This design comes from an exercise in tuning for small area on the open sky130 flow, not from production work. Only simulation tests tie the RTL to the original design; equivalence was not proved. Some runs may be left out. An edit can pass the tests and still lose a function that they never use. The clock cells of run 8 come from the design's own scripts or RTL, not from TritonCTS. No driver is modelled on the clock port, so clock power and skew are understated where the tree is cut down; a real chip needs a root buffer or a tree.

## constraint.sdc

```tcl
create_clock -name core_clock -period 10.0 [get_ports {clk}]
set_input_delay 2.0000 -clock core_clock [delete_from_list [all_inputs] [get_ports {clk}]]
set_output_delay 2.0000 -clock core_clock [all_outputs]
set_load 0.01 [all_outputs]
```

## config.mk

```make
export PLATFORM = sky130hd
export DESIGN_NAME = dart
export DESIGN_NICKNAME = dart
export VERILOG_FILES = /design/flow/design.v
export SDC_FILE = /design/flow/constraint.sdc
export NUM_CORES = 4
export LEC_CHECK = 0
export CAP_MARGIN = 20
export CORE_MARGIN = 2
export CORE_UTILIZATION = 40
export SLEW_MARGIN = 20
```

## design.v

```verilog
`timescale 1ns / 1ps
module dart(
            game_set_o, 
            player_1_done_o, 
            player_2_done_o, 
            player_1_win_o, 
            player_2_win_o, 
            player_1_pt_o,
            player_2_pt_o,
            dart_come_i, 
            dart_position_x_i, 
            dart_position_y_i, 
            clk,
            reset
            );
parameter [3:0] START         =4'b0000; 
parameter [3:0] INITIALIZE    =4'b0001; 
parameter [3:0] IDLE          =4'b0010; 
parameter [3:0] TOUCH         =4'b0011; 
parameter [3:0] COUNT         =4'b0100; 
parameter [3:0] COMPARE       =4'b0101; 
parameter [3:0] PLAYER_DONE   =4'b0110; 
parameter [3:0] RESULT        =4'b1100; 
parameter [3:0] FINISH        =4'b1101; 
output              game_set_o;
output              player_1_done_o;
output              player_2_done_o;
output              player_1_win_o;
output              player_2_win_o;
output [8:0]        player_1_pt_o;
output [8:0]        player_2_pt_o;
input               dart_come_i;
input  [7:0]        dart_position_x_i;
input  [7:0]        dart_position_y_i;
input               clk;
input               reset;
reg  [3:0]          state; 
reg  [3:0]          next_state; 
reg  [9-1:0]        player_1_point; 
reg  [9-1:0]        player_2_point; 
reg  [9-1:0]        dart_point; 
reg  [1:0]          counter;
reg                 who_turn;
wire  [9-1:0]       point_table[0:30][0:30]; 
wire  [961*9-1:0]   temp_table; 
assign player_1_done_o=(state==PLAYER_DONE&&who_turn==1'b0)?1'b1:1'b0;
assign player_2_done_o=(state==PLAYER_DONE&&who_turn==1'b1)?1'b1:1'b0;
assign player_1_win_o=(player_1_point==9'd0)?1'b1:1'b0;
assign player_2_win_o=(player_2_point==9'd0)?1'b1:1'b0;
assign player_1_pt_o=player_1_point;
assign player_2_pt_o=player_2_point;
assign game_set_o=(next_state==RESULT)?1'b1:1'b0;
assign temp_table={ 9'd0, 9'd0, 9'd0, 9'd0, 9'd0, 9'd0, 9'd0, 9'd0, 9'd0, 9'd0, 9'd0, 9'd0, 9'd0, 9'd0, 9'd0, 9'd40, 9'd0, 9'd0, 9'd0, 9'd0, 9'd0, 9'd0, 9'd0, 9'd0, 9'd0, 9'd0, 9'd0, 9'd0, 9'd0, 9'd0, 9'd0,
                    9'd0, 9'd0, 9'd0, 9'd0, 9'd0, 9'd0, 9'd0, 9'd0, 9'd0, 9'd0, 9'd10, 9'd10, 9'd10, 9'd40, 9'd40, 9'd20, 9'd40, 9'd40, 9'd2, 9'd2, 9'd2, 9'd0, 9'd0, 9'd0, 9'd0, 9'd0, 9'd0, 9'd0, 9'd0, 9'd0, 9'd0,
                    9'd0, 9'd0, 9'd0, 9'd0, 9'd0, 9'd0, 9'd0, 9'd0, 9'd24, 9'd10, 9'd5, 9'd5, 9'd5, 9'd20, 9'd20, 9'd20, 9'd20, 9'd20, 9'd1, 9'd1, 9'd1, 9'd2, 9'd36, 9'd0, 9'd0, 9'd0, 9'd0, 9'd0, 9'd0, 9'd0, 9'd0,
                    9'd0, 9'd0, 9'd0, 9'd0, 9'd0, 9'd0, 9'd24, 9'd24, 9'd12, 9'd5, 9'd5, 9'd5, 9'd5, 9'd5, 9'd60, 9'd60, 9'd60, 9'd1, 9'd1, 9'd1, 9'd1, 9'd1, 9'd18, 9'd36, 9'd36, 9'd0, 9'd0, 9'd0, 9'd0, 9'd0, 9'd0,
                    9'd0, 9'd0, 9'd0, 9'd0, 9'd0, 9'd24, 9'd24, 9'd12, 9'd12, 9'd12, 9'd15, 9'd15, 9'd15, 9'd15, 9'd20, 9'd20, 9'd20, 9'd3, 9'd3, 9'd3, 9'd3, 9'd18, 9'd18, 9'd18, 9'd36, 9'd36, 9'd0, 9'd0, 9'd0, 9'd0, 9'd0,
                    9'd0, 9'd0, 9'd0, 9'd0, 9'd18, 9'd24, 9'd12, 9'd12, 9'd12, 9'd36, 9'd15, 9'd5, 9'd5, 9'd5, 9'd20, 9'd20, 9'd20, 9'd1, 9'd1, 9'd1, 9'd3, 9'd54, 9'd18, 9'd18, 9'd18, 9'd8, 9'd8, 9'd0, 9'd0, 9'd0, 9'd0,
                    9'd0, 9'd0, 9'd0, 9'd18, 9'd18, 9'd9, 9'd12, 9'd36, 9'd36, 9'd12, 9'd12, 9'd5, 9'd5, 9'd5, 9'd20, 9'd20, 9'd20, 9'd1, 9'd1, 9'd1, 9'd18, 9'd18, 9'd54, 9'd54, 9'd4, 9'd4, 9'd8, 9'd8, 9'd0, 9'd0, 9'd0,
                    9'd0, 9'd0, 9'd0, 9'd18, 9'd9, 9'd9, 9'd27, 9'd36, 9'd12, 9'd12, 9'd12, 9'd5, 9'd5, 9'd5, 9'd20, 9'd20, 9'd20, 9'd1, 9'd1, 9'd1, 9'd18, 9'd18, 9'd18, 9'd12, 9'd12, 9'd4, 9'd4, 9'd8, 9'd0, 9'd0, 9'd0,
                    9'd0, 9'd0, 9'd18, 9'd9, 9'd9, 9'd9, 9'd27, 9'd9, 9'd12, 9'd12, 9'd12, 9'd12, 9'd5, 9'd5, 9'd20, 9'd20, 9'd20, 9'd1, 9'd1, 9'd18, 9'd18, 9'd18, 9'd4, 9'd4, 9'd12, 9'd4, 9'd4, 9'd4, 9'd8, 9'd0, 9'd0,
                    9'd0, 9'd0, 9'd28, 9'd14, 9'd9, 9'd27, 9'd9, 9'd9, 9'd9, 9'd12, 9'd12, 9'd12, 9'd5, 9'd5, 9'd5, 9'd20, 9'd1, 9'd1, 9'd1, 9'd18, 9'd18, 9'd4, 9'd4, 9'd4, 9'd4, 9'd12, 9'd4, 9'd13, 9'd26, 9'd0, 9'd0,
                    9'd0, 9'd28, 9'd14, 9'd14, 9'd42, 9'd42, 9'd9, 9'd9, 9'd9, 9'd9, 9'd12, 9'd12, 9'd12, 9'd5, 9'd5, 9'd20, 9'd1, 9'd1, 9'd18, 9'd18, 9'd4, 9'd4, 9'd4, 9'd4, 9'd4, 9'd39, 9'd39, 9'd13, 9'd13, 9'd26, 9'd0,
                    9'd0, 9'd28, 9'd14, 9'd14, 9'd42, 9'd14, 9'd14, 9'd14, 9'd9, 9'd9, 9'd9, 9'd12, 9'd12, 9'd5, 9'd5, 9'd20, 9'd1, 9'd1, 9'd18, 9'd4, 9'd4, 9'd4, 9'd4, 9'd13, 9'd13, 9'd13, 9'd39, 9'd13, 9'd13, 9'd26, 9'd0,
                    9'd0, 9'd28, 9'd14, 9'd14, 9'd42, 9'd14, 9'd14, 9'd14, 9'd14, 9'd14, 9'd9, 9'd9, 9'd12, 9'd12, 9'd5, 9'd20, 9'd1, 9'd18, 9'd4, 9'd4, 9'd4, 9'd13, 9'd13, 9'd13, 9'd13, 9'd13, 9'd39, 9'd13, 9'd13, 9'd26, 9'd0,
                    9'd0, 9'd22, 9'd11, 9'd14, 9'd42, 9'd14, 9'd14, 9'd14, 9'd14, 9'd14, 9'd14, 9'd14, 9'd9, 9'd12, 9'd50, 9'd50, 9'd50, 9'd4, 9'd4, 9'd13, 9'd13, 9'd13, 9'd13, 9'd13, 9'd13, 9'd13, 9'd39, 9'd13, 9'd6, 9'd12, 9'd0,
                    9'd0, 9'd22, 9'd11, 9'd33, 9'd11, 9'd11, 9'd11, 9'd11, 9'd11, 9'd14, 9'd14, 9'd14, 9'd14, 9'd50, 9'd50, 9'd50, 9'd50, 9'd50, 9'd13, 9'd13, 9'd13, 9'd13, 9'd6, 9'd6, 9'd6, 9'd6, 9'd6, 9'd18, 9'd6, 9'd12, 9'd0,
                    9'd22, 9'd11, 9'd11, 9'd33, 9'd11, 9'd11, 9'd11, 9'd11, 9'd11, 9'd11, 9'd11, 9'd11, 9'd11, 9'd50, 9'd50, 9'd50, 9'd50, 9'd50, 9'd6, 9'd6, 9'd6, 9'd6, 9'd6, 9'd6, 9'd6, 9'd6, 9'd6, 9'd18, 9'd6, 9'd6, 9'd12, 
                    9'd0, 9'd22, 9'd11, 9'd33, 9'd11, 9'd11, 9'd11, 9'd11, 9'd11, 9'd8, 9'd8, 9'd8, 9'd8, 9'd50, 9'd50, 9'd50, 9'd50, 9'd50, 9'd10, 9'd10, 9'd10, 9'd10, 9'd6, 9'd6, 9'd6, 9'd6, 9'd6, 9'd18, 9'd6, 9'd12, 9'd0,
                    9'd0, 9'd22, 9'd11, 9'd8, 9'd24, 9'd8, 9'd8, 9'd8, 9'd8, 9'd8, 9'd8, 9'd8, 9'd16, 9'd16, 9'd50, 9'd50, 9'd50, 9'd2, 9'd15, 9'd10, 9'd10, 9'd10, 9'd10, 9'd10, 9'd10, 9'd10, 9'd30, 9'd10, 9'd6, 9'd12, 9'd0,
                    9'd0, 9'd16, 9'd8, 9'd8, 9'd24, 9'd8, 9'd8, 9'd8, 9'd8, 9'd8, 9'd16, 9'd16, 9'd16, 9'd7, 9'd19, 9'd3, 9'd17, 9'd2, 9'd2, 9'd15, 9'd15, 9'd10, 9'd10, 9'd10, 9'd10, 9'd10, 9'd30, 9'd10, 9'd10, 9'd20, 9'd0,
                    9'd0, 9'd16, 9'd8, 9'd8, 9'd24, 9'd8, 9'd8, 9'd8, 9'd16, 9'd16, 9'd16, 9'd16, 9'd7, 9'd19, 9'd19, 9'd3, 9'd17, 9'd17, 9'd2, 9'd2, 9'd15, 9'd15, 9'd15, 9'd10, 9'd10, 9'd10, 9'd30, 9'd10, 9'd10, 9'd20, 9'd0,
                    9'd0, 9'd16, 9'd8, 9'd8, 9'd24, 9'd24, 9'd16, 9'd16, 9'd16, 9'd16, 9'd16, 9'd7, 9'd7, 9'd19, 9'd19, 9'd3, 9'd17, 9'd17, 9'd2, 9'd2, 9'd2, 9'd15, 9'd15, 9'd15, 9'd15, 9'd30, 9'd30, 9'd10, 9'd10, 9'd20, 9'd0,
                    9'd0, 9'd0, 9'd16, 9'd8, 9'd16, 9'd48, 9'd16, 9'd16, 9'd16, 9'd16, 9'd7, 9'd7, 9'd19, 9'd19, 9'd19, 9'd3, 9'd17, 9'd17, 9'd17, 9'd2, 9'd2, 9'd2, 9'd15, 9'd15, 9'd15, 9'd45, 9'd15, 9'd10, 9'd20, 9'd0, 9'd0,
                    9'd0, 9'd0, 9'd32, 9'd16, 9'd16, 9'd16, 9'd48, 9'd16, 9'd16, 9'd7, 9'd7, 9'd7, 9'd19, 9'd19, 9'd3, 9'd3, 9'd3, 9'd17, 9'd17, 9'd2, 9'd2, 9'd2, 9'd2, 9'd15, 9'd45, 9'd15, 9'd15, 9'd15, 9'd30, 9'd0, 9'd0,
                    9'd0, 9'd0, 9'd0, 9'd32, 9'd16, 9'd16, 9'd48, 9'd48, 9'd7, 9'd7, 9'd7, 9'd19, 9'd19, 9'd19, 9'd3, 9'd3, 9'd3, 9'd17, 9'd17, 9'd17, 9'd2, 9'd2, 9'd2, 9'd6, 9'd45, 9'd15, 9'd15, 9'd30, 9'd0, 9'd0, 9'd0,
                    9'd0, 9'd0, 9'd0, 9'd32, 9'd32, 9'd16, 9'd16, 9'd21, 9'd21, 9'd7, 9'd7, 9'd19, 9'd19, 9'd19, 9'd3, 9'd3, 9'd3, 9'd17, 9'd17, 9'd17, 9'd2, 9'd2, 9'd6, 9'd6, 9'd2, 9'd15, 9'd30, 9'd30, 9'd0, 9'd0, 9'd0,
                    9'd0, 9'd0, 9'd0, 9'd0, 9'd32, 9'd32, 9'd7, 9'd7, 9'd7, 9'd21, 9'd57, 9'd19, 9'd19, 9'd19, 9'd3, 9'd3, 9'd3, 9'd17, 9'd17, 9'd17, 9'd51, 9'd6, 9'd2, 9'd2, 9'd2, 9'd4, 9'd30, 9'd0, 9'd0, 9'd0, 9'd0,
                    9'd0, 9'd0, 9'd0, 9'd0, 9'd0, 9'd14, 9'd14, 9'd7, 9'd7, 9'd7, 9'd57, 9'd57, 9'd57, 9'd57, 9'd3, 9'd3, 9'd3, 9'd51, 9'd51, 9'd51, 9'd51, 9'd2, 9'd2, 9'd2, 9'd4, 9'd4, 9'd0, 9'd0, 9'd0, 9'd0, 9'd0,
                    9'd0, 9'd0, 9'd0, 9'd0, 9'd0, 9'd0, 9'd14, 9'd14, 9'd7, 9'd19, 9'd19, 9'd19, 9'd19, 9'd19, 9'd9, 9'd9, 9'd9, 9'd17, 9'd17, 9'd17, 9'd17, 9'd17, 9'd2, 9'd4, 9'd4, 9'd0, 9'd0, 9'd0, 9'd0, 9'd0, 9'd0,
                    9'd0, 9'd0, 9'd0, 9'd0, 9'd0, 9'd0, 9'd0, 9'd0, 9'd14, 9'd38, 9'd19, 9'd19, 9'd19, 9'd3, 9'd3, 9'd3, 9'd3, 9'd3, 9'd17, 9'd17, 9'd17, 9'd34, 9'd4, 9'd0, 9'd0, 9'd0, 9'd0, 9'd0, 9'd0, 9'd0, 9'd0,
                    9'd0, 9'd0, 9'd0, 9'd0, 9'd0, 9'd0, 9'd0, 9'd0, 9'd0, 9'd0, 9'd38, 9'd38, 9'd38, 9'd6, 9'd6, 9'd3, 9'd6, 9'd6, 9'd34, 9'd34, 9'd34, 9'd0, 9'd0, 9'd0, 9'd0, 9'd0, 9'd0, 9'd0, 9'd0, 9'd0, 9'd0,
                    9'd0, 9'd0, 9'd0, 9'd0, 9'd0, 9'd0, 9'd0, 9'd0, 9'd0, 9'd0, 9'd0, 9'd0, 9'd0, 9'd0, 9'd0, 9'd6, 9'd0, 9'd0, 9'd0, 9'd0, 9'd0, 9'd0, 9'd0, 9'd0, 9'd0, 9'd0, 9'd0, 9'd0, 9'd0, 9'd0, 9'd0
                    };
genvar i;
generate 
    for(i=0; i<31; i=i+1) begin 
        assign point_table[0][i]=temp_table[8648-279*0-i*9:8640-279*0-i*9];
        assign point_table[1][i]=temp_table[8648-279*1-i*9:8640-279*1-i*9];
        assign point_table[2][i]=temp_table[8648-279*2-i*9:8640-279*2-i*9];
        assign point_table[3][i]=temp_table[8648-279*3-i*9:8640-279*3-i*9];
        assign point_table[4][i]=temp_table[8648-279*4-i*9:8640-279*4-i*9];
        assign point_table[5][i]=temp_table[8648-279*5-i*9:8640-279*5-i*9];
        assign point_table[6][i]=temp_table[8648-279*6-i*9:8640-279*6-i*9];
        assign point_table[7][i]=temp_table[8648-279*7-i*9:8640-279*7-i*9];
        assign point_table[8][i]=temp_table[8648-279*8-i*9:8640-279*8-i*9];
        assign point_table[9][i]=temp_table[8648-279*9-i*9:8640-279*9-i*9];
        assign point_table[10][i]=temp_table[8648-279*10-i*9:8640-279*10-i*9];
        assign point_table[11][i]=temp_table[8648-279*11-i*9:8640-279*11-i*9];
        assign point_table[12][i]=temp_table[8648-279*12-i*9:8640-279*12-i*9];
        assign point_table[13][i]=temp_table[8648-279*13-i*9:8640-279*13-i*9];
        assign point_table[14][i]=temp_table[8648-279*14-i*9:8640-279*14-i*9];
        assign point_table[15][i]=temp_table[8648-279*15-i*9:8640-279*15-i*9];
        assign point_table[16][i]=temp_table[8648-279*16-i*9:8640-279*16-i*9];
        assign point_table[17][i]=temp_table[8648-279*17-i*9:8640-279*17-i*9];
        assign point_table[18][i]=temp_table[8648-279*18-i*9:8640-279*18-i*9];
        assign point_table[19][i]=temp_table[8648-279*19-i*9:8640-279*19-i*9];
        assign point_table[20][i]=temp_table[8648-279*20-i*9:8640-279*20-i*9];
        assign point_table[21][i]=temp_table[8648-279*21-i*9:8640-279*21-i*9];
        assign point_table[22][i]=temp_table[8648-279*22-i*9:8640-279*22-i*9];
        assign point_table[23][i]=temp_table[8648-279*23-i*9:8640-279*23-i*9];
        assign point_table[24][i]=temp_table[8648-279*24-i*9:8640-279*24-i*9];
        assign point_table[25][i]=temp_table[8648-279*25-i*9:8640-279*25-i*9];
        assign point_table[26][i]=temp_table[8648-279*26-i*9:8640-279*26-i*9];
        assign point_table[27][i]=temp_table[8648-279*27-i*9:8640-279*27-i*9];
        assign point_table[28][i]=temp_table[8648-279*28-i*9:8640-279*28-i*9];
        assign point_table[29][i]=temp_table[8648-279*29-i*9:8640-279*29-i*9];
        assign point_table[30][i]=temp_table[8648-279*30-i*9:8640-279*30-i*9];
    end
endgenerate
always@(*)begin 
    case (state)
        START:
            next_state=INITIALIZE;
        INITIALIZE:
            next_state=IDLE;
        IDLE:
            if(dart_come_i)next_state=TOUCH;
            else next_state=IDLE;
        TOUCH:
            next_state=COUNT;
        COUNT:
            next_state=PLAYER_DONE;
        PLAYER_DONE:
            if(player_1_win_o||player_2_win_o)next_state=RESULT;
            else next_state=IDLE;
        RESULT:
            next_state=FINISH;
        FINISH:
            next_state=FINISH;
        default:
            next_state=START;
    endcase
end
always@(posedge clk)begin 
    if(~reset)state<=START;
    else state<=next_state;
end
always@(posedge clk)begin 
    if(~reset)dart_point<=9'd0;
    else if(state==TOUCH)dart_point<=(dart_position_x_i<8'd31&&dart_position_y_i<8'd31)?point_table[dart_position_y_i][dart_position_x_i]:9'd0; 
    else dart_point<=dart_point;
end
always@(posedge clk)begin 
    if(~reset)player_1_point<=9'd0;
    else if(state==INITIALIZE)player_1_point<=9'd501;
    else if(state==COUNT&&who_turn==1'b0)player_1_point<=(player_1_point>=dart_point)?player_1_point-dart_point:player_1_point;
    else player_1_point<=player_1_point;
end
always@(posedge clk)begin 
    if(~reset)player_2_point<=9'd0;
    else if(state==INITIALIZE)player_2_point<=9'd501;
    else if(state==COUNT&&who_turn==1'b1)player_2_point<=(player_2_point>=dart_point)?player_2_point-dart_point:player_2_point;
    else player_2_point<=player_2_point;
end
always@(posedge clk)begin 
    if(~reset)counter<=2'b00;
    else if(state==TOUCH)counter<=(counter==2'b10)?2'b00:counter+2'b01;
	else if(state==COUNT&&who_turn==1'b0)counter<=(player_1_point>=dart_point)?counter:2'b00;
	else if(state==COUNT&&who_turn==1'b1)counter<=(player_2_point>=dart_point)?counter:2'b00;
    else counter<=counter;
end
always@(posedge clk)begin 
    if(~reset)who_turn<=1'b0;
    else if(state==PLAYER_DONE&&counter==2'b00)who_turn<=~who_turn;
    else who_turn<=who_turn;
end
endmodule
```

## run.sh

```bash
#!/bin/bash
# synth_recipe.tcl (not shown) runs the flow's synth.tcl, then flattens the netlist and writes it again
# the make line also repeats each setting of config.mk as NAME=value (left out here)
make -C /OpenROAD-flow-scripts/flow DESIGN_CONFIG=/design/flow/config.mk WORK_HOME=/design/flow/orfs CLKGATE_MAP_FILE= SYNTH_SCRIPT=/design/flow/synth_recipe.tcl finish
```

### The metal 3 layer, run 1

The bar under the picture is 50 µm long.
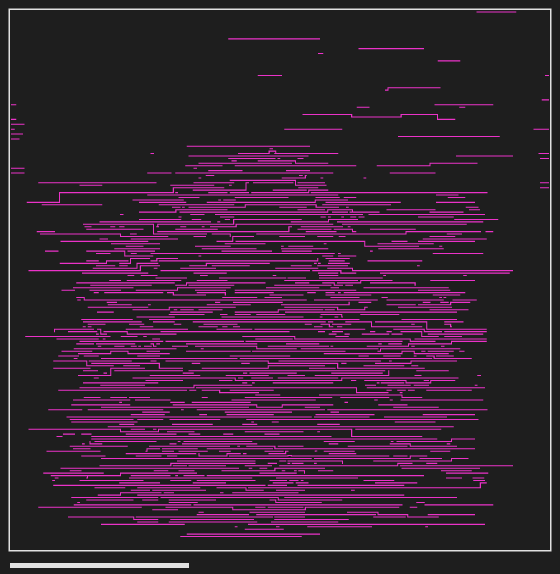
share of all routed wire	18%
nets with wire on the layer	326
Via Count: 12200
final wirelength: 53200 µm

### Signal wires on met2, run 1

The bar under the picture is 50 µm long.
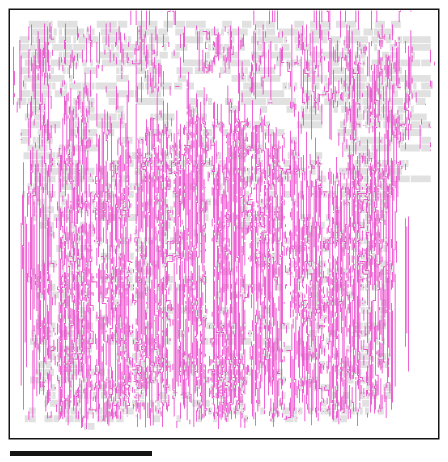
wire length on this layer	20000 µm
main direction	vertical
nets with wire on the layer	1144
GRT met2 Usage: 62.4%

==> metrics.cfg, run 1 <==
[sta]
setup_viol = 0
hold_viol = 0
max_freq_mhz = 115
drv_slew = 0
rsz0062_at_grt = false
skew_ns = 0.00535
setup_tns_ns = 0
fin_crit_ns = 8.72
fin_crit_sh_pct = 87.2
hold_ws_ns = 0.467
maxSlewHeadroom_pct = 11.4
worst_slew_pin_slew_ns = 1.32

[yosys]
synth-edff-count = 0
synth_cells = 1310
syn_avg_cell_area_um2 = 6.55
synth_compound_area_share_pct = 37.7
ys_top_cells_by_area = dfxtp_1 7.2%, nor2_1 6.6%, fa_1 6.1%
ys_seq_area_share_pct = 7.23
synthArstFlopShare_pct = 0
synth_area_leader_cell = dfxtp_1
synth_nets = 1384
syn_area_um2 = 8590
synth-adder-area-share_pct = 10.4
ys_warn_count = 1
synth_simple_gate_area_share_pct = 28.5
synth.most_common_cell = nor2_1
netlist.area_leader.share_pct = 7.23
synthFlopType = dfxtp_1
synthMuxAreaShare_pct = 2.83
synth_xor_area_share_pct = 4.55
ys_seq_elements = 31
yosysUniqueCellTypes = 96
synthTopCellsByCount = 151 x nor2_1, 126 x nand2_1, 97 x o21ai_0
synth_top_family_by_area = compound AO/OA/AOI/OAI gates

[clock_tree]
clock-sinks = 31
postCtsSetupBuffers = 0
cts_tree = yes
path_clk_slew_ns = 0.05
cts_root_buf = clkbuf_16
cts_hold_buffers = 0
postCtsResizedCells = 0
cts_max_level = 2
clock_path_buffers = 2
cts_buffers = 5
clk_latency_ns = 0.28

[finish]
syn2layout_area_growth_pct = 12.8
fin_util_pct = 46.1
layout_commonest_cell = nor2_1
drive_above_1_share_pct = 9.60
antennaDiodeCount = 0
nNetsFinal = 1396
mostFrequentLayoutCells = 151 x nor2_1, 126 x nand2_1, 97 x o21ai_0

[floorplanning]
die_w_um = 151
rows = 53
die_y_um = 151
core_um2 = 21000
num_io_pins = 42
fp.dieArea_um2 = 22700
start_util_pct = 40.8

[worst_setup_path]
cp.required_ns = 10.20
slowest_stage = xor2_4
critical_path.max_fanout = 24
critical_path.max_stage_delay_ns = 0.67
crit_path_end_kind = flop
arrival_ns = 8.92
critPathKind = in2reg
crit_chain = clkdlybuf4s50_1 > fa_1 > inv_1 > fa_1 > fa_1 > inv_1 > ha_1 > and2b_1 > buf_4 > o22ai_4 > xor2_4 > buf_4 > o21ai_0 > o211ai_1 > o211ai_1 > nor4_1 > a31oi_1 > nor4_1 > nand4_1 > a31oi_1
cp-start-kind = primary input
worst_path_most_repeated_cell = fa_1

[drt]
ant_nets = 0
drt-pass1-iter-count = 11
drc_errors = 0
drt-initial-drc-count = 2476
avgRoutedWirePerCell_um = 33.3
avgViaCountPerCell = 7.63

[min_path]
hp-class = reg2reg

[grt]
grt_pass1_wl_um = 76200
track_usage_pct = 46.2
grt_pass1_vias = 11200
grt_max_degree = 45
grt_antenna_before_repair = 4
gr-total-overflow = 0

[run_status]
status = finished clean

[placed_design]
hpwl_um = 39400
io_buffer_count = 41
gp_congestion = 1.21

[job]
drv_cap = 0

### Placement density heat map, run 1

15 x 15 tiles, from dark purple (low) to yellow (high), 0 to 100% covered.
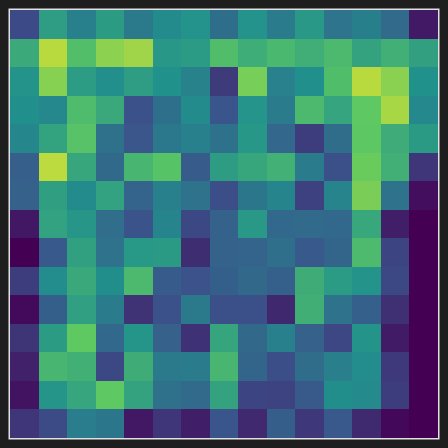
emptiest ninth of the die	lower right
mean over tiles	41%
fullest tile	90%
nearly empty tiles	4.0%
tiles over 75% full	5.8%

==> run 1: worst max-delay path, delay by kind of cell <==
kind	cells	cell delay, ns
AOI/OAI and AO/OA	6	1.45
xor gates and xnor gates	1	0.67
adders and majority gates	4	2.08
buffers and inverters	5	1.28
and+or+nand+nor	4	1.41
==> run 1: layout make-up <==
class | count | area (µm²)
clock buffer | 6 | 139
clock inverter | 2 | 35.0
fill | 2206 | 11300
inverter | 65 | 244
multi-input combinational | 1098 | 7280
sequential | 31 | 621
tap | 275 | 344
timing repair buffer | 121 | 1020
==> run 1: registers in the layout, indices dropped and copies added, names as in the netlist <==
signal          cells
who_turn            1
dart_point          6
player_1_point      9
player_2_point      9
counter             2
state               4
==> run 1: kinds of logic after synthesis <==
| family | count (synthesis) |
|---|---|
| compound gates | 469 |
| mux | 24 |
| fa+ha+maj | 56 |
| flops | 31 |
| xor+xnor | 34 |
| simple gates | 515 |
| buf+inv | 181 |
==> run 1: worst paths after layout <==
kind                               from                             end  cells after the start  slack, ns
max reg2reg  dart_point[1]$_SDFFE_PN0P_  player_2_point[8]$_SDFFE_PN0P_                     13       6.57
min          dart_point[2]$_SDFFE_PN0P_      dart_point[2]$_SDFFE_PN0P_                      2       0.47
min reg2reg  dart_point[2]$_SDFFE_PN0P_      dart_point[2]$_SDFFE_PN0P_                      2       0.47
max                dart_position_y_i[3]      dart_point[5]$_SDFFE_PN0P_                     20       1.28
==> run 1: metrics by stage <==
stage                     instances  setup slack [ns]  cell area [µm²]
after global placement         1590              1.24             9510
after global routing           1598              1.08             9690
after detailed placement       1590              1.20             9510
after CTS                      1598              1.47             9690
after floorplan                1310              3.28             8590
final                          1598              1.28             9690
==> run 1: layer usage <==
layer	vias to the layer above	global-route usage [%]	share of wire, %	routed length [µm]
met3	357	23.2	18	9400
met1	5633	59.3	37	19500
met2	1213	62.4	38	20000
met4	6	24.6	7.9	4210
met5	-	0	0.23	123
li1	4991	-	-	-
==> run 2: a larger rewrite; changed files in full <==
==> design.v <==
`timescale 1ns / 1ps
module dart(
            game_set_o,
            player_1_done_o,
            player_2_done_o,
            player_1_win_o,
            player_2_win_o,
            player_1_pt_o,
            player_2_pt_o,
            dart_come_i,
            dart_position_x_i,
            dart_position_y_i,
            clk,
            reset
            );
localparam [2:0] START       = 3'd0;
localparam [2:0] INITIALIZE  = 3'd1;
localparam [2:0] IDLE        = 3'd2;
localparam [2:0] TOUCH       = 3'd3;
localparam [2:0] COUNT       = 3'd4;
localparam [2:0] PLAYER_DONE = 3'd5;
localparam [2:0] RESULT      = 3'd6;
localparam [2:0] FINISH      = 3'd7;
output              game_set_o;
output              player_1_done_o;
output              player_2_done_o;
output              player_1_win_o;
output              player_2_win_o;
output [8:0]        player_1_pt_o;
output [8:0]        player_2_pt_o;
input               dart_come_i;
input  [7:0]        dart_position_x_i;
input  [7:0]        dart_position_y_i;
input               clk;
input               reset;
reg  [2:0]          state;
reg  [2:0]          next_state;
reg  [8:0]          player_1_point;
reg  [8:0]          player_2_point;
reg  [5:0]          dart_point;
reg  [1:0]          counter;
reg                 who_turn;
genvar gi;
function ge5;
    input [4:0] a;
    input [4:0] b;
    integer i;
    reg g;
    begin
        g = 1'b1;
        for (i = 0; i < 5; i = i + 1) g = (a[i] & ~b[i]) | (~(a[i] ^ b[i]) & g);
        ge5 = g;
    end
endfunction
wire [7:0] px = dart_position_x_i;
wire [7:0] py = dart_position_y_i;
wire on_board = (px[7:5] == 3'd0) && (py[7:5] == 3'd0) && (px[4:0] != 5'd31) && (py[4:0] != 5'd31);
wire [3:0] px_inc = {px[3] ^ (px[2] & px[1] & px[0]), px[2] ^ (px[1] & px[0]), px[1] ^ px[0], ~px[0]};
wire [3:0] py_inc = {py[3] ^ (py[2] & py[1] & py[0]), py[2] ^ (py[1] & py[0]), py[1] ^ py[0], ~py[0]};
wire [3:0] ax = px[4] ? px_inc : ~px[3:0];
wire [3:0] ay = py[4] ? py_inc : ~py[3:0];
wire       right = px[4];      
wire       upper = ~py[4];     
wire [1:0] ring_m;
wire rg_n11;
wire rg_n12;
wire rg_n13;
wire rg_n14;
wire rg_n15;
wire rg_n16;
wire rg_n17;
wire rg_n18;
wire rg_n19;
wire rg_n20;
wire rg_n21;
wire rg_n22;
wire rg_n23;
wire rg_n24;
wire rg_n25;
wire rg_n26;
wire rg_n27;
wire rg_n28;
wire rg_n29;
wire rg_n30;
wire rg_n31;
wire rg_n32;
wire rg_n33;
wire rg_n34;
wire rg_n35;
wire rg_n36;
wire rg_n37;
wire rg_n38;
wire rg_n39;
wire rg_n40;
wire rg_n41;
wire rg_n42;
wire rg_n43;
wire rg_n44;
wire rg_n45;
wire rg_n46;
wire rg_n47;
wire rg_n48;
wire rg_n49;
wire rg_n50;
wire rg_n51;
wire rg_n52;
wire rg_n53;
wire rg_n54;
wire rg_n55;
wire rg_n56;
wire rg_n57;
wire rg_n58;
wire rg_n59;
wire rg_n60;
wire rg_n61;
wire rg_n62;
wire rg_n63;
wire rg_n64;
wire rg_n65;
wire rg_n66;
wire rg_n67;
wire rg_n68;
wire rg_n69;
wire rg_n70;
wire rg_n71;
wire rg_n72;
wire rg_n73;
wire rg_n74;
wire rg_n75;
wire rg_n76;
wire rg_n77;
wire rg_n78;
wire rg_n79;
wire rg_n80;
wire rg_n81;
wire rg_n82;
wire rg_n83;
wire rg_n84;
wire rg_n85;
wire rg_n86;
wire rg_n87;
wire rg_n88;
wire rg_n89;
wire rg_n90;
wire rg_n91;
wire rg_n92;
wire rg_n93;
wire rg_n94;
wire rg_n95;
wire rg_n96;
wire rg_n97;
wire rg_n98;
wire rg_n99;
wire rg_n100;
wire rg_n101;
wire rg_n102;
wire rg_n103;
wire rg_n104;
wire rg_n106;
wire rg_n107;
wire rg_n108;
wire rg_n109;
wire rg_n110;
wire rg_n111;
wire rg_n112;
wire rg_n113;
wire rg_n114;
wire rg_n115;
wire rg_n116;
wire rg_n117;
wire rg_n118;
wire rg_n119;
wire rg_n120;
wire rg_n121;
wire rg_n122;
wire rg_n123;
wire rg_n124;
wire rg_n125;
assign rg_n11 = (ay[2] & ay[1]);
assign rg_n12 = (~ax[3] & ay[3]);
assign rg_n13 = (ay[0] & rg_n12);
assign rg_n14 = (~ax[1] & ~ay[1]);
assign rg_n15 = (ax[1] & ~ay[2]);
assign rg_n16 = (~rg_n14 & ~rg_n15);
assign rg_n17 = (rg_n13 & rg_n16);
assign rg_n18 = (~rg_n11 & rg_n17);
assign rg_n19 = (ax[1] & ax[0]);
assign rg_n20 = (~ay[0] & rg_n12);
assign rg_n21 = (ay[1] & rg_n20);
assign rg_n22 = (~rg_n19 & rg_n21);
assign rg_n23 = (~ax[1] & ay[2]);
assign rg_n24 = (~rg_n15 & ~rg_n23);
assign rg_n25 = (rg_n22 & ~rg_n24);
assign rg_n26 = (ax[1] & ay[1]);
assign rg_n27 = (ax[1] & rg_n13);
assign rg_n28 = (~rg_n21 & ~rg_n27);
assign rg_n29 = (~rg_n26 & ~rg_n28);
assign rg_n30 = (ax[1] & ~ay[1]);
assign rg_n31 = (~ay[2] & ~ay[0]);
assign rg_n32 = (rg_n30 & ~rg_n31);
assign rg_n33 = (~ay[3] & ~rg_n26);
assign rg_n34 = (~ax[1] & ~rg_n11);
assign rg_n35 = (rg_n33 & ~rg_n34);
assign rg_n36 = (~rg_n32 & rg_n35);
assign rg_n37 = (ax[0] & ~rg_n36);
assign rg_n38 = (ax[3] & ~rg_n37);
assign rg_n39 = (~rg_n29 & ~rg_n38);
assign rg_n40 = (~ay[3] & rg_n26);
assign rg_n41 = (~rg_n14 & ~rg_n40);
assign rg_n42 = (ax[3] & ~ay[2]);
assign rg_n43 = (~rg_n41 & rg_n42);
assign rg_n44 = (ax[3] & ~ay[3]);
assign rg_n45 = (rg_n32 & rg_n44);
assign rg_n46 = (~rg_n43 & ~rg_n45);
assign rg_n47 = (~ax[0] & rg_n46);
assign rg_n48 = (~rg_n39 & ~rg_n47);
assign rg_n49 = (~rg_n25 & ~rg_n48);
assign rg_n50 = (~rg_n18 & rg_n49);
assign rg_n51 = (ax[2] & ~rg_n50);
assign rg_n52 = (ay[0] & ~rg_n14);
assign rg_n53 = (~rg_n26 & ~rg_n52);
assign rg_n54 = (ay[3] & rg_n26);
assign rg_n55 = (~rg_n33 & ~rg_n54);
assign rg_n56 = (ax[3] & ax[0]);
assign rg_n57 = (rg_n55 & rg_n56);
assign rg_n58 = (~rg_n53 & rg_n57);
assign rg_n59 = (ay[0] & rg_n54);
assign rg_n60 = (~ax[3] & ~ay[3]);
assign rg_n61 = (~ay[1] & rg_n60);
assign rg_n62 = (~rg_n19 & rg_n61);
assign rg_n63 = (~rg_n59 & ~rg_n62);
assign rg_n64 = (~rg_n56 & ~rg_n63);
assign rg_n65 = (~rg_n58 & ~rg_n64);
assign rg_n66 = (~ay[2] & ~rg_n65);
assign rg_n67 = (ax[3] & rg_n14);
assign rg_n68 = (ay[3] & rg_n67);
assign rg_n69 = (~ay[0] & rg_n68);
assign rg_n70 = (~ax[3] & ~ax[1]);
assign rg_n71 = (~rg_n54 & ~rg_n70);
assign rg_n72 = (~rg_n12 & ~rg_n71);
assign rg_n73 = (rg_n31 & rg_n72);
assign rg_n74 = (~rg_n69 & ~rg_n73);
assign rg_n75 = (ay[3] & ~ay[0]);
assign rg_n76 = (rg_n14 & rg_n75);
assign rg_n77 = (rg_n30 & rg_n44);
assign rg_n78 = (ax[0] & rg_n77);
assign rg_n79 = (~rg_n76 & ~rg_n78);
assign rg_n80 = (rg_n20 & rg_n26);
assign rg_n81 = (rg_n79 & ~rg_n80);
assign rg_n82 = (ay[2] & ~rg_n81);
assign rg_n83 = (ax[1] & ~ay[0]);
assign rg_n84 = (~rg_n70 & ~rg_n83);
assign rg_n85 = (~ax[0] & ~rg_n60);
assign rg_n86 = (rg_n11 & rg_n85);
assign rg_n87 = (~rg_n84 & rg_n86);
assign rg_n88 = (~rg_n75 & rg_n87);
assign rg_n89 = (~rg_n82 & ~rg_n88);
assign rg_n90 = (rg_n74 & rg_n89);
assign rg_n91 = (~rg_n66 & rg_n90);
assign rg_n92 = (~ax[2] & ~rg_n91);
assign rg_n93 = (~ay[2] & ~rg_n68);
assign rg_n94 = (ay[0] & rg_n44);
assign rg_n95 = (rg_n30 & rg_n94);
assign rg_n96 = (~ax[0] & ay[2]);
assign rg_n97 = (~rg_n95 & rg_n96);
assign rg_n98 = (~rg_n20 & ~rg_n94);
assign rg_n99 = (~ax[1] & rg_n11);
assign rg_n100 = (~rg_n98 & rg_n99);
assign rg_n101 = (ax[0] & ~rg_n100);
assign rg_n102 = (~rg_n97 & ~rg_n101);
assign rg_n103 = (~rg_n93 & rg_n102);
assign rg_n104 = (~rg_n92 & ~rg_n103);
assign ring_m[1] = ~((~rg_n51 & rg_n104));
assign rg_n106 = (rg_n60 & rg_n92);
assign rg_n107 = (~ax[2] & ~ax[0]);
assign rg_n108 = (ay[1] & ~rg_n107);
assign rg_n109 = (rg_n53 & ~rg_n108);
assign rg_n110 = (~ax[2] & ~ay[1]);
assign rg_n111 = (ay[3] & ~rg_n110);
assign rg_n112 = (ay[2] & rg_n111);
assign rg_n113 = (~rg_n109 & rg_n112);
assign rg_n114 = (ax[0] & rg_n52);
assign rg_n115 = (~ax[2] & ~ay[2]);
assign rg_n116 = (~rg_n114 & rg_n115);
assign rg_n117 = (~ay[3] & ~rg_n32);
assign rg_n118 = (~ax[0] & rg_n117);
assign rg_n119 = (~rg_n116 & ~rg_n118);
assign rg_n120 = (~rg_n26 & ~rg_n119);
assign rg_n121 = (ax[2] & ~rg_n34);
assign rg_n122 = (~ay[3] & ~rg_n121);
assign rg_n123 = (ax[3] & ~rg_n122);
assign rg_n124 = (~rg_n120 & rg_n123);
assign rg_n125 = (~rg_n113 & ~rg_n124);
assign ring_m[0] = (~rg_n106 & rg_n125);
wire bull = (ax[3:2] == 2'd0) && (ay[3:2] == 2'd0) && !(ax[1] && ay[1]) && !(ax[1] && ax[0]) && !(ay[1] && ay[0]);
wire b0 = (ax == 4'd0) || (ax == 4'd1 && (ay[3] || ay[2] & ay[1] & ay[0])) || (ax == 4'd2 && ay[3] & ay[2] & (ay[1] | ay[0]));
wire b5 = (ay == 4'd0) || (ay == 4'd1 && (ax[3] || ax[2] & ax[1] & ax[0])) || (ay == 4'd2 && ax[3] & ax[2] & (ax[1] | ax[0]));
wire b1 = ge5({1'b0, ay}, {ax, 1'b0});
wire h2 = ge5({1'b0, ax}, {ay, 1'b0});
wire lt = ~ge5({1'b0, ax}, {1'b0, ay});
wire eq = (ax == ay);
reg  [4:0] sector_val;
always @(*) begin
    if (bull)       sector_val = 5'd25;
    else if (b0)    case ({right, upper}) 2'd0: sector_val = 5'd3; 2'd1: sector_val = 5'd20; 2'd2: sector_val = 5'd3; default: sector_val = 5'd20; endcase
    else if (b1)    case ({right, upper}) 2'd0: sector_val = 5'd19; 2'd1: sector_val = 5'd5; 2'd2: sector_val = 5'd17; default: sector_val = 5'd1; endcase
    else if (lt)    case ({right, upper}) 2'd0: sector_val = 5'd7; 2'd1: sector_val = 5'd12; 2'd2: sector_val = 5'd2; default: sector_val = 5'd18; endcase
    else if (eq)    case ({right, upper}) 2'd0: sector_val = 5'd16; 2'd1: sector_val = 5'd12; 2'd2: sector_val = 5'd2; default: sector_val = 5'd4; endcase
    else if (~h2)   case ({right, upper}) 2'd0: sector_val = 5'd16; 2'd1: sector_val = 5'd9; 2'd2: sector_val = 5'd15; default: sector_val = 5'd4; endcase
    else if (~b5)   case ({right, upper}) 2'd0: sector_val = 5'd8; 2'd1: sector_val = 5'd14; 2'd2: sector_val = 5'd10; default: sector_val = 5'd13; endcase
    else            case ({right, upper}) 2'd0: sector_val = 5'd11; 2'd1: sector_val = 5'd11; 2'd2: sector_val = 5'd6; default: sector_val = 5'd6; endcase
end
wire [1:0] mult = ring_m & {2{on_board}};
wire [5:0] pa = {6{mult[0]}} & {1'b0, sector_val};
wire [5:0] pb = {6{mult[1]}} & {sector_val, 1'b0};
wire [6:0] pc;
wire [5:0] lookup_point;
assign pc[0] = 1'b0;
generate for (gi = 0; gi < 6; gi = gi + 1) begin : g_mul
    assign lookup_point[gi] = pa[gi] ^ pb[gi] ^ pc[gi];
    assign pc[gi+1] = (pa[gi] & pb[gi]) | ((pa[gi] ^ pb[gi]) & pc[gi]);
end endgenerate
wire p1_win = (player_1_point == 9'd0);
wire p2_win = (player_2_point == 9'd0);
assign player_1_done_o = (state == PLAYER_DONE) && !who_turn;
assign player_2_done_o = (state == PLAYER_DONE) && who_turn;
assign player_1_win_o  = p1_win;
assign player_2_win_o  = p2_win;
assign player_1_pt_o   = player_1_point;
assign player_2_pt_o   = player_2_point;
assign game_set_o      = (state == PLAYER_DONE) && (p1_win || p2_win);
always @(*) begin
    case (state)
        START:       next_state = INITIALIZE;
        INITIALIZE:  next_state = IDLE;
        IDLE:        next_state = dart_come_i ? TOUCH : IDLE;
        TOUCH:       next_state = COUNT;
        COUNT:       next_state = PLAYER_DONE;
        PLAYER_DONE: next_state = (p1_win || p2_win) ? RESULT : IDLE;
        RESULT:      next_state = FINISH;
        default:     next_state = FINISH;
    endcase
end
always @(posedge clk) begin
    if (~reset) state <= START;
    else        state <= next_state;
end
always @(posedge clk) begin
    dart_point <= lookup_point;
end
wire [8:0] cur_point = who_turn ? player_2_point : player_1_point;
wire [8:0] sub_b = {3'd0, dart_point};
wire [9:0] brw;
wire [8:0] diff;
assign brw[0] = 1'b0;
generate for (gi = 0; gi < 9; gi = gi + 1) begin : g_sub
    assign diff[gi]  = cur_point[gi] ^ sub_b[gi] ^ brw[gi];
    assign brw[gi+1] = (~cur_point[gi] & sub_b[gi]) | (~(cur_point[gi] ^ sub_b[gi]) & brw[gi]);
end endgenerate
wire bust = brw[9];
wire init_st = (state == INITIALIZE);
wire ld1 = init_st | ((state == COUNT) & ~who_turn & ~bust);
wire ld2 = init_st | ((state == COUNT) &  who_turn & ~bust);
wire [8:0] new_point = init_st ? 9'd501 : diff;
wire en1 = reset & ld1, hold1 = reset & ~ld1;
wire en2 = reset & ld2, hold2 = reset & ~ld2;
always @(posedge clk) begin
    player_1_point <= ({9{en1}} & new_point) | ({9{hold1}} & player_1_point);
    player_2_point <= ({9{en2}} & new_point) | ({9{hold2}} & player_2_point);
end
always @(posedge clk) begin
    if (~reset)                      counter <= 2'd0;
    else if (state == TOUCH)         counter <= (counter == 2'd2) ? 2'd0 : counter + 2'd1;
    else if (state == COUNT && bust) counter <= 2'd0;
end
always @(posedge clk) begin
    if (~reset)                                       who_turn <= 1'b0;
    else if (state == PLAYER_DONE && counter == 2'd0) who_turn <= ~who_turn;
end
endmodule
==> config.mk <==
export PLATFORM = sky130hd
export DESIGN_NAME = dart
export DESIGN_NICKNAME = dart
export VERILOG_FILES = /design/flow/design.v
export SDC_FILE = /design/flow/constraint.sdc
export NUM_CORES = 4
export LEC_CHECK = 0
export ABC_AREA = 1
export CAP_MARGIN = 20
export CORE_MARGIN = 2
export CORE_UTILIZATION = 40
export SLEW_MARGIN = 20
==> run 2 against run 1 <==
Still clean. Clock skew barely moved. Non-clock buffer count fell by 80. Register-to-register slack got worse by 0.99 ns. Global-route usage fell by 27 points. Hold slack got worse by 0.044 ns. Cell count fell by 63%. Worst setup slack improved by 2.5 ns. Via count fell by 76%. Count of clock-buffer cells in the layout did not move. Area after synthesis fell by 66%.
==> metrics.cfg, run 2 <==
[grt]
track_usage_pct = 19.3
gr-total-overflow = 0
grt_pass1_wl_um = 12300
grt_antenna_before_repair = 0
grt_pass1_vias = 2667
grt_max_degree = 23
use_met1_pct = 27.1
grt.busiest_layer = met2

[sta]
fin_crit_ns = 6.21
worst_slew_pin_slew_ns = 0.699
max_freq_mhz = 161
maxSlewHeadroom_pct = 53.3
setup_viol = 0
rsz0062_at_grt = false
skew_ns = 0.00571
fin_crit_sh_pct = 62.1
hold_viol = 0
drv_slew = 0
setup_tns_ns = 0
layout_setup_ws_ns = 3.79

[finish]
layout_commonest_cell = nand2_1
mostFrequentLayoutCells = 112 x nand2_1, 80 x inv_1, 41 x clkdlybuf4s50_1
syn2layout_area_growth_pct = 19.4
nNetsFinal = 534
antennaDiodeCount = 0
fillCellCount = 775
layout.area.seq_um2 = 601
multi_input_area_um2 = 1910
reg_top3 = player_1_point x9, player_2_point x9, dart_point x6
drive_above_1_share_pct = 7.41

[clock_tree]
cts_hold_buffers = 0
postCtsSetupBuffers = 0
cts_buffers = 5
cts_tree = yes
clk_latency_ns = 0.28
cts_max_level = 2
postCtsResizedCells = 0
clock-sinks = 30
clock_path_buffers = 2
path_clk_slew_ns = 0.07
cts_root_buf = clkbuf_8

[yosys]
synthTopCellsByCount = 112 x nand2_1, 80 x inv_1, 35 x nand3_1
netlist.area_leader.share_pct = 20.7
ys_seq_elements = 30
synth_cells = 448
syn_avg_cell_area_um2 = 6.47
synth_nets = 497
ys_top_cells_by_area = dfxtp_1 21%, nand2_1 15%, inv_1 10%
synthFlopType = dfxtp_1
synth-edff-count = 0
ys_seq_area_share_pct = 20.7
synthArstFlopShare_pct = 0
synth_area_leader_cell = dfxtp_1
yosysUniqueCellTypes = 42
syn_area_um2 = 2900
synth.most_common_cell = nand2_1
ys_warn_count = 1

[drt]
ant_nets = 0
met3_wirelength_um = 351
top_layer = met4
drt-pass1-iter-count = 4
wl_met1_um = 3490
drc_errors = 0
drt-initial-drc-count = 178
avgRoutedWirePerCell_um = 12.4
avgViaCountPerCell = 5.10
wl_met2_um = 3320

[worst_setup_path]
startpoint = dart_position_x_i[0]
worst_path_most_repeated_cell = nand2_1
rrSetupSlack_ns = 5.58
cp.required_ns = 10.18
r2r_cells = 17
critical_path.max_stage_delay_ns = 0.84
r2r_end = player_2_point[5]$_DFF_P_
cp-start-kind = primary input
critical_path.max_fanout = 13
critPathKind = in2reg
crit_family = adder cells
arrival_ns = 6.39
slowest_stage = clkdlybuf4s50_1
r2r-start = who_turn$_SDFFE_PN0P_
path_buf_inv = 6
crit_path_end_kind = flop

[floorplanning]
core_um2 = 7140
fp.dieArea_um2 = 7940
rows = 31
die_y_um = 89.1
start_util_pct = 40.6
num_io_pins = 42
die_w_um = 89.1

[min_path]
min-delay-start = counter[1]$_SDFFE_PN0P_
hold_path_depth = 1
hp-class = reg2reg
holdPathEnd = counter[1]$_SDFFE_PN0P_

[placed_design]
hpwl_um = 5720
gp_congestion = 0.933
io_buffer_count = 41
post-place-ws_ns = 3.55

[run_status]
status = finished clean

[job]
drv_cap = 0

-- run 2: cell count changes in the layout (fill, tap and decap cells not counted), sizes merged, moves of 25 or more --
| cell | change |
|---|---|
| a21oi | -70 |
| nor4 | -33 |
| o21ai | -73 |
| a211oi | -25 |
| a31oi | -29 |
| nor2 | -122 |
| nor3 | -58 |
| buf | -80 |
-- run 2: worst max path at each step --
stage	to	slack, ns	cells past startpoint
after CTS	dart_point[5]$_DFF_P_	3.87	25
after global routing	dart_point[5]$_DFF_P_	3.45	25
after floorplan	dart_point[5]$_DFF_P_	4.87	22
after global placement	dart_point[5]$_DFF_P_	3.60	25
after detailed placement	dart_point[5]$_DFF_P_	3.55	25
final	dart_point[5]$_DFF_P_	3.79	25
-- run 2: logic make-up (layout without fill, tap and decap cells) --
family | Yosys count | after routing | share of synthesized area [%]
flops | 30 | 30 | 20.7
simple gates | 217 | 217 | 34.6
buf+inv | 97 | 135 | 13.4
fa+ha+maj | 30 | 30 | 15.0
compound gates | 74 | 74 | 16.3
-- run 2: final cells by class --
class	count	share of cell area, %
clock buffer	6	2.39
clock inverter	2	0.361
inverter	86	9.32
multi-input combinational	321	55.1
sequential	30	17.3
tap	99	3.58
timing repair buffer	41	11.9
-- run 2: stage by stage --
step / instance area (µm²) / hold slack (ns) / instances / util (%)
after floorplan: 2900 / 0.403 / 448 / -
after global placement: 3370 / 0.414 / 577 / 47.2
after detailed placement: 3370 / 0.416 / 577 / 47.2
after CTS: 3460 / 0.425 / 585 / 48.5
after global routing: 3460 / 0.476 / 585 / 48.5
final: 3460 / 0.423 / 585 / 48.5
-- run 2: worst register-to-register path: stages, from the launching register on --
cell and delay [ns]:
dfxtp_1 0.77, o21ai_0 0.27, ha_1 0.25, fa_1 0.38
fa_1 0.36, inv_1 0.07, fa_1 0.15, inv_1 0.05
fa_1 0.37, fa_1 0.38, ha_1 0.20, ha_1 0.18
ha_1 0.18, inv_1 0.10, nand3_1 0.11, nand2_1 0.10
nand2_1 0.25, o22ai_1 0.21
### Signal wires on met2, run 2

The bar under the picture is 20 µm long.
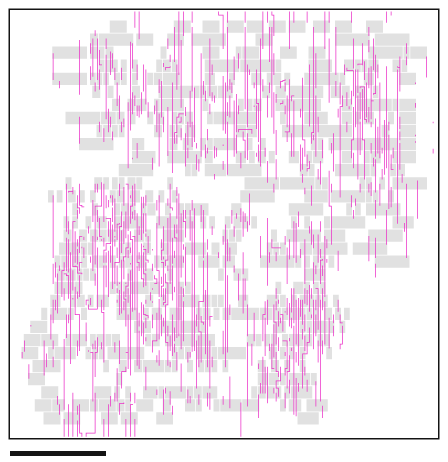
longest straight run	32.0 µm
share of all routed wire	46%
wire length on this layer	3320 µm
nets with wire on the layer	421
GRT met2 Usage: 30.1%
final wirelength: 7250 µm
Via Count: 2986

### The metal 3 layer, run 2

The bar under the picture is 20 µm long.
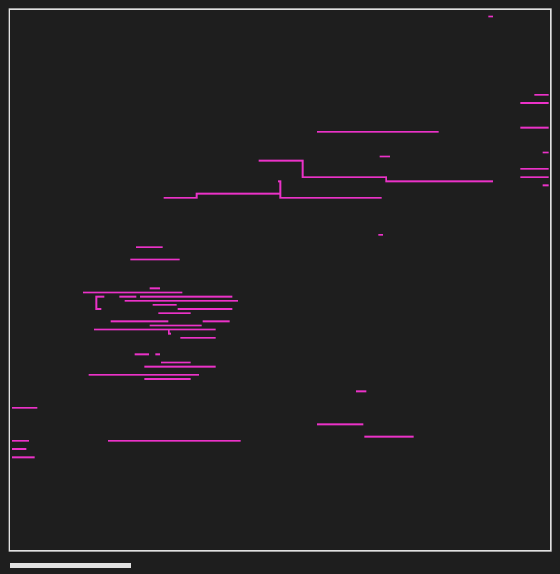
GR Util met3: 4.34%

==> run 3: changes to the inputs <==
--- a/config.mk
+++ b/config.mk
@@ -9,4 +9,7 @@
 export CAP_MARGIN = 20
 export CORE_MARGIN = 2
 export CORE_UTILIZATION = 40
+export CTS_BUF_LIST = sky130_fd_sc_hd__clkbuf_4
+export CTS_CLUSTER_DIAMETER = 300
+export CTS_CLUSTER_SIZE = 40
 export SLEW_MARGIN = 20
==> run 3 against run 2 <==
Still clean on timing, DRC and antenna. Register-to-register slack about the same. Design area decreased by 1.2%. Global-route usage about the same. Synthesized cell count unchanged. Routed wire length decreased by 0.36%. First-iteration DRC count decreased by 5.1%. Count of clock-buffer cells in the layout decreased by 1. Fmax increased by 0.77%. Critical path depth unchanged. Core utilization decreased by 0.58 points. Hold slack improved by 0.0041 ns.
==> metrics.cfg, run 3 <==
[run_status]
status = finished clean

[drt]
drt-pass1-iter-count = 5
avgRoutedWirePerCell_um = 12.3
avgViaCountPerCell = 5.12
drt-initial-drc-count = 169
ant_nets = 0
drt_wl_total_um = 7220
drc_errors = 0

[sta]
skew_ns = 0.0155
hold_viol = 0
maxSlewHeadroom_pct = 53.3
setup_viol = 0
worst_slew_pin_slew_ns = 0.700
drv_slew = 0
max_freq_mhz = 162
fin_crit_sh_pct = 61.6
fin_crit_ns = 6.16
setup_tns_ns = 0
rsz0062_at_grt = false

[yosys]
synth_xor_area_share_pct = 0
synth_top_family_by_area = simple AND/OR/NAND/NOR gates
ys_seq_area_share_pct = 20.7
synthFlopType = dfxtp_1
ys_warn_count = 1
synthMuxAreaShare_pct = 0
synth_nets = 497
synth.most_common_cell = nand2_1
synth_area_leader_cell = dfxtp_1
synth_cells = 448
synthTopCellsByCount = 112 x nand2_1, 80 x inv_1, 35 x nand3_1
ys_top_cells_by_area = dfxtp_1 21%, nand2_1 15%, inv_1 10%
syn_avg_cell_area_um2 = 6.47
synth_compound_area_share_pct = 16.3
syn_area_um2 = 2900
netlist.area_leader.share_pct = 20.7
yosysUniqueCellTypes = 42
synthArstFlopShare_pct = 0
synth_simple_gate_area_share_pct = 34.6
synth-adder-area-share_pct = 15.0
ys_seq_elements = 30
synth-edff-count = 0

[floorplanning]
die_y_um = 89.1
rows = 31
fp.dieArea_um2 = 7940
num_io_pins = 42
die_w_um = 89.1

[clock_tree]
clock-sinks = 30
cts_buffers = 5
clk_latency_ns = 0.34
cts_hold_buffers = 0
path_clk_slew_ns = 0.09
cts_tree = yes
postCtsResizedCells = 0
cts_max_level = 2
cts_root_buf = clkbuf_4
clock_path_buffers = 2
postCtsSetupBuffers = 0

[finish]
fin_cells = 585
reg_top3 = player_1_point x9, player_2_point x9, dart_point x6
layout_commonest_cell = nand2_1
drive_above_1_share_pct = 7.20
fillCellCount = 781
mostFrequentLayoutCells = 112 x nand2_1, 80 x inv_1, 41 x clkdlybuf4s50_1
syn2layout_area_growth_pct = 18.0
antennaDiodeCount = 0
nNetsFinal = 534

[worst_setup_path]
path_buf_inv = 6
slowest_stage = clkdlybuf4s50_1
cp.required_ns = 10.23
arrival_ns = 6.40
crit_path_end_kind = flop
cp-start-kind = primary input
critical_path.max_stage_delay_ns = 0.85
critPathKind = in2reg
r2r-start = who_turn$_SDFFE_PN0P_
worst_path_most_repeated_cell = nand2_1
startpoint = dart_position_x_i[0]
crit_family = adder cells
critical_path.max_fanout = 13

[grt]
grt_pass1_wl_um = 12300
gr-total-overflow = 0
grt_pass1_vias = 2662
grt_max_degree = 23
grt_antenna_before_repair = 0
track_usage_pct = 19.3

[min_path]
min-delay-start = counter[1]$_SDFFE_PN0P_
hp-class = reg2reg

[job]
drv_cap = 0

[placed_design]
hpwl_um = 5720
io_buffer_count = 41
gp_congestion = 0.933
dp.cells = 577

run 3: cell counts after synthesis:
Identical to the previous run, type by type.
run 3: metrics by stage:
step | instance area, µm² | hold WS [ns] | util (%) | worst slack [ns]
finish | 3420 | 0.428 | 47.9 | 3.84
floorplan | 2900 | 0.403 | - | 4.87
detailed placement | 3370 | 0.416 | 47.2 | 3.55
CTS | 3420 | 0.429 | 47.9 | 3.92
global route | 3420 | 0.482 | 47.9 | 3.53
global placement | 3370 | 0.414 | 47.2 | 3.60
run 3: final timing paths:
path                                             endpoint  slack, ns  depth (start not counted)
worst max-delay path                dart_point[5]$_DFF_P_       3.84                         25
worst min-delay path              counter[1]$_SDFFE_PN0P_       0.43                          1
worst max register to register  player_2_point[5]$_DFF_P_       5.57                         17
worst min register to register    counter[1]$_SDFFE_PN0P_       0.43                          1
run 3: logic make-up after synthesis:
| logic type | Yosys count |
|---|---|
| AOI/OAI and AO/OA | 74 |
| adders and majority gates | 30 |
| buffers and inverters | 97 |
| DFF | 30 |
| and+or+nand+nor | 217 |
run 3: per-layer routing:
metal | part of all wire [%] | GRT usage [%] | vias to the layer above
met5 | 0 | 0 | -
met4 | 1.1 | 4.48 | 0
met3 | 5.5 | 4.89 | 11
met2 | 46 | 30.0 | 87
met1 | 48 | 27.1 | 1359
li1 | - | - | 1537
run 3: cell type report:
cell class | count | area, µm² | area share (%)
inverter | 86 | 323 | 9.44
clock inverter | 3 | 16.3 | 0.475
timing repair buffer | 41 | 410 | 12.0
clock buffer | 5 | 37.5 | 1.10
tap | 99 | 124 | 3.62
sequential | 30 | 601 | 17.6
multi-input combinational | 321 | 1910 | 55.8
### The metal 3 layer, run 3

The bar under the picture is 20 µm long.
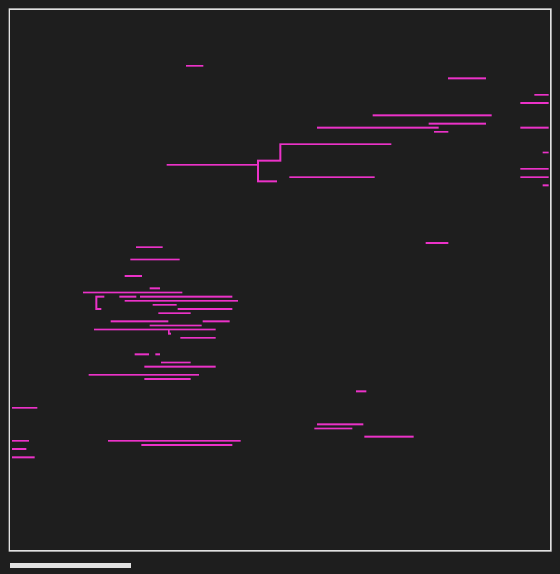
GR Util met3: 4.89%
Via Count: 2994

### Placement density heat map, run 3

9 x 9 tiles, from dark purple (low) to yellow (high), 0 to 100% covered.
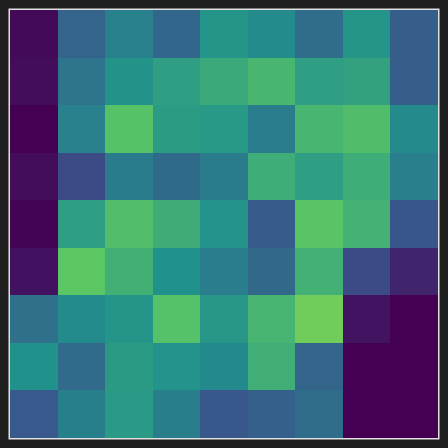
nearly empty tiles	8.6%
emptiest ninth of the die	lower right
mean over tiles	42%
final core occ: 47.9%
core area: 7140 µm²
Initial Util: 40.6%

==> run 4: changes to the inputs <==
==> flow/run.sh (new file) <==
#!/bin/bash
# Own layout flow: the standard flow with two changes:
#  - synthesis maps with an area-oriented ABC script (flow/abc_area.script, run by
#    ORFS's unchanged synth scripts from a copy of the scripts folder);
#  - port buffers use the smallest buffer cell (buf_1).
# Each step's full output goes to a log file in this folder.
set -euo pipefail
W=$(pwd)
rm -rf "$W/scripts_area"
cp -r "$FLOW_HOME/scripts" "$W/scripts_area"
cp "$W/flow/abc_area.script" "$W/scripts_area/abc_area.script"
bash "$W/standard.sh" "SCRIPTS_DIR=$W/scripts_area" ABC_AREA=1 synth > "$W/synth.log" 2>&1
bash "$W/standard.sh" "BUFFER_PORTS_ARGS=-buffer_cell sky130_fd_sc_hd__buf_1" finish > "$W/layout.log" 2>&1
test -f "$W/out/final.def"
==> flow/abc_area.script (new file) <==
strash
&get -n
&fraig -x
&put
scorr
dc2
dretime
strash
&get -n
&dch -f
&nf -R 1000
&put
topo
dnsize -c
==> standard.sh (new file) <==
#!/bin/bash
# synth_recipe.tcl (not shown) runs the flow's synth.tcl, then flattens the netlist and writes it again
# the make line also repeats each setting of config.mk as NAME=value (left out here)
make -C /OpenROAD-flow-scripts/flow DESIGN_CONFIG=/design/flow/config.mk WORK_HOME=/design/flow/orfs CLKGATE_MAP_FILE= SYNTH_SCRIPT=/design/flow/synth_recipe.tcl "${@:-finish}"
removed: run.sh
### Placement density heat map, run 4

8 x 8 tiles, from dark purple (low) to yellow (high), 0 to 100% covered.
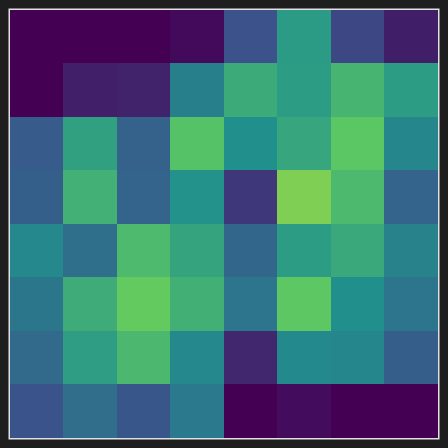
fullest tile	80%
tiles over 75% full	3.1%
nearly empty tiles	11%
mean over tiles	39%
densest ninth of the die	middle right

### Clock tree after CTS, run 4

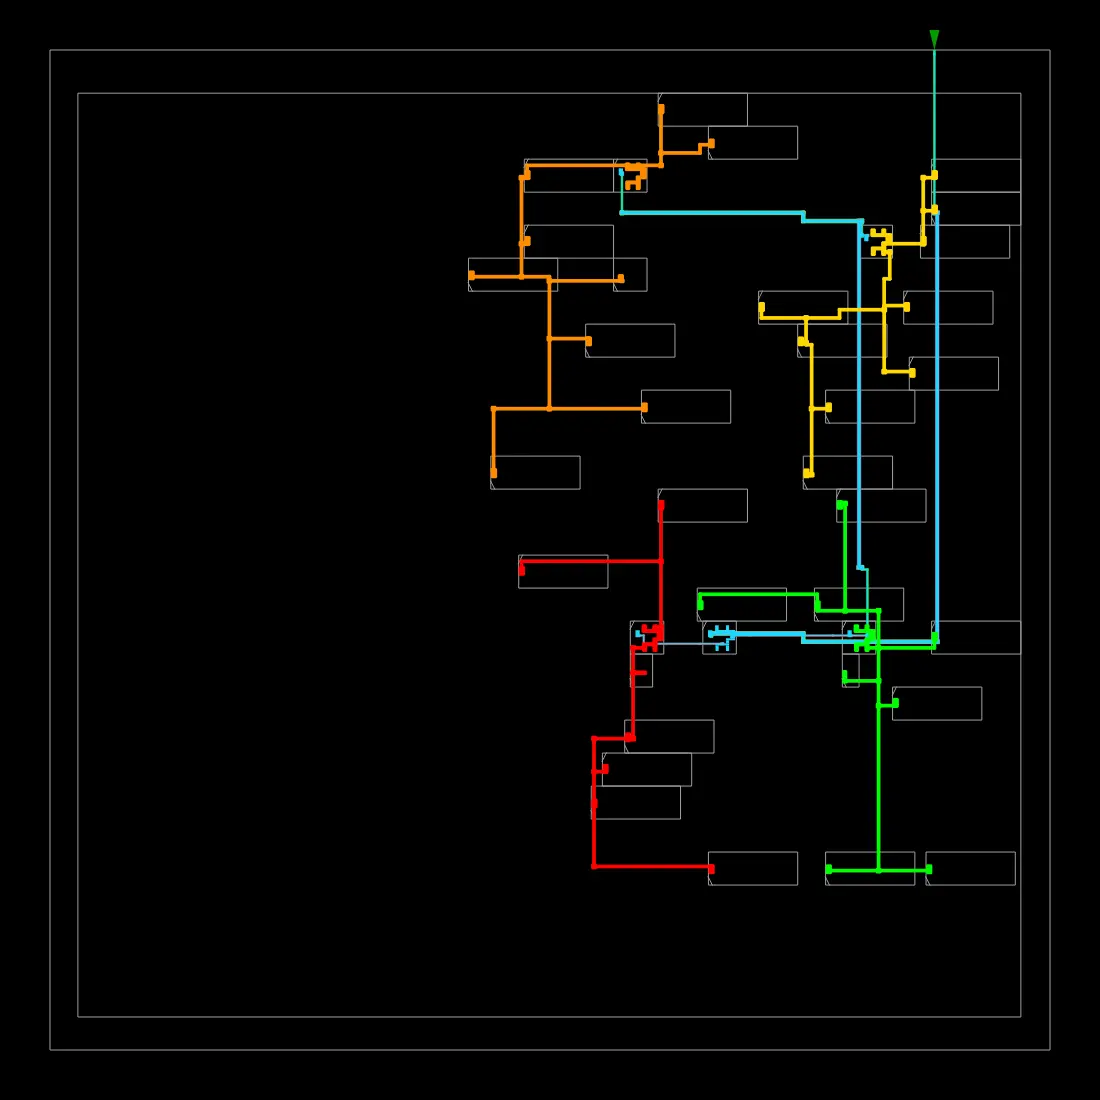
FFs & Latches: 30
CTS H-tree depth: 2
Root Buffer: clkbuf_4
CTS Buf Count: 5
clock sinks: 30

==> run 4 against run 3 <==
Still clean on timing, DRC and antenna. Worst setup slack worse by 0.62 ns. Flip-flop and latch count unchanged. Sequential share of layout area up 4.2 points. Clock skew down 0.0078 ns. Area after synthesis down 15%. Via count down 16%. Register-to-register slack worse by 0.29 ns. Critical path type unchanged.
==> metrics.cfg, run 4 <==
[run_status]
status = finished clean

[drt]
route.vias.total = 2523
drc_errors = 0
avgViaCountPerCell = 5.84
drt_wl_total_um = 6090
drt-initial-drc-count = 109
drt-pass1-iter-count = 5
avgRoutedWirePerCell_um = 14.1
ant_nets = 0

[clock_tree]
clk_latency_ns = 0.32
postCtsSetupBuffers = 0
path_clk_slew_ns = 0.09
postCtsResizedCells = 0
clock_path_buffers = 2
cts_tree = yes
cts_hold_buffers = 0

[floorplanning]
core_um2 = 5920
fp.dieArea_um2 = 6800
rows = 28
die_y_um = 82.4
start_util_pct = 41.6
die_w_um = 82.4
num_io_pins = 42

[finish]
mostFrequentLayoutCells = 41 x buf_1, 31 x nor2_1, 30 x nand2_1, 30 x dfxtp_1, 23 x clkinv_1
syn2layout_area_growth_pct = 12.4
nNetsFinal = 405
reg_top3 = player_1_point x9, player_2_point x9, dart_point x6
fin_util_pct = 46.7
multi_input_area_um2 = 1770
layout_commonest_cell = buf_1
fillCellCount = 612
drive_above_1_share_pct = 2.24
layout.area.seq_um2 = 601
antennaDiodeCount = 0
final_area_um2 = 2770

[grt]
grt_max_degree = 18
track_usage_pct = 19.0
use_met1_pct = 22.6
met3_usage_pct = 3.70
grt_pass1_wl_um = 10000
grt_util_met2_pct = 33.0
grt_pass1_vias = 2305
gr-total-overflow = 0
grt_antenna_before_repair = 0
grt.busiest_layer = met2

[sta]
maxSlewHeadroom_pct = 38.5
hold_viol = 0
worst_slew_pin_slew_ns = 0.913
fin_crit_ns = 6.79
skew_ns = 0.00771
max_freq_mhz = 147
drv_slew = 0
fin_crit_sh_pct = 67.9
setup_tns_ns = 0
layout_setup_ws_ns = 3.22
rsz0062_at_grt = false
setup_viol = 0

[worst_setup_path]
cp.required_ns = 10.23
path_buf_inv = 4
crit_path_end_kind = flop
crit_family = adder cells
critical_path.max_stage_delay_ns = 0.71
slowest_stage = xnor2_1
cp-start-kind = primary input
critPathKind = in2reg
critical_path.max_fanout = 17
arrival_ns = 7.02
crit_chain = buf_1 > ha_1 > nand2b_1 > xnor2_1 > clkinv_1 > nor2_1 > or4b_1 > a21oi_1 > o21ai_0 > a32o_1 > a211oi_1 > a21oi_1 > a21oi_1 > and2_0 > fa_1 > clkinv_1 > fa_1 > fa_1 > clkinv_1

[yosys]
ys_top_cells_by_area = dfxtp_1 24%, ha_1 11%, fa_1 6.5%
ys_seq_elements = 30
synth_nets = 357
yosysUniqueCellTypes = 46
synthArstFlopShare_pct = 0
syn_avg_cell_area_um2 = 7.99
synth-edff-count = 0
synth_cells = 308
synthTopCellsByCount = 31 x nor2_1, 30 x dfxtp_1, 30 x nand2_1
synth_area_leader_cell = dfxtp_1
ys_seq_area_share_pct = 24.4
synth.most_common_cell = nor2_1
netlist.area_leader.share_pct = 24.4
ys_warn_count = 1
syn_area_um2 = 2460
synthFlopType = dfxtp_1

[placed_design]
post-place-ws_ns = 2.97
gp_congestion = 0.922
place_area_um2 = 2710
io_buffer_count = 41
hpwl_um = 4650

[min_path]
hp-class = reg2reg

[job]
drv_cap = 0

[run 4: cell count changes after synthesis, moves of 6 or more]
cell | before | now
a22o_1 | 0 | 16
a31oi_1 | 3 | 10
clkinv_1 | 0 | 22
inv_1 | 80 | 0
inv_2 | 6 | 0
mux2i_1 | 0 | 8
nand2_1 | 112 | 30
nand3_1 | 35 | 9
nand4_1 | 13 | 4
nor2b_1 | 0 | 8
nor3_1 | 7 | 14
o22ai_1 | 19 | 2
[run 4: path summary, 6_finish.rpt]
path | startpoint | endpoint | slack (ns) | cells past startpoint
hold / removal | player_1_point[3]$_DFF_P_ | player_1_point[3]$_DFF_P_ | 0.53 | 1
setup reg to reg | who_turn$_SDFFE_PN0P_ | player_2_point[3]$_DFF_P_ | 5.28 | 16
setup / recovery | dart_position_y_i[0] | dart_point[4]$_DFF_P_ | 3.22 | 19
hold reg to reg | player_1_point[3]$_DFF_P_ | player_1_point[3]$_DFF_P_ | 0.53 | 1
[run 4: layer usage]
layer | vias up | wire [µm]
met2 | 124 | 2820
met4 | 0 | 148
met3 | 29 | 467
met5 | - | 0
li1 | 1243 | -
met1 | 1127 | 2650
[run 4: metrics by stage]
step                      hold WS, ns  cells
after floorplan                 0.488    308
after global placement          0.514    424
after detailed placement        0.506    424
after CTS                       0.532    432
after global routing            0.562    432
final                           0.528    432
[run 4: layout make-up]
type,instances,share of cell area (%)
Tap cell,75,3.39
Clock inverter,2,0.317
Timing Repair Buffer,42,5.83
Sequential cell,30,21.7
Inverter,22,2.99
Clock buffer,6,1.63
Multi-Input combinational cell,255,64.1
[run 4: cells by family after synthesis]
logic type      synth area share [%]
mux                             3.71
buf+inv                         3.51
flops                           24.4
fa+ha+maj                       17.7
compound gates                  26.3
xor+xnor                        2.14
simple gates                    22.3
### The metal 3 layer, run 4

The bar under the picture is 20 µm long.
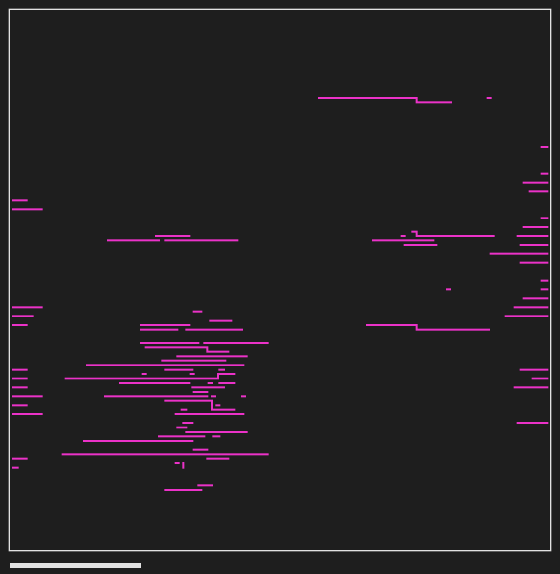

==> run 5: changes to the inputs <==
==> flow/run.sh (replaced) <==
#!/bin/bash
# Own layout flow: the standard flow with these changes:
#  - synthesis maps with an area-oriented ABC script (flow/abc_area.script, run by
#    ORFS's unchanged synth scripts from a copy of the scripts folder);
#  - port buffers use the smallest buffer cell (buf_1);
#  - clock tree synthesis without dummy loads.
# Each step's full output goes to a log file in this folder.
set -euo pipefail
W=$(pwd)
rm -rf "$W/scripts_area"
cp -r "$FLOW_HOME/scripts" "$W/scripts_area"
cp "$W/flow/abc_area.script" "$W/scripts_area/abc_area.script"
bash "$W/standard.sh" "SCRIPTS_DIR=$W/scripts_area" ABC_AREA=1 synth > "$W/synth.log" 2>&1
bash "$W/standard.sh" \
  "BUFFER_PORTS_ARGS=-buffer_cell sky130_fd_sc_hd__buf_1" \
  "CTS_ARGS=-sink_clustering_enable -repair_clock_nets -dont_use_dummy_load -buf_list sky130_fd_sc_hd__clkbuf_4 -sink_clustering_size 40 -sink_clustering_max_diameter 300" \
  finish > "$W/layout.log" 2>&1
test -f "$W/out/final.def"
### The metal 3 layer, run 5

The bar under the picture is 20 µm long.
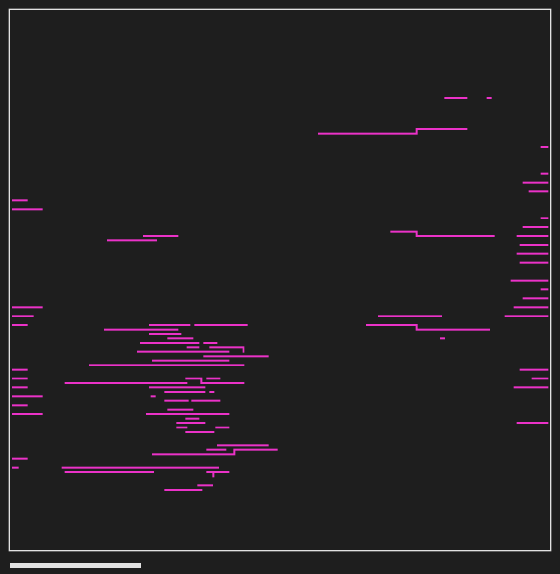
longest straight run	23.7 µm
main direction	horizontal
share of all routed wire	7.5%
wire length on this layer	456 µm
nets with wire on the layer	63
GR Util met3: 3.70%
Via Count: 2498
final wirelength: 6110 µm

### Signal wires on met2, run 5

The bar under the picture is 20 µm long.
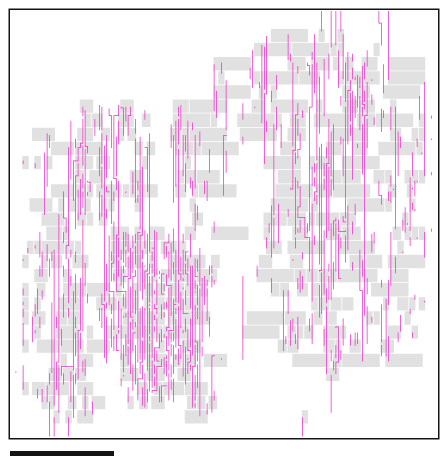
longest straight run	38.5 µm
main direction	vertical
share of all routed wire	47%
GRT met2 Usage: 33.1%

==> run 5 against run 4 <==
Largest cell class unchanged. Area after synthesis did not move. Fmax rose by 0.35%. Design area fell by 0.59%. Synthesized cell count is the same. Cell count shrank 0.69%. Critical path type unchanged. Global-route usage decreased by 0.11 points. Clock skew increased by 0.0096 ns. First-iteration DRC count grew 19%. Critical path depth stayed put. Die area did not move.
==> metrics.cfg, run 5 <==
[worst_setup_path]
cp-start-kind = primary input
critPathKind = in2reg
cp.required_ns = 10.23
r2r-start = who_turn$_SDFFE_PN0P_
r2r_end = player_2_point[3]$_DFF_P_
path_buf_inv = 4
critical_path.max_stage_delay_ns = 0.68
cp-endpoint = dart_point[4]$_DFF_P_
r2r_cells = 16
rrSetupSlack_ns = 5.28
crit_path_end_kind = flop
worstSetupPathDepth = 19
critical_path.max_fanout = 17
crit_family = adder cells
arrival_ns = 6.99
slowest_stage = xnor2_1
crit_chain = buf_1 > ha_1 > nand2b_1 > xnor2_1 > clkinv_1 > nor2_1 > or4b_1 > a21oi_1 > o21ai_0 > a32o_1 > a211oi_1 > a21oi_1 > a21oi_1 > and2_0 > fa_1 > clkinv_1 > fa_1 > fa_1 > clkinv_1
startpoint = dart_position_y_i[0]

[clock_tree]
postCtsResizedCells = 0
cts_tree = yes
path_clk_slew_ns = 0.09
cts_max_level = 2
cts_hold_buffers = 0
clk_latency_ns = 0.32
cts_buffers = 5
clock-sinks = 30
clock_path_buffers = 2
postCtsSetupBuffers = 0
cts_root_buf = clkbuf_4

[drt]
avgViaCountPerCell = 5.82
drt-initial-drc-count = 130
drt-pass1-iter-count = 5
avgRoutedWirePerCell_um = 14.2
drc_errors = 0
ant_nets = 0

[floorplanning]
fp.dieArea_um2 = 6800
die_y_um = 82.4
rows = 28
start_util_pct = 41.6
core_um2 = 5920
die_w_um = 82.4
num_io_pins = 42

[sta]
setup_tns_ns = 0
maxSlewHeadroom_pct = 38.5
hold_ws_ns = 0.530
skew_ns = 0.0173
rsz0062_at_grt = false
hold_viol = 0
fin_crit_sh_pct = 67.6
setup_viol = 0
fin_crit_ns = 6.76
worst_slew_pin_slew_ns = 0.912
max_freq_mhz = 148
drv_slew = 0

[yosys]
synth_cells = 308
ys_seq_area_share_pct = 24.4
syn_avg_cell_area_um2 = 7.99
synth.most_common_cell = nor2_1
ys_top_cells_by_area = dfxtp_1 24%, ha_1 11%, fa_1 6.5%
yosysUniqueCellTypes = 46
syn_area_um2 = 2460
synthArstFlopShare_pct = 0
synth-edff-count = 0
synthFlopType = dfxtp_1
synth_area_leader_cell = dfxtp_1
ys_seq_elements = 30
netlist.area_leader.share_pct = 24.4
ys_warn_count = 1
synth_nets = 357
synthTopCellsByCount = 31 x nor2_1, 30 x dfxtp_1, 30 x nand2_1

[grt]
gr-total-overflow = 0
grt_pass1_wl_um = 9990
grt_max_degree = 18
grt_pass1_vias = 2297
track_usage_pct = 18.8
grt_antenna_before_repair = 0

[finish]
drive_above_1_share_pct = 1.69
antennaDiodeCount = 0
reg_top3 = player_1_point x9, player_2_point x9, dart_point x6
syn2layout_area_growth_pct = 11.7
mostFrequentLayoutCells = 41 x buf_1, 31 x nor2_1, 30 x nand2_1, 30 x dfxtp_1
layout_commonest_cell = buf_1
nNetsFinal = 405

[placed_design]
io_buffer_count = 41
gp_congestion = 0.922
hpwl_um = 4650

[min_path]
hp-class = reg2reg

[job]
drv_cap = 0

[run_status]
status = finished clean

-- run 5: changes by cell type in the layout (fill, tap and decap cells not counted) --
cell	previous run	this run
clkinv_1	23	22
clkinv_2	1	0
clkbuf_4	6	5
-- run 5: worst min path at each step --
stage,startpoint,endpoint,slack (ns),depth (start not counted)
finish,player_1_point[3]$_DFF_P_,player_1_point[3]$_DFF_P_,0.53,1
global route,player_1_point[3]$_DFF_P_,player_1_point[3]$_DFF_P_,0.56,1
CTS,player_1_point[3]$_DFF_P_,player_1_point[3]$_DFF_P_,0.53,1
detailed placement,player_1_point[3]$_DFF_P_,player_1_point[3]$_DFF_P_,0.51,1
global placement,player_1_point[3]$_DFF_P_,player_1_point[3]$_DFF_P_,0.51,1
floorplan,state[0]$_SDFF_PN0_,state[1]$_SDFF_PN0_,0.49,2
-- run 5: through the flow --
| stage | setup slack, ns | cell area (µm²) | util (%) | std cells |
|---|---|---|---|---|
| 6_report | 3.24 | 2750 | 46.4 | 429 |
| 5_1_grt | 2.79 | 2750 | 46.4 | 429 |
| 4_1_cts | 3.30 | 2750 | 46.4 | 429 |
| 3_5_place_dp | 2.97 | 2710 | 45.8 | 424 |
| 3_3_place_gp | 3.00 | 2710 | 45.8 | 424 |
| 2_1_floorplan | 3.94 | 2460 | - | 308 |
-- run 5: layer usage --
| metal | routed length, µm | up-vias | GRT usage, % |
|---|---|---|---|
| li1 | - | 1242 | - |
| met1 | 2690 | 1121 | 22.4 |
| met2 | 2850 | 120 | 33.1 |
| met3 | 456 | 15 | 3.70 |
| met4 | 107 | 0 | 7.50 |
| met5 | 0 | - | 0 |
-- run 5: kinds of logic (layout without fill, tap and decap cells) --
kind of cell | Yosys count | count (layout) | synth area share [%]
DFF | 30 | 30 | 24.4
AOI/OAI and AO/OA | 95 | 95 | 26.3
muxes | 9 | 9 | 3.71
and+or+nand+nor | 115 | 115 | 22.3
buffers and inverters | 23 | 69 | 3.51
adders and majority gates | 30 | 30 | 17.7
xor gates and xnor gates | 6 | 6 | 2.14
-- run 5: cell type report --
type | instances | area [µm²]
Tap cell | 75 | 93.8
Fill cell | 610 | 3170
Inverter | 22 | 82.6
Timing Repair Buffer | 42 | 161
Multi-Input combinational cell | 255 | 1770
Sequential cell | 30 | 601
Clock buffer | 5 | 37.5
## Run 6: files that changed since run 5, shown whole
==> design.v <==
`timescale 1ns / 1ps
module dart(
            game_set_o,
            player_1_done_o,
            player_2_done_o,
            player_1_win_o,
            player_2_win_o,
            player_1_pt_o,
            player_2_pt_o,
            dart_come_i,
            dart_position_x_i,
            dart_position_y_i,
            clk,
            reset
            );
localparam [2:0] START       = 3'd0;
localparam [2:0] INITIALIZE  = 3'd1;
localparam [2:0] IDLE        = 3'd2;
localparam [2:0] TOUCH       = 3'd3;
localparam [2:0] COUNT       = 3'd4;
localparam [2:0] PLAYER_DONE = 3'd5;
localparam [2:0] RESULT      = 3'd6;
localparam [2:0] FINISH      = 3'd7;
output              game_set_o;
output              player_1_done_o;
output              player_2_done_o;
output              player_1_win_o;
output              player_2_win_o;
output [8:0]        player_1_pt_o;
output [8:0]        player_2_pt_o;
input               dart_come_i;
input  [7:0]        dart_position_x_i;
input  [7:0]        dart_position_y_i;
input               clk;
input               reset;
reg  [2:0]          state;
reg  [2:0]          next_state;
reg  [8:0]          player_1_point;
reg  [8:0]          player_2_point;
reg  [5:0]          dart_point;
reg  [1:0]          counter;
reg                 who_turn;
genvar gi;
function ge5;
    input [4:0] a;
    input [4:0] b;
    integer i;
    reg g;
    begin
        g = 1'b1;
        for (i = 0; i < 5; i = i + 1) g = (a[i] & ~b[i]) | (~(a[i] ^ b[i]) & g);
        ge5 = g;
    end
endfunction
wire [7:0] px = dart_position_x_i;
wire [7:0] py = dart_position_y_i;
wire on_board = (px[7:5] == 3'd0) && (py[7:5] == 3'd0) && (px[4:0] != 5'd31) && (py[4:0] != 5'd31);
wire [3:0] px_inc = {px[3] ^ (px[2] & px[1] & px[0]), px[2] ^ (px[1] & px[0]), px[1] ^ px[0], ~px[0]};
wire [3:0] py_inc = {py[3] ^ (py[2] & py[1] & py[0]), py[2] ^ (py[1] & py[0]), py[1] ^ py[0], ~py[0]};
wire [3:0] ax = px[4] ? px_inc : ~px[3:0];
wire [3:0] ay = py[4] ? py_inc : ~py[3:0];
wire       right = px[4];      
wire       upper = ~py[4];     
wire lt = ~ge5({1'b0, ax}, {1'b0, ay});       
wire eq = (ax == ay);
wire [3:0] lo = lt ? ax : ay;
wire [3:0] hi = lt ? ay : ax;
wire [1:0] ring_m;
wire rg_n11;
wire rg_n12;
wire rg_n13;
wire rg_n14;
wire rg_n15;
wire rg_n16;
wire rg_n17;
wire rg_n18;
wire rg_n19;
wire rg_n20;
wire rg_n21;
wire rg_n22;
wire rg_n23;
wire rg_n24;
wire rg_n25;
wire rg_n26;
wire rg_n27;
wire rg_n28;
wire rg_n29;
wire rg_n30;
wire rg_n31;
wire rg_n32;
wire rg_n33;
wire rg_n34;
wire rg_n35;
wire rg_n36;
wire rg_n37;
wire rg_n38;
wire rg_n39;
wire rg_n40;
wire rg_n41;
wire rg_n42;
wire rg_n43;
wire rg_n44;
wire rg_n45;
wire rg_n46;
wire rg_n47;
wire rg_n48;
wire rg_n49;
wire rg_n50;
wire rg_n51;
wire rg_n52;
wire rg_n54;
wire rg_n55;
wire rg_n56;
wire rg_n57;
wire rg_n58;
wire rg_n59;
wire rg_n60;
wire rg_n61;
wire rg_n62;
wire rg_n63;
wire rg_n64;
wire rg_n65;
assign rg_n11 = (~lo[0] & ~hi[2]);
assign rg_n12 = (lo[3] & rg_n11);
assign rg_n13 = (hi[3] & hi[2]);
assign rg_n14 = (~hi[0] & rg_n13);
assign rg_n15 = (~lo[1] & rg_n14);
assign rg_n16 = (~rg_n12 & ~rg_n15);
assign rg_n17 = (~hi[1] & ~rg_n16);
assign rg_n18 = (~lo[1] & hi[3]);
assign rg_n19 = (hi[1] & hi[0]);
assign rg_n20 = (lo[0] & rg_n19);
assign rg_n21 = (~hi[2] & rg_n20);
assign rg_n22 = (rg_n18 & ~rg_n21);
assign rg_n23 = (~lo[0] & ~rg_n13);
assign rg_n24 = (~rg_n18 & ~rg_n23);
assign rg_n25 = (lo[3] & ~rg_n24);
assign rg_n26 = (~rg_n22 & rg_n25);
assign rg_n27 = (~rg_n17 & ~rg_n26);
assign rg_n28 = (~lo[2] & ~rg_n27);
assign rg_n29 = (lo[2] & lo[1]);
assign rg_n30 = (~rg_n11 & rg_n29);
assign rg_n31 = (~lo[2] & ~hi[2]);
assign rg_n32 = (~lo[2] & ~lo[1]);
assign rg_n33 = (~lo[0] & rg_n32);
assign rg_n34 = (hi[2] & ~rg_n33);
assign rg_n35 = (~lo[1] & ~lo[0]);
assign rg_n36 = (~rg_n34 & rg_n35);
assign rg_n37 = (~rg_n31 & ~rg_n36);
assign rg_n38 = (~rg_n30 & rg_n37);
assign rg_n39 = (~hi[0] & ~rg_n38);
assign rg_n40 = (~hi[1] & ~rg_n30);
assign rg_n41 = (hi[3] & ~rg_n40);
assign rg_n42 = (~lo[1] & rg_n31);
assign rg_n43 = (~rg_n29 & ~rg_n42);
assign rg_n44 = (~rg_n34 & rg_n43);
assign rg_n45 = (rg_n19 & ~rg_n44);
assign rg_n46 = (~lo[3] & ~rg_n45);
assign rg_n47 = (rg_n41 & rg_n46);
assign rg_n48 = (~rg_n39 & rg_n47);
assign rg_n49 = (~lo[3] & ~hi[3]);
assign rg_n50 = (~rg_n19 & rg_n49);
assign rg_n51 = (rg_n42 & rg_n50);
assign rg_n52 = (~rg_n48 & ~rg_n51);
assign ring_m[1] = ~((~rg_n28 & rg_n52));
assign rg_n54 = (lo[3] & hi[3]);
assign rg_n55 = (rg_n20 & rg_n54);
assign rg_n56 = (~rg_n13 & ~rg_n55);
assign rg_n57 = (hi[1] & ~rg_n33);
assign rg_n58 = (lo[3] & ~rg_n11);
assign rg_n59 = (~rg_n57 & ~rg_n58);
assign rg_n60 = (hi[0] & rg_n29);
assign rg_n61 = (~rg_n19 & ~rg_n60);
assign rg_n62 = (rg_n59 & rg_n61);
assign rg_n63 = (~rg_n56 & ~rg_n62);
assign rg_n64 = (lo[3] & ~rg_n32);
assign rg_n65 = (~rg_n51 & ~rg_n64);
assign ring_m[0] = (~rg_n63 & rg_n65);
wire bull = (hi[3:2] == 2'd0) && !(hi[1] && hi[0]) && !(lo[1] && hi[1]);
wire ob0 = (lo == 4'd0) || (lo == 4'd1 && (hi[3] || hi[2] & hi[1] & hi[0])) || (lo == 4'd2 && hi[3] & hi[2] & (hi[1] | hi[0]));
wire ob1 = ge5({1'b0, hi}, {lo, 1'b0});
reg  [4:0] sector_val;
always @(*) begin
    if (bull)            sector_val = 5'd25;
    else if (lt & ob0)   case ({right, upper}) 2'd0: sector_val = 5'd3; 2'd1: sector_val = 5'd20; 2'd2: sector_val = 5'd3; default: sector_val = 5'd20; endcase
    else if (lt & ob1)   case ({right, upper}) 2'd0: sector_val = 5'd19; 2'd1: sector_val = 5'd5; 2'd2: sector_val = 5'd17; default: sector_val = 5'd1; endcase
    else if (lt)         case ({right, upper}) 2'd0: sector_val = 5'd7; 2'd1: sector_val = 5'd12; 2'd2: sector_val = 5'd2; default: sector_val = 5'd18; endcase
    else if (eq)         case ({right, upper}) 2'd0: sector_val = 5'd16; 2'd1: sector_val = 5'd12; 2'd2: sector_val = 5'd2; default: sector_val = 5'd4; endcase
    else if (~ob1)       case ({right, upper}) 2'd0: sector_val = 5'd16; 2'd1: sector_val = 5'd9; 2'd2: sector_val = 5'd15; default: sector_val = 5'd4; endcase
    else if (~ob0)       case ({right, upper}) 2'd0: sector_val = 5'd8; 2'd1: sector_val = 5'd14; 2'd2: sector_val = 5'd10; default: sector_val = 5'd13; endcase
    else                 case ({right, upper}) 2'd0: sector_val = 5'd11; 2'd1: sector_val = 5'd11; 2'd2: sector_val = 5'd6; default: sector_val = 5'd6; endcase
end
wire [1:0] mult = ring_m & {2{on_board}};
wire [5:0] pa = {6{mult[0]}} & {1'b0, sector_val};
wire [5:0] pb = {6{mult[1]}} & {sector_val, 1'b0};
wire [6:0] pc;
wire [5:0] lookup_point;
assign pc[0] = 1'b0;
generate for (gi = 0; gi < 6; gi = gi + 1) begin : g_mul
    assign lookup_point[gi] = pa[gi] ^ pb[gi] ^ pc[gi];
    assign pc[gi+1] = (pa[gi] & pb[gi]) | ((pa[gi] ^ pb[gi]) & pc[gi]);
end endgenerate
wire p1_win = (player_1_point == 9'd0);
wire p2_win = (player_2_point == 9'd0);
assign player_1_done_o = (state == PLAYER_DONE) && !who_turn;
assign player_2_done_o = (state == PLAYER_DONE) && who_turn;
assign player_1_win_o  = p1_win;
assign player_2_win_o  = p2_win;
assign player_1_pt_o   = player_1_point;
assign player_2_pt_o   = player_2_point;
assign game_set_o      = (state == PLAYER_DONE) && (p1_win || p2_win);
always @(*) begin
    case (state)
        START:       next_state = INITIALIZE;
        INITIALIZE:  next_state = IDLE;
        IDLE:        next_state = dart_come_i ? TOUCH : IDLE;
        TOUCH:       next_state = COUNT;
        COUNT:       next_state = PLAYER_DONE;
        PLAYER_DONE: next_state = (p1_win || p2_win) ? RESULT : IDLE;
        RESULT:      next_state = FINISH;
        default:     next_state = FINISH;
    endcase
end
always @(posedge clk) begin
    if (~reset) state <= START;
    else        state <= next_state;
end
always @(posedge clk) begin
    dart_point <= lookup_point;
end
wire [8:0] cur_point = who_turn ? player_2_point : player_1_point;
wire [8:0] sub_b = {3'd0, dart_point};
wire [9:0] brw;
wire [8:0] diff;
assign brw[0] = 1'b0;
generate for (gi = 0; gi < 9; gi = gi + 1) begin : g_sub
    assign diff[gi]  = cur_point[gi] ^ sub_b[gi] ^ brw[gi];
    assign brw[gi+1] = (~cur_point[gi] & sub_b[gi]) | (~(cur_point[gi] ^ sub_b[gi]) & brw[gi]);
end endgenerate
wire bust = brw[9];
wire init_st = (state == INITIALIZE);
wire ld1 = init_st | ((state == COUNT) & ~who_turn & ~bust);
wire ld2 = init_st | ((state == COUNT) &  who_turn & ~bust);
wire [8:0] new_point = init_st ? 9'd501 : diff;
wire en1 = reset & ld1, hold1 = reset & ~ld1;
wire en2 = reset & ld2, hold2 = reset & ~ld2;
always @(posedge clk) begin
    player_1_point <= ({9{en1}} & new_point) | ({9{hold1}} & player_1_point);
    player_2_point <= ({9{en2}} & new_point) | ({9{hold2}} & player_2_point);
end
always @(posedge clk) begin
    if (~reset)                      counter <= 2'd0;
    else if (state == TOUCH)         counter <= (counter == 2'd2) ? 2'd0 : counter + 2'd1;
    else if (state == COUNT && bust) counter <= 2'd0;
end
always @(posedge clk) begin
    if (~reset)                                       who_turn <= 1'b0;
    else if (state == PLAYER_DONE && counter == 2'd0) who_turn <= ~who_turn;
end
endmodule
### Cell outlines without signal wires, run 6

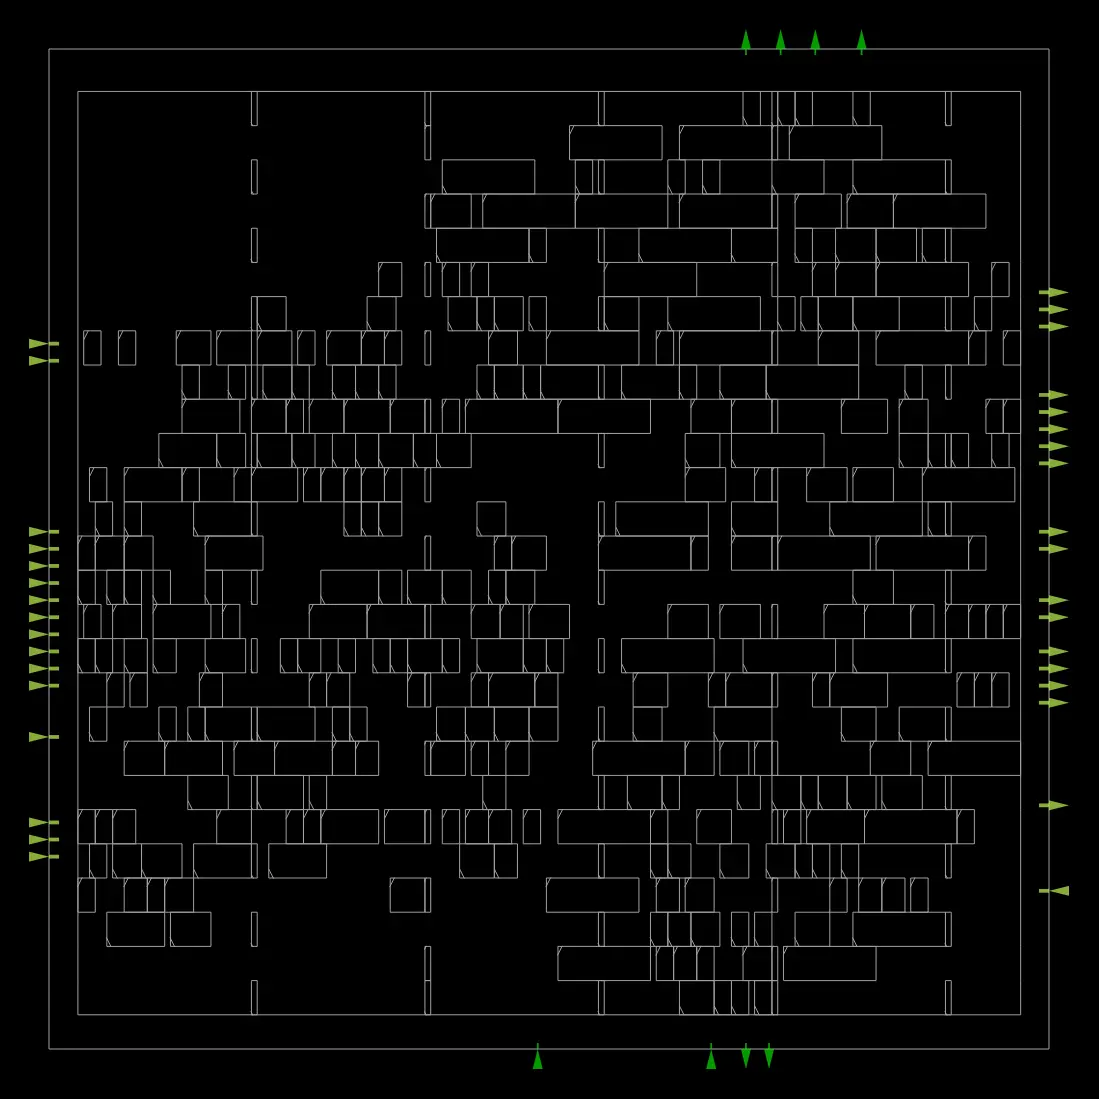
fin cells: 393
Seq/total area: 23.4%

### Signal wires on met2, run 6

The bar under the picture is 20 µm long.
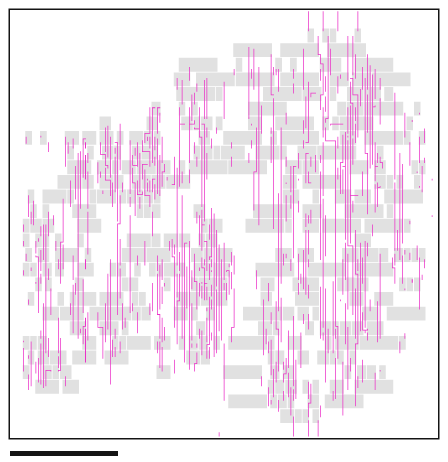
Via Count: 2142
final wirelength: 5160 µm
GRT met2 Usage: 30.0%

==> run 6 against run 5 <==
Core utilization increased by 0.11 points. Largest cell class unchanged. Register-to-register slack about the same. Clock skew increased by 0.0037 ns. Global-route usage decreased by 1.8 points. Sequential share of layout area increased by 1.6 points. Still clean. Routed wire length decreased by 16%. Fmax decreased by 11%.
==> metrics.cfg, run 6 <==
[clock_tree]
postCtsResizedCells = 0
cts_root_buf = clkbuf_4
cts_buffers = 5
clock-sinks = 30
cts_max_level = 2
path_clk_slew_ns = 0.08
cts_tree = yes
cts_hold_buffers = 0
postCtsSetupBuffers = 0

[yosys]
syn_area_um2 = 2280
synth.most_common_cell = nor2_1
synth_area_leader_cell = dfxtp_1
ys_warn_count = 1
ys_top_cells_by_area = dfxtp_1 26%, ha_1 12%, fa_1 7.0%
netlist.area_leader.share_pct = 26.3
synth-edff-count = 0
syn_avg_cell_area_um2 = 8.27
yosysUniqueCellTypes = 41
synth_cells = 276
synthArstFlopShare_pct = 0
synth_nets = 324

[sta]
rsz0062_at_grt = false
setup_viol = 0
drv_slew = 0
hold_viol = 0
fin_crit_ns = 7.64
setup_tns_ns = 0
skew_ns = 0.0210
hold_ws_ns = 0.467
max_freq_mhz = 131
worst_slew_pin_slew_ns = 0.733
maxSlewHeadroom_pct = 51.0

[placed_design]
io_buffer_count = 41
dp.cells = 388
hpwl_um = 4090

[drt]
drt-initial-drc-count = 94
drt-pass1-iter-count = 4
avgRoutedWirePerCell_um = 13.1
avgViaCountPerCell = 5.45
drc_errors = 0
ant_nets = 0

[finish]
nNetsFinal = 371
layout_commonest_cell = buf_1
mostFrequentLayoutCells = 41 x buf_1, 32 x nor2_1, 30 x dfxtp_1
fin_util_pct = 46.6
drive_above_1_share_pct = 1.87
reg_top3 = player_1_point x9, player_2_point x9, dart_point x6
syn2layout_area_growth_pct = 12.3
antennaDiodeCount = 0

[worst_setup_path]
rrSetupSlack_ns = 5.27
arrival_ns = 7.85
cp-start-kind = primary input
critical_path.max_fanout = 19
path_buf_inv = 4
critical_path.max_stage_delay_ns = 0.56
startpoint = dart_position_y_i[0]
slowest_stage = a21oi_2
worst_path_most_repeated_cell = ha_1
r2r-start = who_turn$_SDFFE_PN0P_
worstSetupPathDepth = 27
cp-endpoint = dart_point[4]$_DFF_P_

[floorplanning]
fp.dieArea_um2 = 6330
num_io_pins = 42
die_y_um = 79.5
core_um2 = 5510
die_w_um = 79.5
rows = 27
start_util_pct = 41.4

[min_path]
hold_path_depth = 1
hp-class = reg2reg
min-delay-start = counter[1]$_SDFFE_PN0P_

[job]
drv_cap = 0

[run_status]
status = finished clean

[grt]
grt_antenna_before_repair = 0
track_usage_pct = 17.0
grt_pass1_wl_um = 8650

[run 6: cell count changes after synthesis, moves of 3 or more]
cell,previous run,this run
nor3_1,14,8
nand3_1,9,4
a21oi_1,19,15
o21ai_0,19,14
o211ai_1,2,5
a31oi_1,10,2
clkinv_1,22,18
nand2b_1,3,6
[run 6: cells by family (layout without fill, tap and decap cells)]
kind of cell	after synthesis	count (layout)	share of synthesized area, %
xor+xnor	5	5	1.92
flops	30	30	26.3
fa+ha+maj	29	29	18.5
compound gates	72	72	21.9
simple gates	110	110	23.3
mux	11	11	4.88
buf+inv	19	64	3.12
[run 6: layer usage]
| layer | global-route usage [%] | up-vias | routed length (µm) |
|---|---|---|---|
| met2 | 30.0 | 68 | 2480 |
| met5 | 0 | - | 0 |
| li1 | - | 1097 | - |
| met1 | 20.8 | 972 | 2380 |
| met4 | 6.55 | 0 | 79 |
| met3 | 2.49 | 5 | 218 |
[run 6: final cells by class]
class                      instances  area (µm²)
sequential                        30         601
inverter                          18        67.6
multi-input combinational        227        1610
clock buffer                       5        37.5
fill                             559        2940
tap                               72        90.1
timing repair buffer              41         154
[run 6: worst reg2reg max path: stages, from the launching register on]
cell	delay, ns
dfxtp_1	0.79
mux2i_1	0.18
ha_1	0.22
fa_1	0.38
fa_1	0.37
clkinv_1	0.07
fa_1	0.16
clkinv_1	0.07
fa_1	0.39
fa_1	0.40
ha_1	0.20
ha_1	0.19
ha_1	0.22
clkinv_1	0.06
a31oi_1	0.08
nor2b_1	0.62
a32o_1	0.26
[run 6: metrics by stage]
step / instance area [µm²] / worst slack, ns
after floorplan: 2280 / 2.58
after global placement: 2520 / 1.71
after detailed placement: 2520 / 1.63
after CTS: 2560 / 1.98
after global routing: 2560 / 1.74
final: 2560 / 2.36
==> run 7: changes to the inputs <==
==> flow/run.sh (replaced) <==
#!/bin/bash
# Own layout flow: the standard flow with these changes:
#  - synthesis maps with an area-oriented ABC script (flow/abc_area.script, run by
#    ORFS's unchanged synth scripts from a copy of the scripts folder) and leaves
#    adders to ABC instead of mapping them to full/half-adder cells first;
#  - port buffers use the smallest buffer cell (buf_1);
#  - clock tree synthesis without dummy loads.
# Each step's full output goes to a log file in this folder.
set -euo pipefail
W=$(pwd)
rm -rf "$W/scripts_area"
cp -r "$FLOW_HOME/scripts" "$W/scripts_area"
cp "$W/flow/abc_area.script" "$W/scripts_area/abc_area.script"
bash "$W/standard.sh" "SCRIPTS_DIR=$W/scripts_area" ABC_AREA=1 ADDER_MAP_FILE= synth > "$W/synth.log" 2>&1
bash "$W/standard.sh" \
  "BUFFER_PORTS_ARGS=-buffer_cell sky130_fd_sc_hd__buf_1" \
  "CTS_ARGS=-sink_clustering_enable -repair_clock_nets -dont_use_dummy_load -buf_list sky130_fd_sc_hd__clkbuf_4 -sink_clustering_size 40 -sink_clustering_max_diameter 300" \
  finish > "$W/layout.log" 2>&1
test -f "$W/out/final.def"
==> flow/abc_area.script (replaced) <==
strash
 ifraig
 dc2
 balance -l
 resub -K 6 -l
 rewrite -l
 resub -K 6 -N 2 -l
 refactor -l
 resub -K 8 -l
 balance -l
 resub -K 8 -N 2 -l
 rewrite -l
 resub -K 10 -l
 rewrite -z -l
 resub -K 10 -N 2 -l
 balance -l
 resub -K 12 -l
 refactor -z -l
 resub -K 12 -N 2 -l
 rewrite -z -l
 balance -l
 dc2
 balance -l
 resub -K 6 -l
 rewrite -l
 resub -K 6 -N 2 -l
 refactor -l
 resub -K 8 -l
 balance -l
 resub -K 8 -N 2 -l
 rewrite -l
 resub -K 10 -l
 rewrite -z -l
 resub -K 10 -N 2 -l
 balance -l
 resub -K 12 -l
 refactor -z -l
 resub -K 12 -N 2 -l
 rewrite -z -l
 balance -l
 dch -f
 amap
### Cell outlines without signal wires, run 7

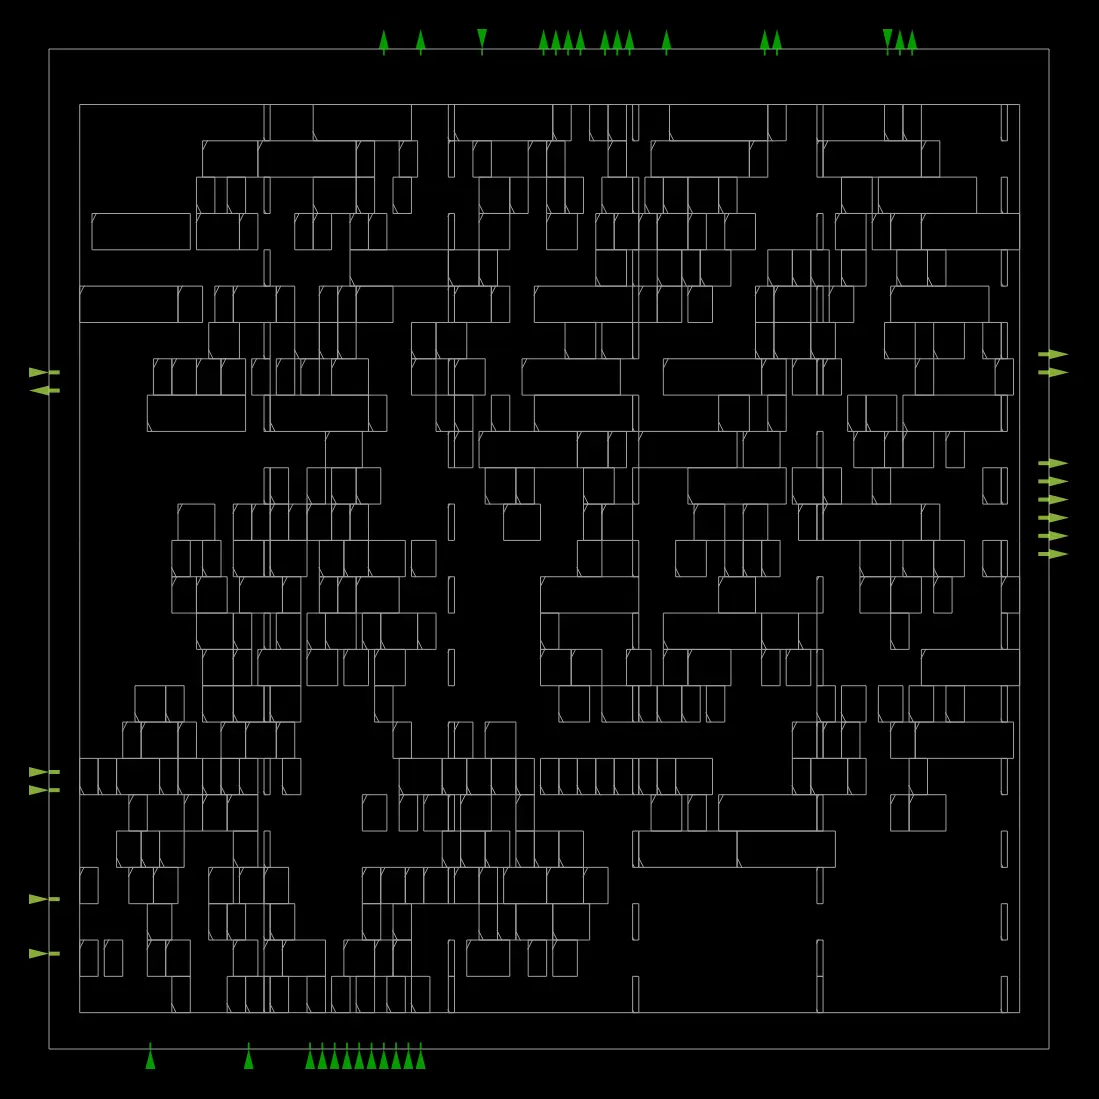
final core occ: 47.7%
TAP cells: 67
Seq/total area: 26.3%

### Signal wires on met2, run 7

The bar under the picture is 20 µm long.
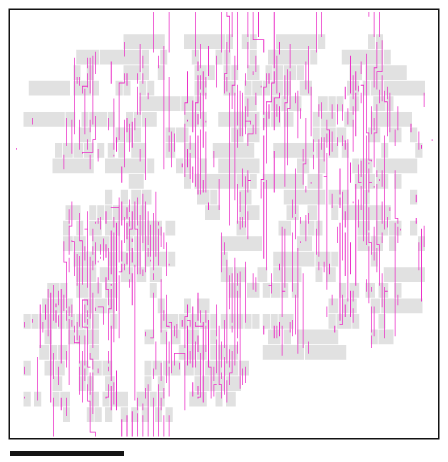
GRT met2 Usage: 34.2%
Via Count: 2343
final wirelength: 5470 µm

==> run 7 against run 6 <==
Non-clock buffer count unchanged. First-iteration DRC count increased by 33%. Highest routed layer unchanged. Synthesized cell count rose by 12%. Clock skew rose by 0.013 ns. Routed wire length increased by 6.1%. Count of clock-buffer cells in the layout did not move.
==> metrics.cfg, run 7 <==
[finish]
drive_above_1_share_pct = 1.40
fin_cells = 423
final_area_um2 = 2280
antennaDiodeCount = 0
mostFrequentLayoutCells = 59 x clkinv_1, 50 x nor2_1, 41 x buf_1
layout_commonest_cell = clkinv_1
nNetsFinal = 377
syn2layout_area_growth_pct = 13.7

[yosys]
synth_xor_area_share_pct = 0
synthMuxAreaShare_pct = 0
synth-edff-count = 0
synth_compound_area_share_pct = 38.0
netlist.area_leader.share_pct = 29.9
synth_area_leader_cell = dfxtp_1
synthArstFlopShare_pct = 0
ys_top_cells_by_area = dfxtp_1 30%, o22ai_1 12%, clkinv_1 11%
synth.most_common_cell = clkinv_1
synth-adder-area-share_pct = 0
synth_nets = 329
synth_top_family_by_area = compound AO/OA/AOI/OAI gates
ys_warn_count = 1
syn_avg_cell_area_um2 = 6.48
synthFlopType = dfxtp_1
ys_seq_elements = 30
syn_area_um2 = 2010

[worst_setup_path]
rrSetupSlack_ns = 5.50
r2r-start = who_turn$_SDFFE_PN0P_
cp-start-kind = primary input
crit_path_end_kind = flop
critPathKind = in2reg
r2r_end = player_2_point[7]$_DFF_P_
cp.required_ns = 10.19
arrival_ns = 7.84

[drt]
avgRoutedWirePerCell_um = 12.9
top_layer = met4
drt-pass1-iter-count = 4
drt-initial-drc-count = 125
avgViaCountPerCell = 5.54
wl_met2_um = 2520
drc_errors = 0
wl_met1_um = 2570

[placed_design]
hpwl_um = 4290
dp.cells = 418
io_buffer_count = 41
place_area_um2 = 2250

[clock_tree]
cts_tree = yes
path_clk_slew_ns = 0.10
postCtsSetupBuffers = 0
clock_path_buffers = 2
cts_max_level = 2
cts_root_buf = clkbuf_4
postCtsResizedCells = 0
clock-sinks = 30
clk_latency_ns = 0.32
cts_hold_buffers = 0
cts_buffers = 5

[grt]
grt_pass1_vias = 2144
use_met1_pct = 28.5
track_usage_pct = 21.4
gr-total-overflow = 0
grt_pass1_wl_um = 9360
met3_usage_pct = 4.95
grt_max_degree = 14

[sta]
hold_viol = 0
fin_crit_ns = 7.65
fin_crit_sh_pct = 76.5
max_freq_mhz = 131
maxSlewHeadroom_pct = 52.4
setup_viol = 0
setup_tns_ns = 0
rsz0062_at_grt = false

[min_path]
min-delay-start = counter[1]$_SDFFE_PN0P_

[run_status]
status = finished clean

[floorplanning]
die_y_um = 74.9
rows = 25
num_io_pins = 42
core_um2 = 4790

[job]
drv_cap = 0

run 7: cell types whose count changed after synthesis, sizes merged, moves of 7 or more:
| cell | change |
|---|---|
| fa | -8 |
| o21ai | +20 |
| o22ai | +39 |
| mux2i | -10 |
| a22oi | +7 |
| nor2 | +18 |
| clkinv | +41 |
| ha | -21 |
| a22o | -16 |
| nand2 | -12 |
run 7: per-stage QoR:
step / setup WS (ns)
5_1_grt: 1.37
6_report: 2.35
4_1_cts: 2.32
3_3_place_gp: 2.03
2_1_floorplan: 3.45
3_5_place_dp: 2.00
run 7: worst max path at each step:
stage / from / endpoint / slack (ns)
after global routing: dart_position_y_i[4] / dart_point[5]$_DFF_P_ / 1.37
after global placement: dart_position_y_i[4] / dart_point[5]$_DFF_P_ / 2.03
after detailed placement: dart_position_y_i[4] / dart_point[5]$_DFF_P_ / 2.00
after floorplan: dart_position_y_i[4] / dart_point[5]$_DFF_P_ / 3.45
final: dart_position_y_i[4] / dart_point[5]$_DFF_P_ / 2.35
after CTS: dart_position_y_i[4] / dart_point[5]$_DFF_P_ / 2.32
run 7: area by class of cell:
type	count	area, µm²
Timing Repair Buffer	41	154
Sequential cell	30	601
Multi-Input combinational cell	221	1190
Fill cell	525	2500
Inverter	59	221
Tap cell	67	83.8
Clock buffer	5	37.5
run 7: worst max-delay path: stages:
cell and delay [ns]:
buf_1 0.27, clkinv_1 0.27, a21oi_1 0.30, o21ai_0 0.14
o21ai_0 0.27, clkinv_1 0.14, nor2_1 0.33, o221ai_1 0.22
o21ai_1 0.43, clkinv_1 0.49, o22ai_1 0.43, clkinv_1 0.15
a211oi_1 0.33, o21ai_0 0.12, a31oi_1 0.27, clkinv_1 0.16
nor2_1 0.27, o221ai_1 0.21, or2_0 0.25, nor2_1 0.17
a21oi_1 0.08, and2_0 0.19, o21ai_0 0.20, o21ai_0 0.13
==> run 8: changes to the inputs <==
--- a/design.v
+++ b/design.v
@@ -13,14 +13,11 @@
             clk,
             reset
             );
-localparam [2:0] START       = 3'd0;
-localparam [2:0] INITIALIZE  = 3'd1;
-localparam [2:0] IDLE        = 3'd2;
-localparam [2:0] TOUCH       = 3'd3;
-localparam [2:0] COUNT       = 3'd4;
-localparam [2:0] PLAYER_DONE = 3'd5;
-localparam [2:0] RESULT      = 3'd6;
-localparam [2:0] FINISH      = 3'd7;
+localparam [1:0] PH_IDLE  = 2'd0, PH_TOUCH = 2'd1, PH_COUNT = 2'd2, PH_DONE  = 2'd3;
+localparam [3:0] START      = 4'b0011;
+localparam [3:0] INITIALIZE = 4'b0111;
+localparam [3:0] RESULT     = 4'b1011;
+localparam [3:0] FINISH     = 4'b1111;
 output              game_set_o;
 output              player_1_done_o;
 output              player_2_done_o;
@@ -33,12 +30,11 @@
 input  [7:0]        dart_position_y_i;
 input               clk;
 input               reset;
-reg  [2:0]          state;
-reg  [2:0]          next_state;
+reg  [3:0]          state;
+reg  [3:0]          next_state;
 reg  [8:0]          player_1_point;
 reg  [8:0]          player_2_point;
 reg  [5:0]          dart_point;
-reg  [1:0]          counter;
 reg                 who_turn;
 genvar gi;
 function ge5;
@@ -202,24 +198,33 @@
 end endgenerate
 wire p1_win = (player_1_point == 9'd0);
 wire p2_win = (player_2_point == 9'd0);
-assign player_1_done_o = (state == PLAYER_DONE) && !who_turn;
-assign player_2_done_o = (state == PLAYER_DONE) && who_turn;
+wire [1:0] phase = state[3:2];
+wire [1:0] cnt   = state[1:0];
+wire special  = (cnt == 2'd3);
+wire st_done  = (phase == PH_DONE) & ~special;
+wire st_count = (phase == PH_COUNT) & ~special;
+assign player_1_done_o = st_done && !who_turn;
+assign player_2_done_o = st_done && who_turn;
 assign player_1_win_o  = p1_win;
 assign player_2_win_o  = p2_win;
 assign player_1_pt_o   = player_1_point;
 assign player_2_pt_o   = player_2_point;
-assign game_set_o      = (state == PLAYER_DONE) && (p1_win || p2_win);
+assign game_set_o      = st_done && (p1_win || p2_win);
 always @(*) begin
-    case (state)
-        START:       next_state = INITIALIZE;
-        INITIALIZE:  next_state = IDLE;
-        IDLE:        next_state = dart_come_i ? TOUCH : IDLE;
-        TOUCH:       next_state = COUNT;
-        COUNT:       next_state = PLAYER_DONE;
-        PLAYER_DONE: next_state = (p1_win || p2_win) ? RESULT : IDLE;
-        RESULT:      next_state = FINISH;
-        default:     next_state = FINISH;
-    endcase
+    if (special) begin
+        case (phase)
+            2'd0:    next_state = INITIALIZE;
+            2'd1:    next_state = {PH_IDLE, 2'd0};
+            default: next_state = FINISH;
+        endcase
+    end else begin
+        case (phase)
+            PH_IDLE:  next_state = dart_come_i ? {PH_TOUCH, cnt} : state;
+            PH_TOUCH: next_state = {PH_COUNT, (cnt == 2'd2) ? 2'd0 : cnt + 2'd1};
+            PH_COUNT: next_state = {PH_DONE, bust ? 2'd0 : cnt};
+            default:  next_state = (p1_win || p2_win) ? RESULT : {PH_IDLE, cnt};
+        endcase
+    end
 end
 always @(posedge clk) begin
     if (~reset) state <= START;
@@ -239,8 +244,8 @@
 end endgenerate
 wire bust = brw[9];
 wire init_st = (state == INITIALIZE);
-wire ld1 = init_st | ((state == COUNT) & ~who_turn & ~bust);
-wire ld2 = init_st | ((state == COUNT) &  who_turn & ~bust);
+wire ld1 = init_st | (st_count & ~who_turn & ~bust);
+wire ld2 = init_st | (st_count &  who_turn & ~bust);
 wire [8:0] new_point = init_st ? 9'd501 : diff;
 wire en1 = reset & ld1, hold1 = reset & ~ld1;
 wire en2 = reset & ld2, hold2 = reset & ~ld2;
@@ -249,12 +254,7 @@
     player_2_point <= ({9{en2}} & new_point) | ({9{hold2}} & player_2_point);
 end
 always @(posedge clk) begin
-    if (~reset)                      counter <= 2'd0;
-    else if (state == TOUCH)         counter <= (counter == 2'd2) ? 2'd0 : counter + 2'd1;
-    else if (state == COUNT && bust) counter <= 2'd0;
-end
-always @(posedge clk) begin
     if (~reset)                                       who_turn <= 1'b0;
-    else if (state == PLAYER_DONE && counter == 2'd0) who_turn <= ~who_turn;
+    else if (st_done && cnt == 2'd0) who_turn <= ~who_turn;
 end
 endmodule
==> flow/run.sh (replaced) <==
#!/bin/bash
# Own layout flow: the standard flow (standard.sh, ORFS) with these changes:
#  - synthesis maps with an area-oriented ABC script (flow/abc_area.script) and
#    leaves adders to ABC instead of mapping them to full/half-adder cells first;
#  - port buffers use the smallest buffer cell (buf_1);
#  - the clock is distributed by one clock buffer (flow/clock_buffer.tcl) in place of
#    TritonCTS's tree; the rest of ORFS's CTS step runs unchanged.
# ORFS runs from a copy of its scripts folder that differs only in those two files.
# Each step's full output goes to a log file in this folder.
set -euo pipefail
W=$(pwd)
S="$W/scripts_own"
rm -rf "$S"
cp -r "$FLOW_HOME/scripts" "$S"
cp "$W/flow/abc_area.script" "$S/abc_area.script"
cp "$W/flow/clock_buffer.tcl" "$S/clock_buffer.tcl"
python3 - "$S/cts.tcl" <<'PY'
import sys
p = sys.argv[1]
s = open(p).read()
old = "log_cmd clock_tree_synthesis {*}$cts_args"
assert s.count(old) == 1
open(p, "w").write(s.replace(old, "source $::env(SCRIPTS_DIR)/clock_buffer.tcl"))
PY
bash "$W/standard.sh" "SCRIPTS_DIR=$S" ABC_AREA=1 ADDER_MAP_FILE= synth > "$W/synth.log" 2>&1
bash "$W/standard.sh" "SCRIPTS_DIR=$S" \
  "BUFFER_PORTS_ARGS=-buffer_cell sky130_fd_sc_hd__buf_1" \
  "CLOCK_BUFFER_CELL=sky130_fd_sc_hd__clkbuf_16" \
  finish > "$W/layout.log" 2>&1
test -f "$W/out/final.def"
==> flow/abc_area.script (replaced) <==
strash
ifraig
dc2
balance -l
resub -K 6 -l
rewrite -l
resub -K 6 -N 2 -l
refactor -l
resub -K 8 -l
balance -l
resub -K 8 -N 2 -l
rewrite -l
resub -K 10 -l
rewrite -z -l
resub -K 10 -N 2 -l
balance -l
resub -K 12 -l
refactor -z -l
resub -K 12 -N 2 -l
rewrite -z -l
balance -l
dc2
balance -l
resub -K 6 -l
rewrite -l
resub -K 6 -N 2 -l
refactor -l
resub -K 8 -l
balance -l
resub -K 8 -N 2 -l
rewrite -l
resub -K 10 -l
rewrite -z -l
resub -K 10 -N 2 -l
balance -l
resub -K 12 -l
refactor -z -l
resub -K 12 -N 2 -l
rewrite -z -l
balance -l
dch -f
amap -E 0.5
==> flow/clock_buffer.tcl (new file) <==
# Clock distribution for a small design: one clock buffer, placed at the centroid of
# the registers, drives every clock sink. It replaces TritonCTS's H-tree inside
# ORFS's cts.tcl; the rest of that step (legalisation, timing repair) is unchanged.
set cb_db [ord::get_db]
set cb_block [ord::get_db_block]
set cb_src [lindex [get_property [lindex [all_clocks] 0] sources] 0]
set cb_bterm [$cb_block findBTerm [get_full_name $cb_src]]
set cb_clk_net [$cb_bterm getNet]
set cb_master [$cb_db findMaster $::env(CLOCK_BUFFER_CELL)]
set cb_inst [odb::dbInst_create $cb_block $cb_master clkbuf_root]
set cb_net [odb::dbNet_create $cb_block clknet_root]
$cb_net setSigType CLOCK
$cb_clk_net setSigType CLOCK
set cb_n 0
set cb_sx 0
set cb_sy 0
foreach cb_it [$cb_clk_net getITerms] {
  set cb_i [$cb_it getInst]
  $cb_it disconnect
  $cb_it connect $cb_net
  set cb_box [$cb_i getBBox]
  set cb_sx [expr {$cb_sx + ([$cb_box xMin] + [$cb_box xMax]) / 2}]
  set cb_sy [expr {$cb_sy + ([$cb_box yMin] + [$cb_box yMax]) / 2}]
  incr cb_n
}
[$cb_inst findITerm A] connect $cb_clk_net
[$cb_inst findITerm X] connect $cb_net
$cb_inst setLocation [expr {$cb_sx / $cb_n}] [expr {$cb_sy / $cb_n}]
$cb_inst setPlacementStatus PLACED
puts "clock_buffer: $::env(CLOCK_BUFFER_CELL) drives $cb_n clock sinks"
set_propagated_clock [all_clocks]
--- a/config.mk
+++ b/config.mk
@@ -9,7 +9,5 @@
 export CAP_MARGIN = 20
 export CORE_MARGIN = 2
 export CORE_UTILIZATION = 40
-export CTS_BUF_LIST = sky130_fd_sc_hd__clkbuf_4
-export CTS_CLUSTER_DIAMETER = 300
-export CTS_CLUSTER_SIZE = 40
+export GPL_TIMING_DRIVEN = 0
 export SLEW_MARGIN = 20
==> run 8 against run 7 <==
Clock skew is 0.031 ns lower. Area after synthesis down 2.9%. Via count down 3.7%. Flip-flop and latch count down 1. Still clean. Critical path type unchanged. Core utilization shrank 0.77 points. Largest cell class unchanged.
==> metrics.cfg, run 8 <==
[placed_design]
place_area_um2 = 2190
io_buffer_count = 41
hpwl_um = 4120
gp_congestion = 0.858
dp.cells = 409

[yosys]
synth_xor_area_share_pct = 0.449
synth-adder-area-share_pct = 0
synthMuxAreaShare_pct = 0
synth_cells = 301
synth_top_family_by_area = compound AO/OA/AOI/OAI gates
synthArstFlopShare_pct = 0
synth_area_leader_cell = dfxtp_1
yosysUniqueCellTypes = 30
ys_seq_elements = 29
synth_compound_area_share_pct = 36.6
ys_seq_area_share_pct = 29.8
synth_simple_gate_area_share_pct = 24.2
syn_avg_cell_area_um2 = 6.48
netlist.area_leader.share_pct = 29.8
synth.most_common_cell = nor2_1
ys_top_cells_by_area = dfxtp_1 30%, o22ai_1 12%, o21ai_0 9.7%
synthFlopType = dfxtp_1
synth_nets = 320
synth-edff-count = 0
syn_area_um2 = 1950
synthTopCellsByCount = 49 x nor2_1, 47 x clkinv_1, 38 x o21ai_0
ys_warn_count = 1

[worst_setup_path]
critPathKind = in2reg
r2r_cells = 21
worst_path_most_repeated_cell = nor2_1
critical_path.max_stage_delay_ns = 0.64
crit_family = compound AO/OA/AOI/OAI gates
cp-start-kind = primary input
slowest_stage = o22ai_1
arrival_ns = 8.00
rrSetupSlack_ns = 5.23
path_buf_inv = 6
r2r_end = player_1_point[1]$_DFF_P_
cp.required_ns = 10.08
r2r-start = who_turn$_SDFFE_PN0P_
critical_path.max_fanout = 13
crit_path_end_kind = flop

[finish]
mostFrequentLayoutCells = 49 x nor2_1, 47 x clkinv_1, 41 x buf_1
reg_top3 = player_1_point x9, player_2_point x9, dart_point x6
fillCellCount = 518
final_area_um2 = 2220
antennaDiodeCount = 0
fin_cells = 410
syn2layout_area_growth_pct = 13.7
drive_above_1_share_pct = 0.583
layout_commonest_cell = nor2_1
nNetsFinal = 364

[floorplanning]
start_util_pct = 41.3
rows = 25
num_io_pins = 42
fp.dieArea_um2 = 5450
die_w_um = 73.8
die_y_um = 73.8
core_um2 = 4720

[grt]
gr-total-overflow = 0
grt_max_degree = 30
grt_antenna_before_repair = 0
grt_pass1_vias = 1971
grt_pass1_wl_um = 8830
track_usage_pct = 19.2

[sta]
setup_tns_ns = 0
fin_crit_ns = 7.92
setup_viol = 0
skew_ns = 0.00282
fin_crit_sh_pct = 79.2
drv_slew = 0
hold_ws_ns = 0.512
rsz0062_at_grt = false
max_freq_mhz = 126
worst_slew_pin_slew_ns = 0.827
hold_viol = 0
maxSlewHeadroom_pct = 44.5

[drt]
drt-pass1-iter-count = 4
drt-initial-drc-count = 126
ant_nets = 0
avgViaCountPerCell = 5.50
drc_errors = 0
avgRoutedWirePerCell_um = 12.7

[clock_tree]
cts_hold_buffers = 0
path_clk_slew_ns = 0.11
postCtsSetupBuffers = 0
clk_latency_ns = 0.17
postCtsResizedCells = 0

[min_path]
min-delay-start = player_1_point[3]$_DFF_P_
holdPathEnd = player_1_point[3]$_DFF_P_
hold_path_depth = 2
hp-class = reg2reg

[run_status]
status = finished clean

[job]
drv_cap = 0

run 8: cell types whose count changed in the layout (fill, tap and decap cells not counted), moves of 3 or more:
cell,previous run,this run
clkbuf_4,5,0
nand2_1,17,25
a21oi_1,19,11
o21a_1,3,7
clkinv_1,59,47
a211oi_1,3,8
o22ai_1,40,36
nand3_1,6,3
and2_0,3,0
nor3_1,8,11
a22oi_1,8,2
a31oi_1,2,6
run 8: metal layers:
layer	GRT usage (%)	routed length, µm
met1	28.2	2540
met2	32.7	2480
met3	0.412	164
met4	1.21	19
met5	0	0
run 8: final cells by class:
cell class                      count  area, µm²  share of cell area [%]
Tap cell                           67       83.8                    3.78
Buffer                              1       25.0                    1.13
Multi-Input combinational cell    225       1200                    54.0
Sequential cell                    29        581                    26.2
Timing Repair Buffer               41        154                    6.94
Inverter                           47        176                    7.95
run 8: how the worst max path moves through the flow:
stage | cells past startpoint | endpoint | startpoint
floorplan | 26 | dart_point[4]$_DFF_P_ | dart_position_y_i[4]
global placement | 31 | dart_point[4]$_DFF_P_ | dart_position_y_i[4]
detailed placement | 31 | dart_point[4]$_DFF_P_ | dart_position_y_i[4]
CTS | 31 | dart_point[4]$_DFF_P_ | dart_position_y_i[4]
global route | 31 | dart_point[4]$_DFF_P_ | dart_position_y_i[4]
finish | 31 | dart_point[4]$_DFF_P_ | dart_position_y_i[4]
run 8: metrics by stage:
stage          setup slack, ns  utilization, %
2_1_floorplan             3.31               -
3_3_place_gp              1.74            46.3
3_5_place_dp              1.97            46.4
4_1_cts                   2.17            47.0
5_1_grt                   1.40            47.0
6_report                  2.08            47.0
run 8: kinds of logic after synthesis:
kind of cell              count (synthesis)
and+or+nand+nor                         107
AOI/OAI and AO/OA                       117
DFF                                      29
xor gates and xnor gates                  1
buffers and inverters                    47
### The metal 3 layer, run 8

The bar under the picture is 20 µm long.
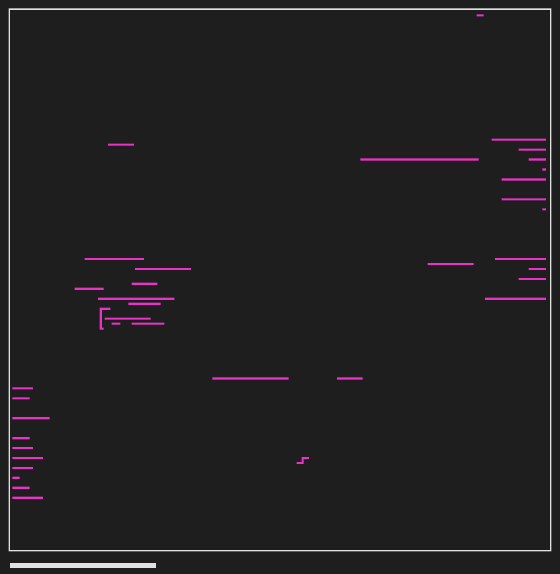
nets with wire on the layer	37
share of all routed wire	3.2%
Via Count: 2257
final wirelength: 5210 µm
GR Util met3: 0.412%

### Wires at chosen ports, followed through buffers, run 8

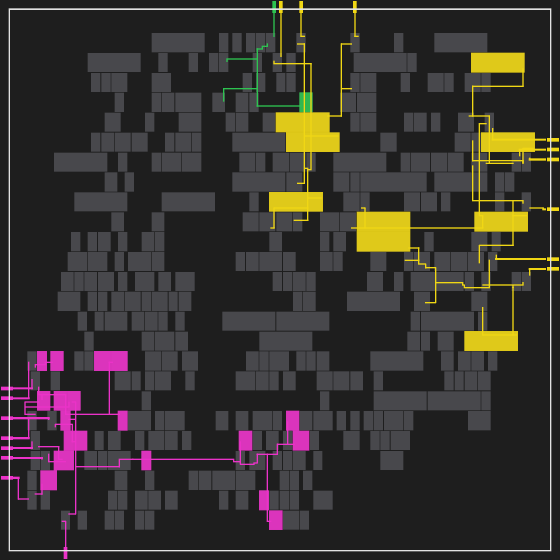
colour	port	direction	end cells	buffers	wire
magenta	dart_position_y_i	input	19	8	158 µm
green	player_1_win_o	output	1	1	30.0 µm
yellow	player_1_pt_o	output	9	9	271 µm

-- what the ideal ports hide --
No port has a modelled driver above. Below, the same layouts with a new extraction and two added sets of constraints.
Step 1, drivers: a clkbuf_16 drives clk and a buf_2 each remaining input, both assumed.
Step 2 also shifts input and output timing later by t, the mid clock arrival at the registers, as if the neighbouring blocks saw the same clock.
Slacks: ideal / step 1 / step 2; pairs: ideal / step 1.
run | shift t [ns] | slack for setup (ns) | worst hold slack (ns)
run 1 | 0.316 | 1.283 / 1.295 / 0.979 | 0.467 / 0.467 / 0.467
run 2 | 0.310 | 3.791 / 3.800 / 3.490 | 0.423 / 0.423 / 0.423
run 3 | 0.354 | 3.838 / 3.841 / 3.487 | 0.428 / 0.428 / 0.428
run 4 | 0.347 | 3.215 / 3.223 / 2.876 | 0.528 / 0.528 / 0.528
run 5 | 0.342 | 3.238 / 3.246 / 2.904 | 0.530 / 0.530 / 0.530
run 6 | 0.334 | 2.365 / 2.371 / 2.037 | 0.467 / 0.467 / 0.467
run 7 | 0.329 | 2.353 / 2.357 / 2.028 | 0.486 / 0.486 / 0.486
run 8 | 0.195 | 2.080 / 2.087 / 1.892 | 0.512 / 0.512 / 0.512
After both steps every run listed still meets setup and hold. For run 3, which loses most, drivers alone change the setup slack by +0.003 ns; drivers and shift together by -0.351 ns.
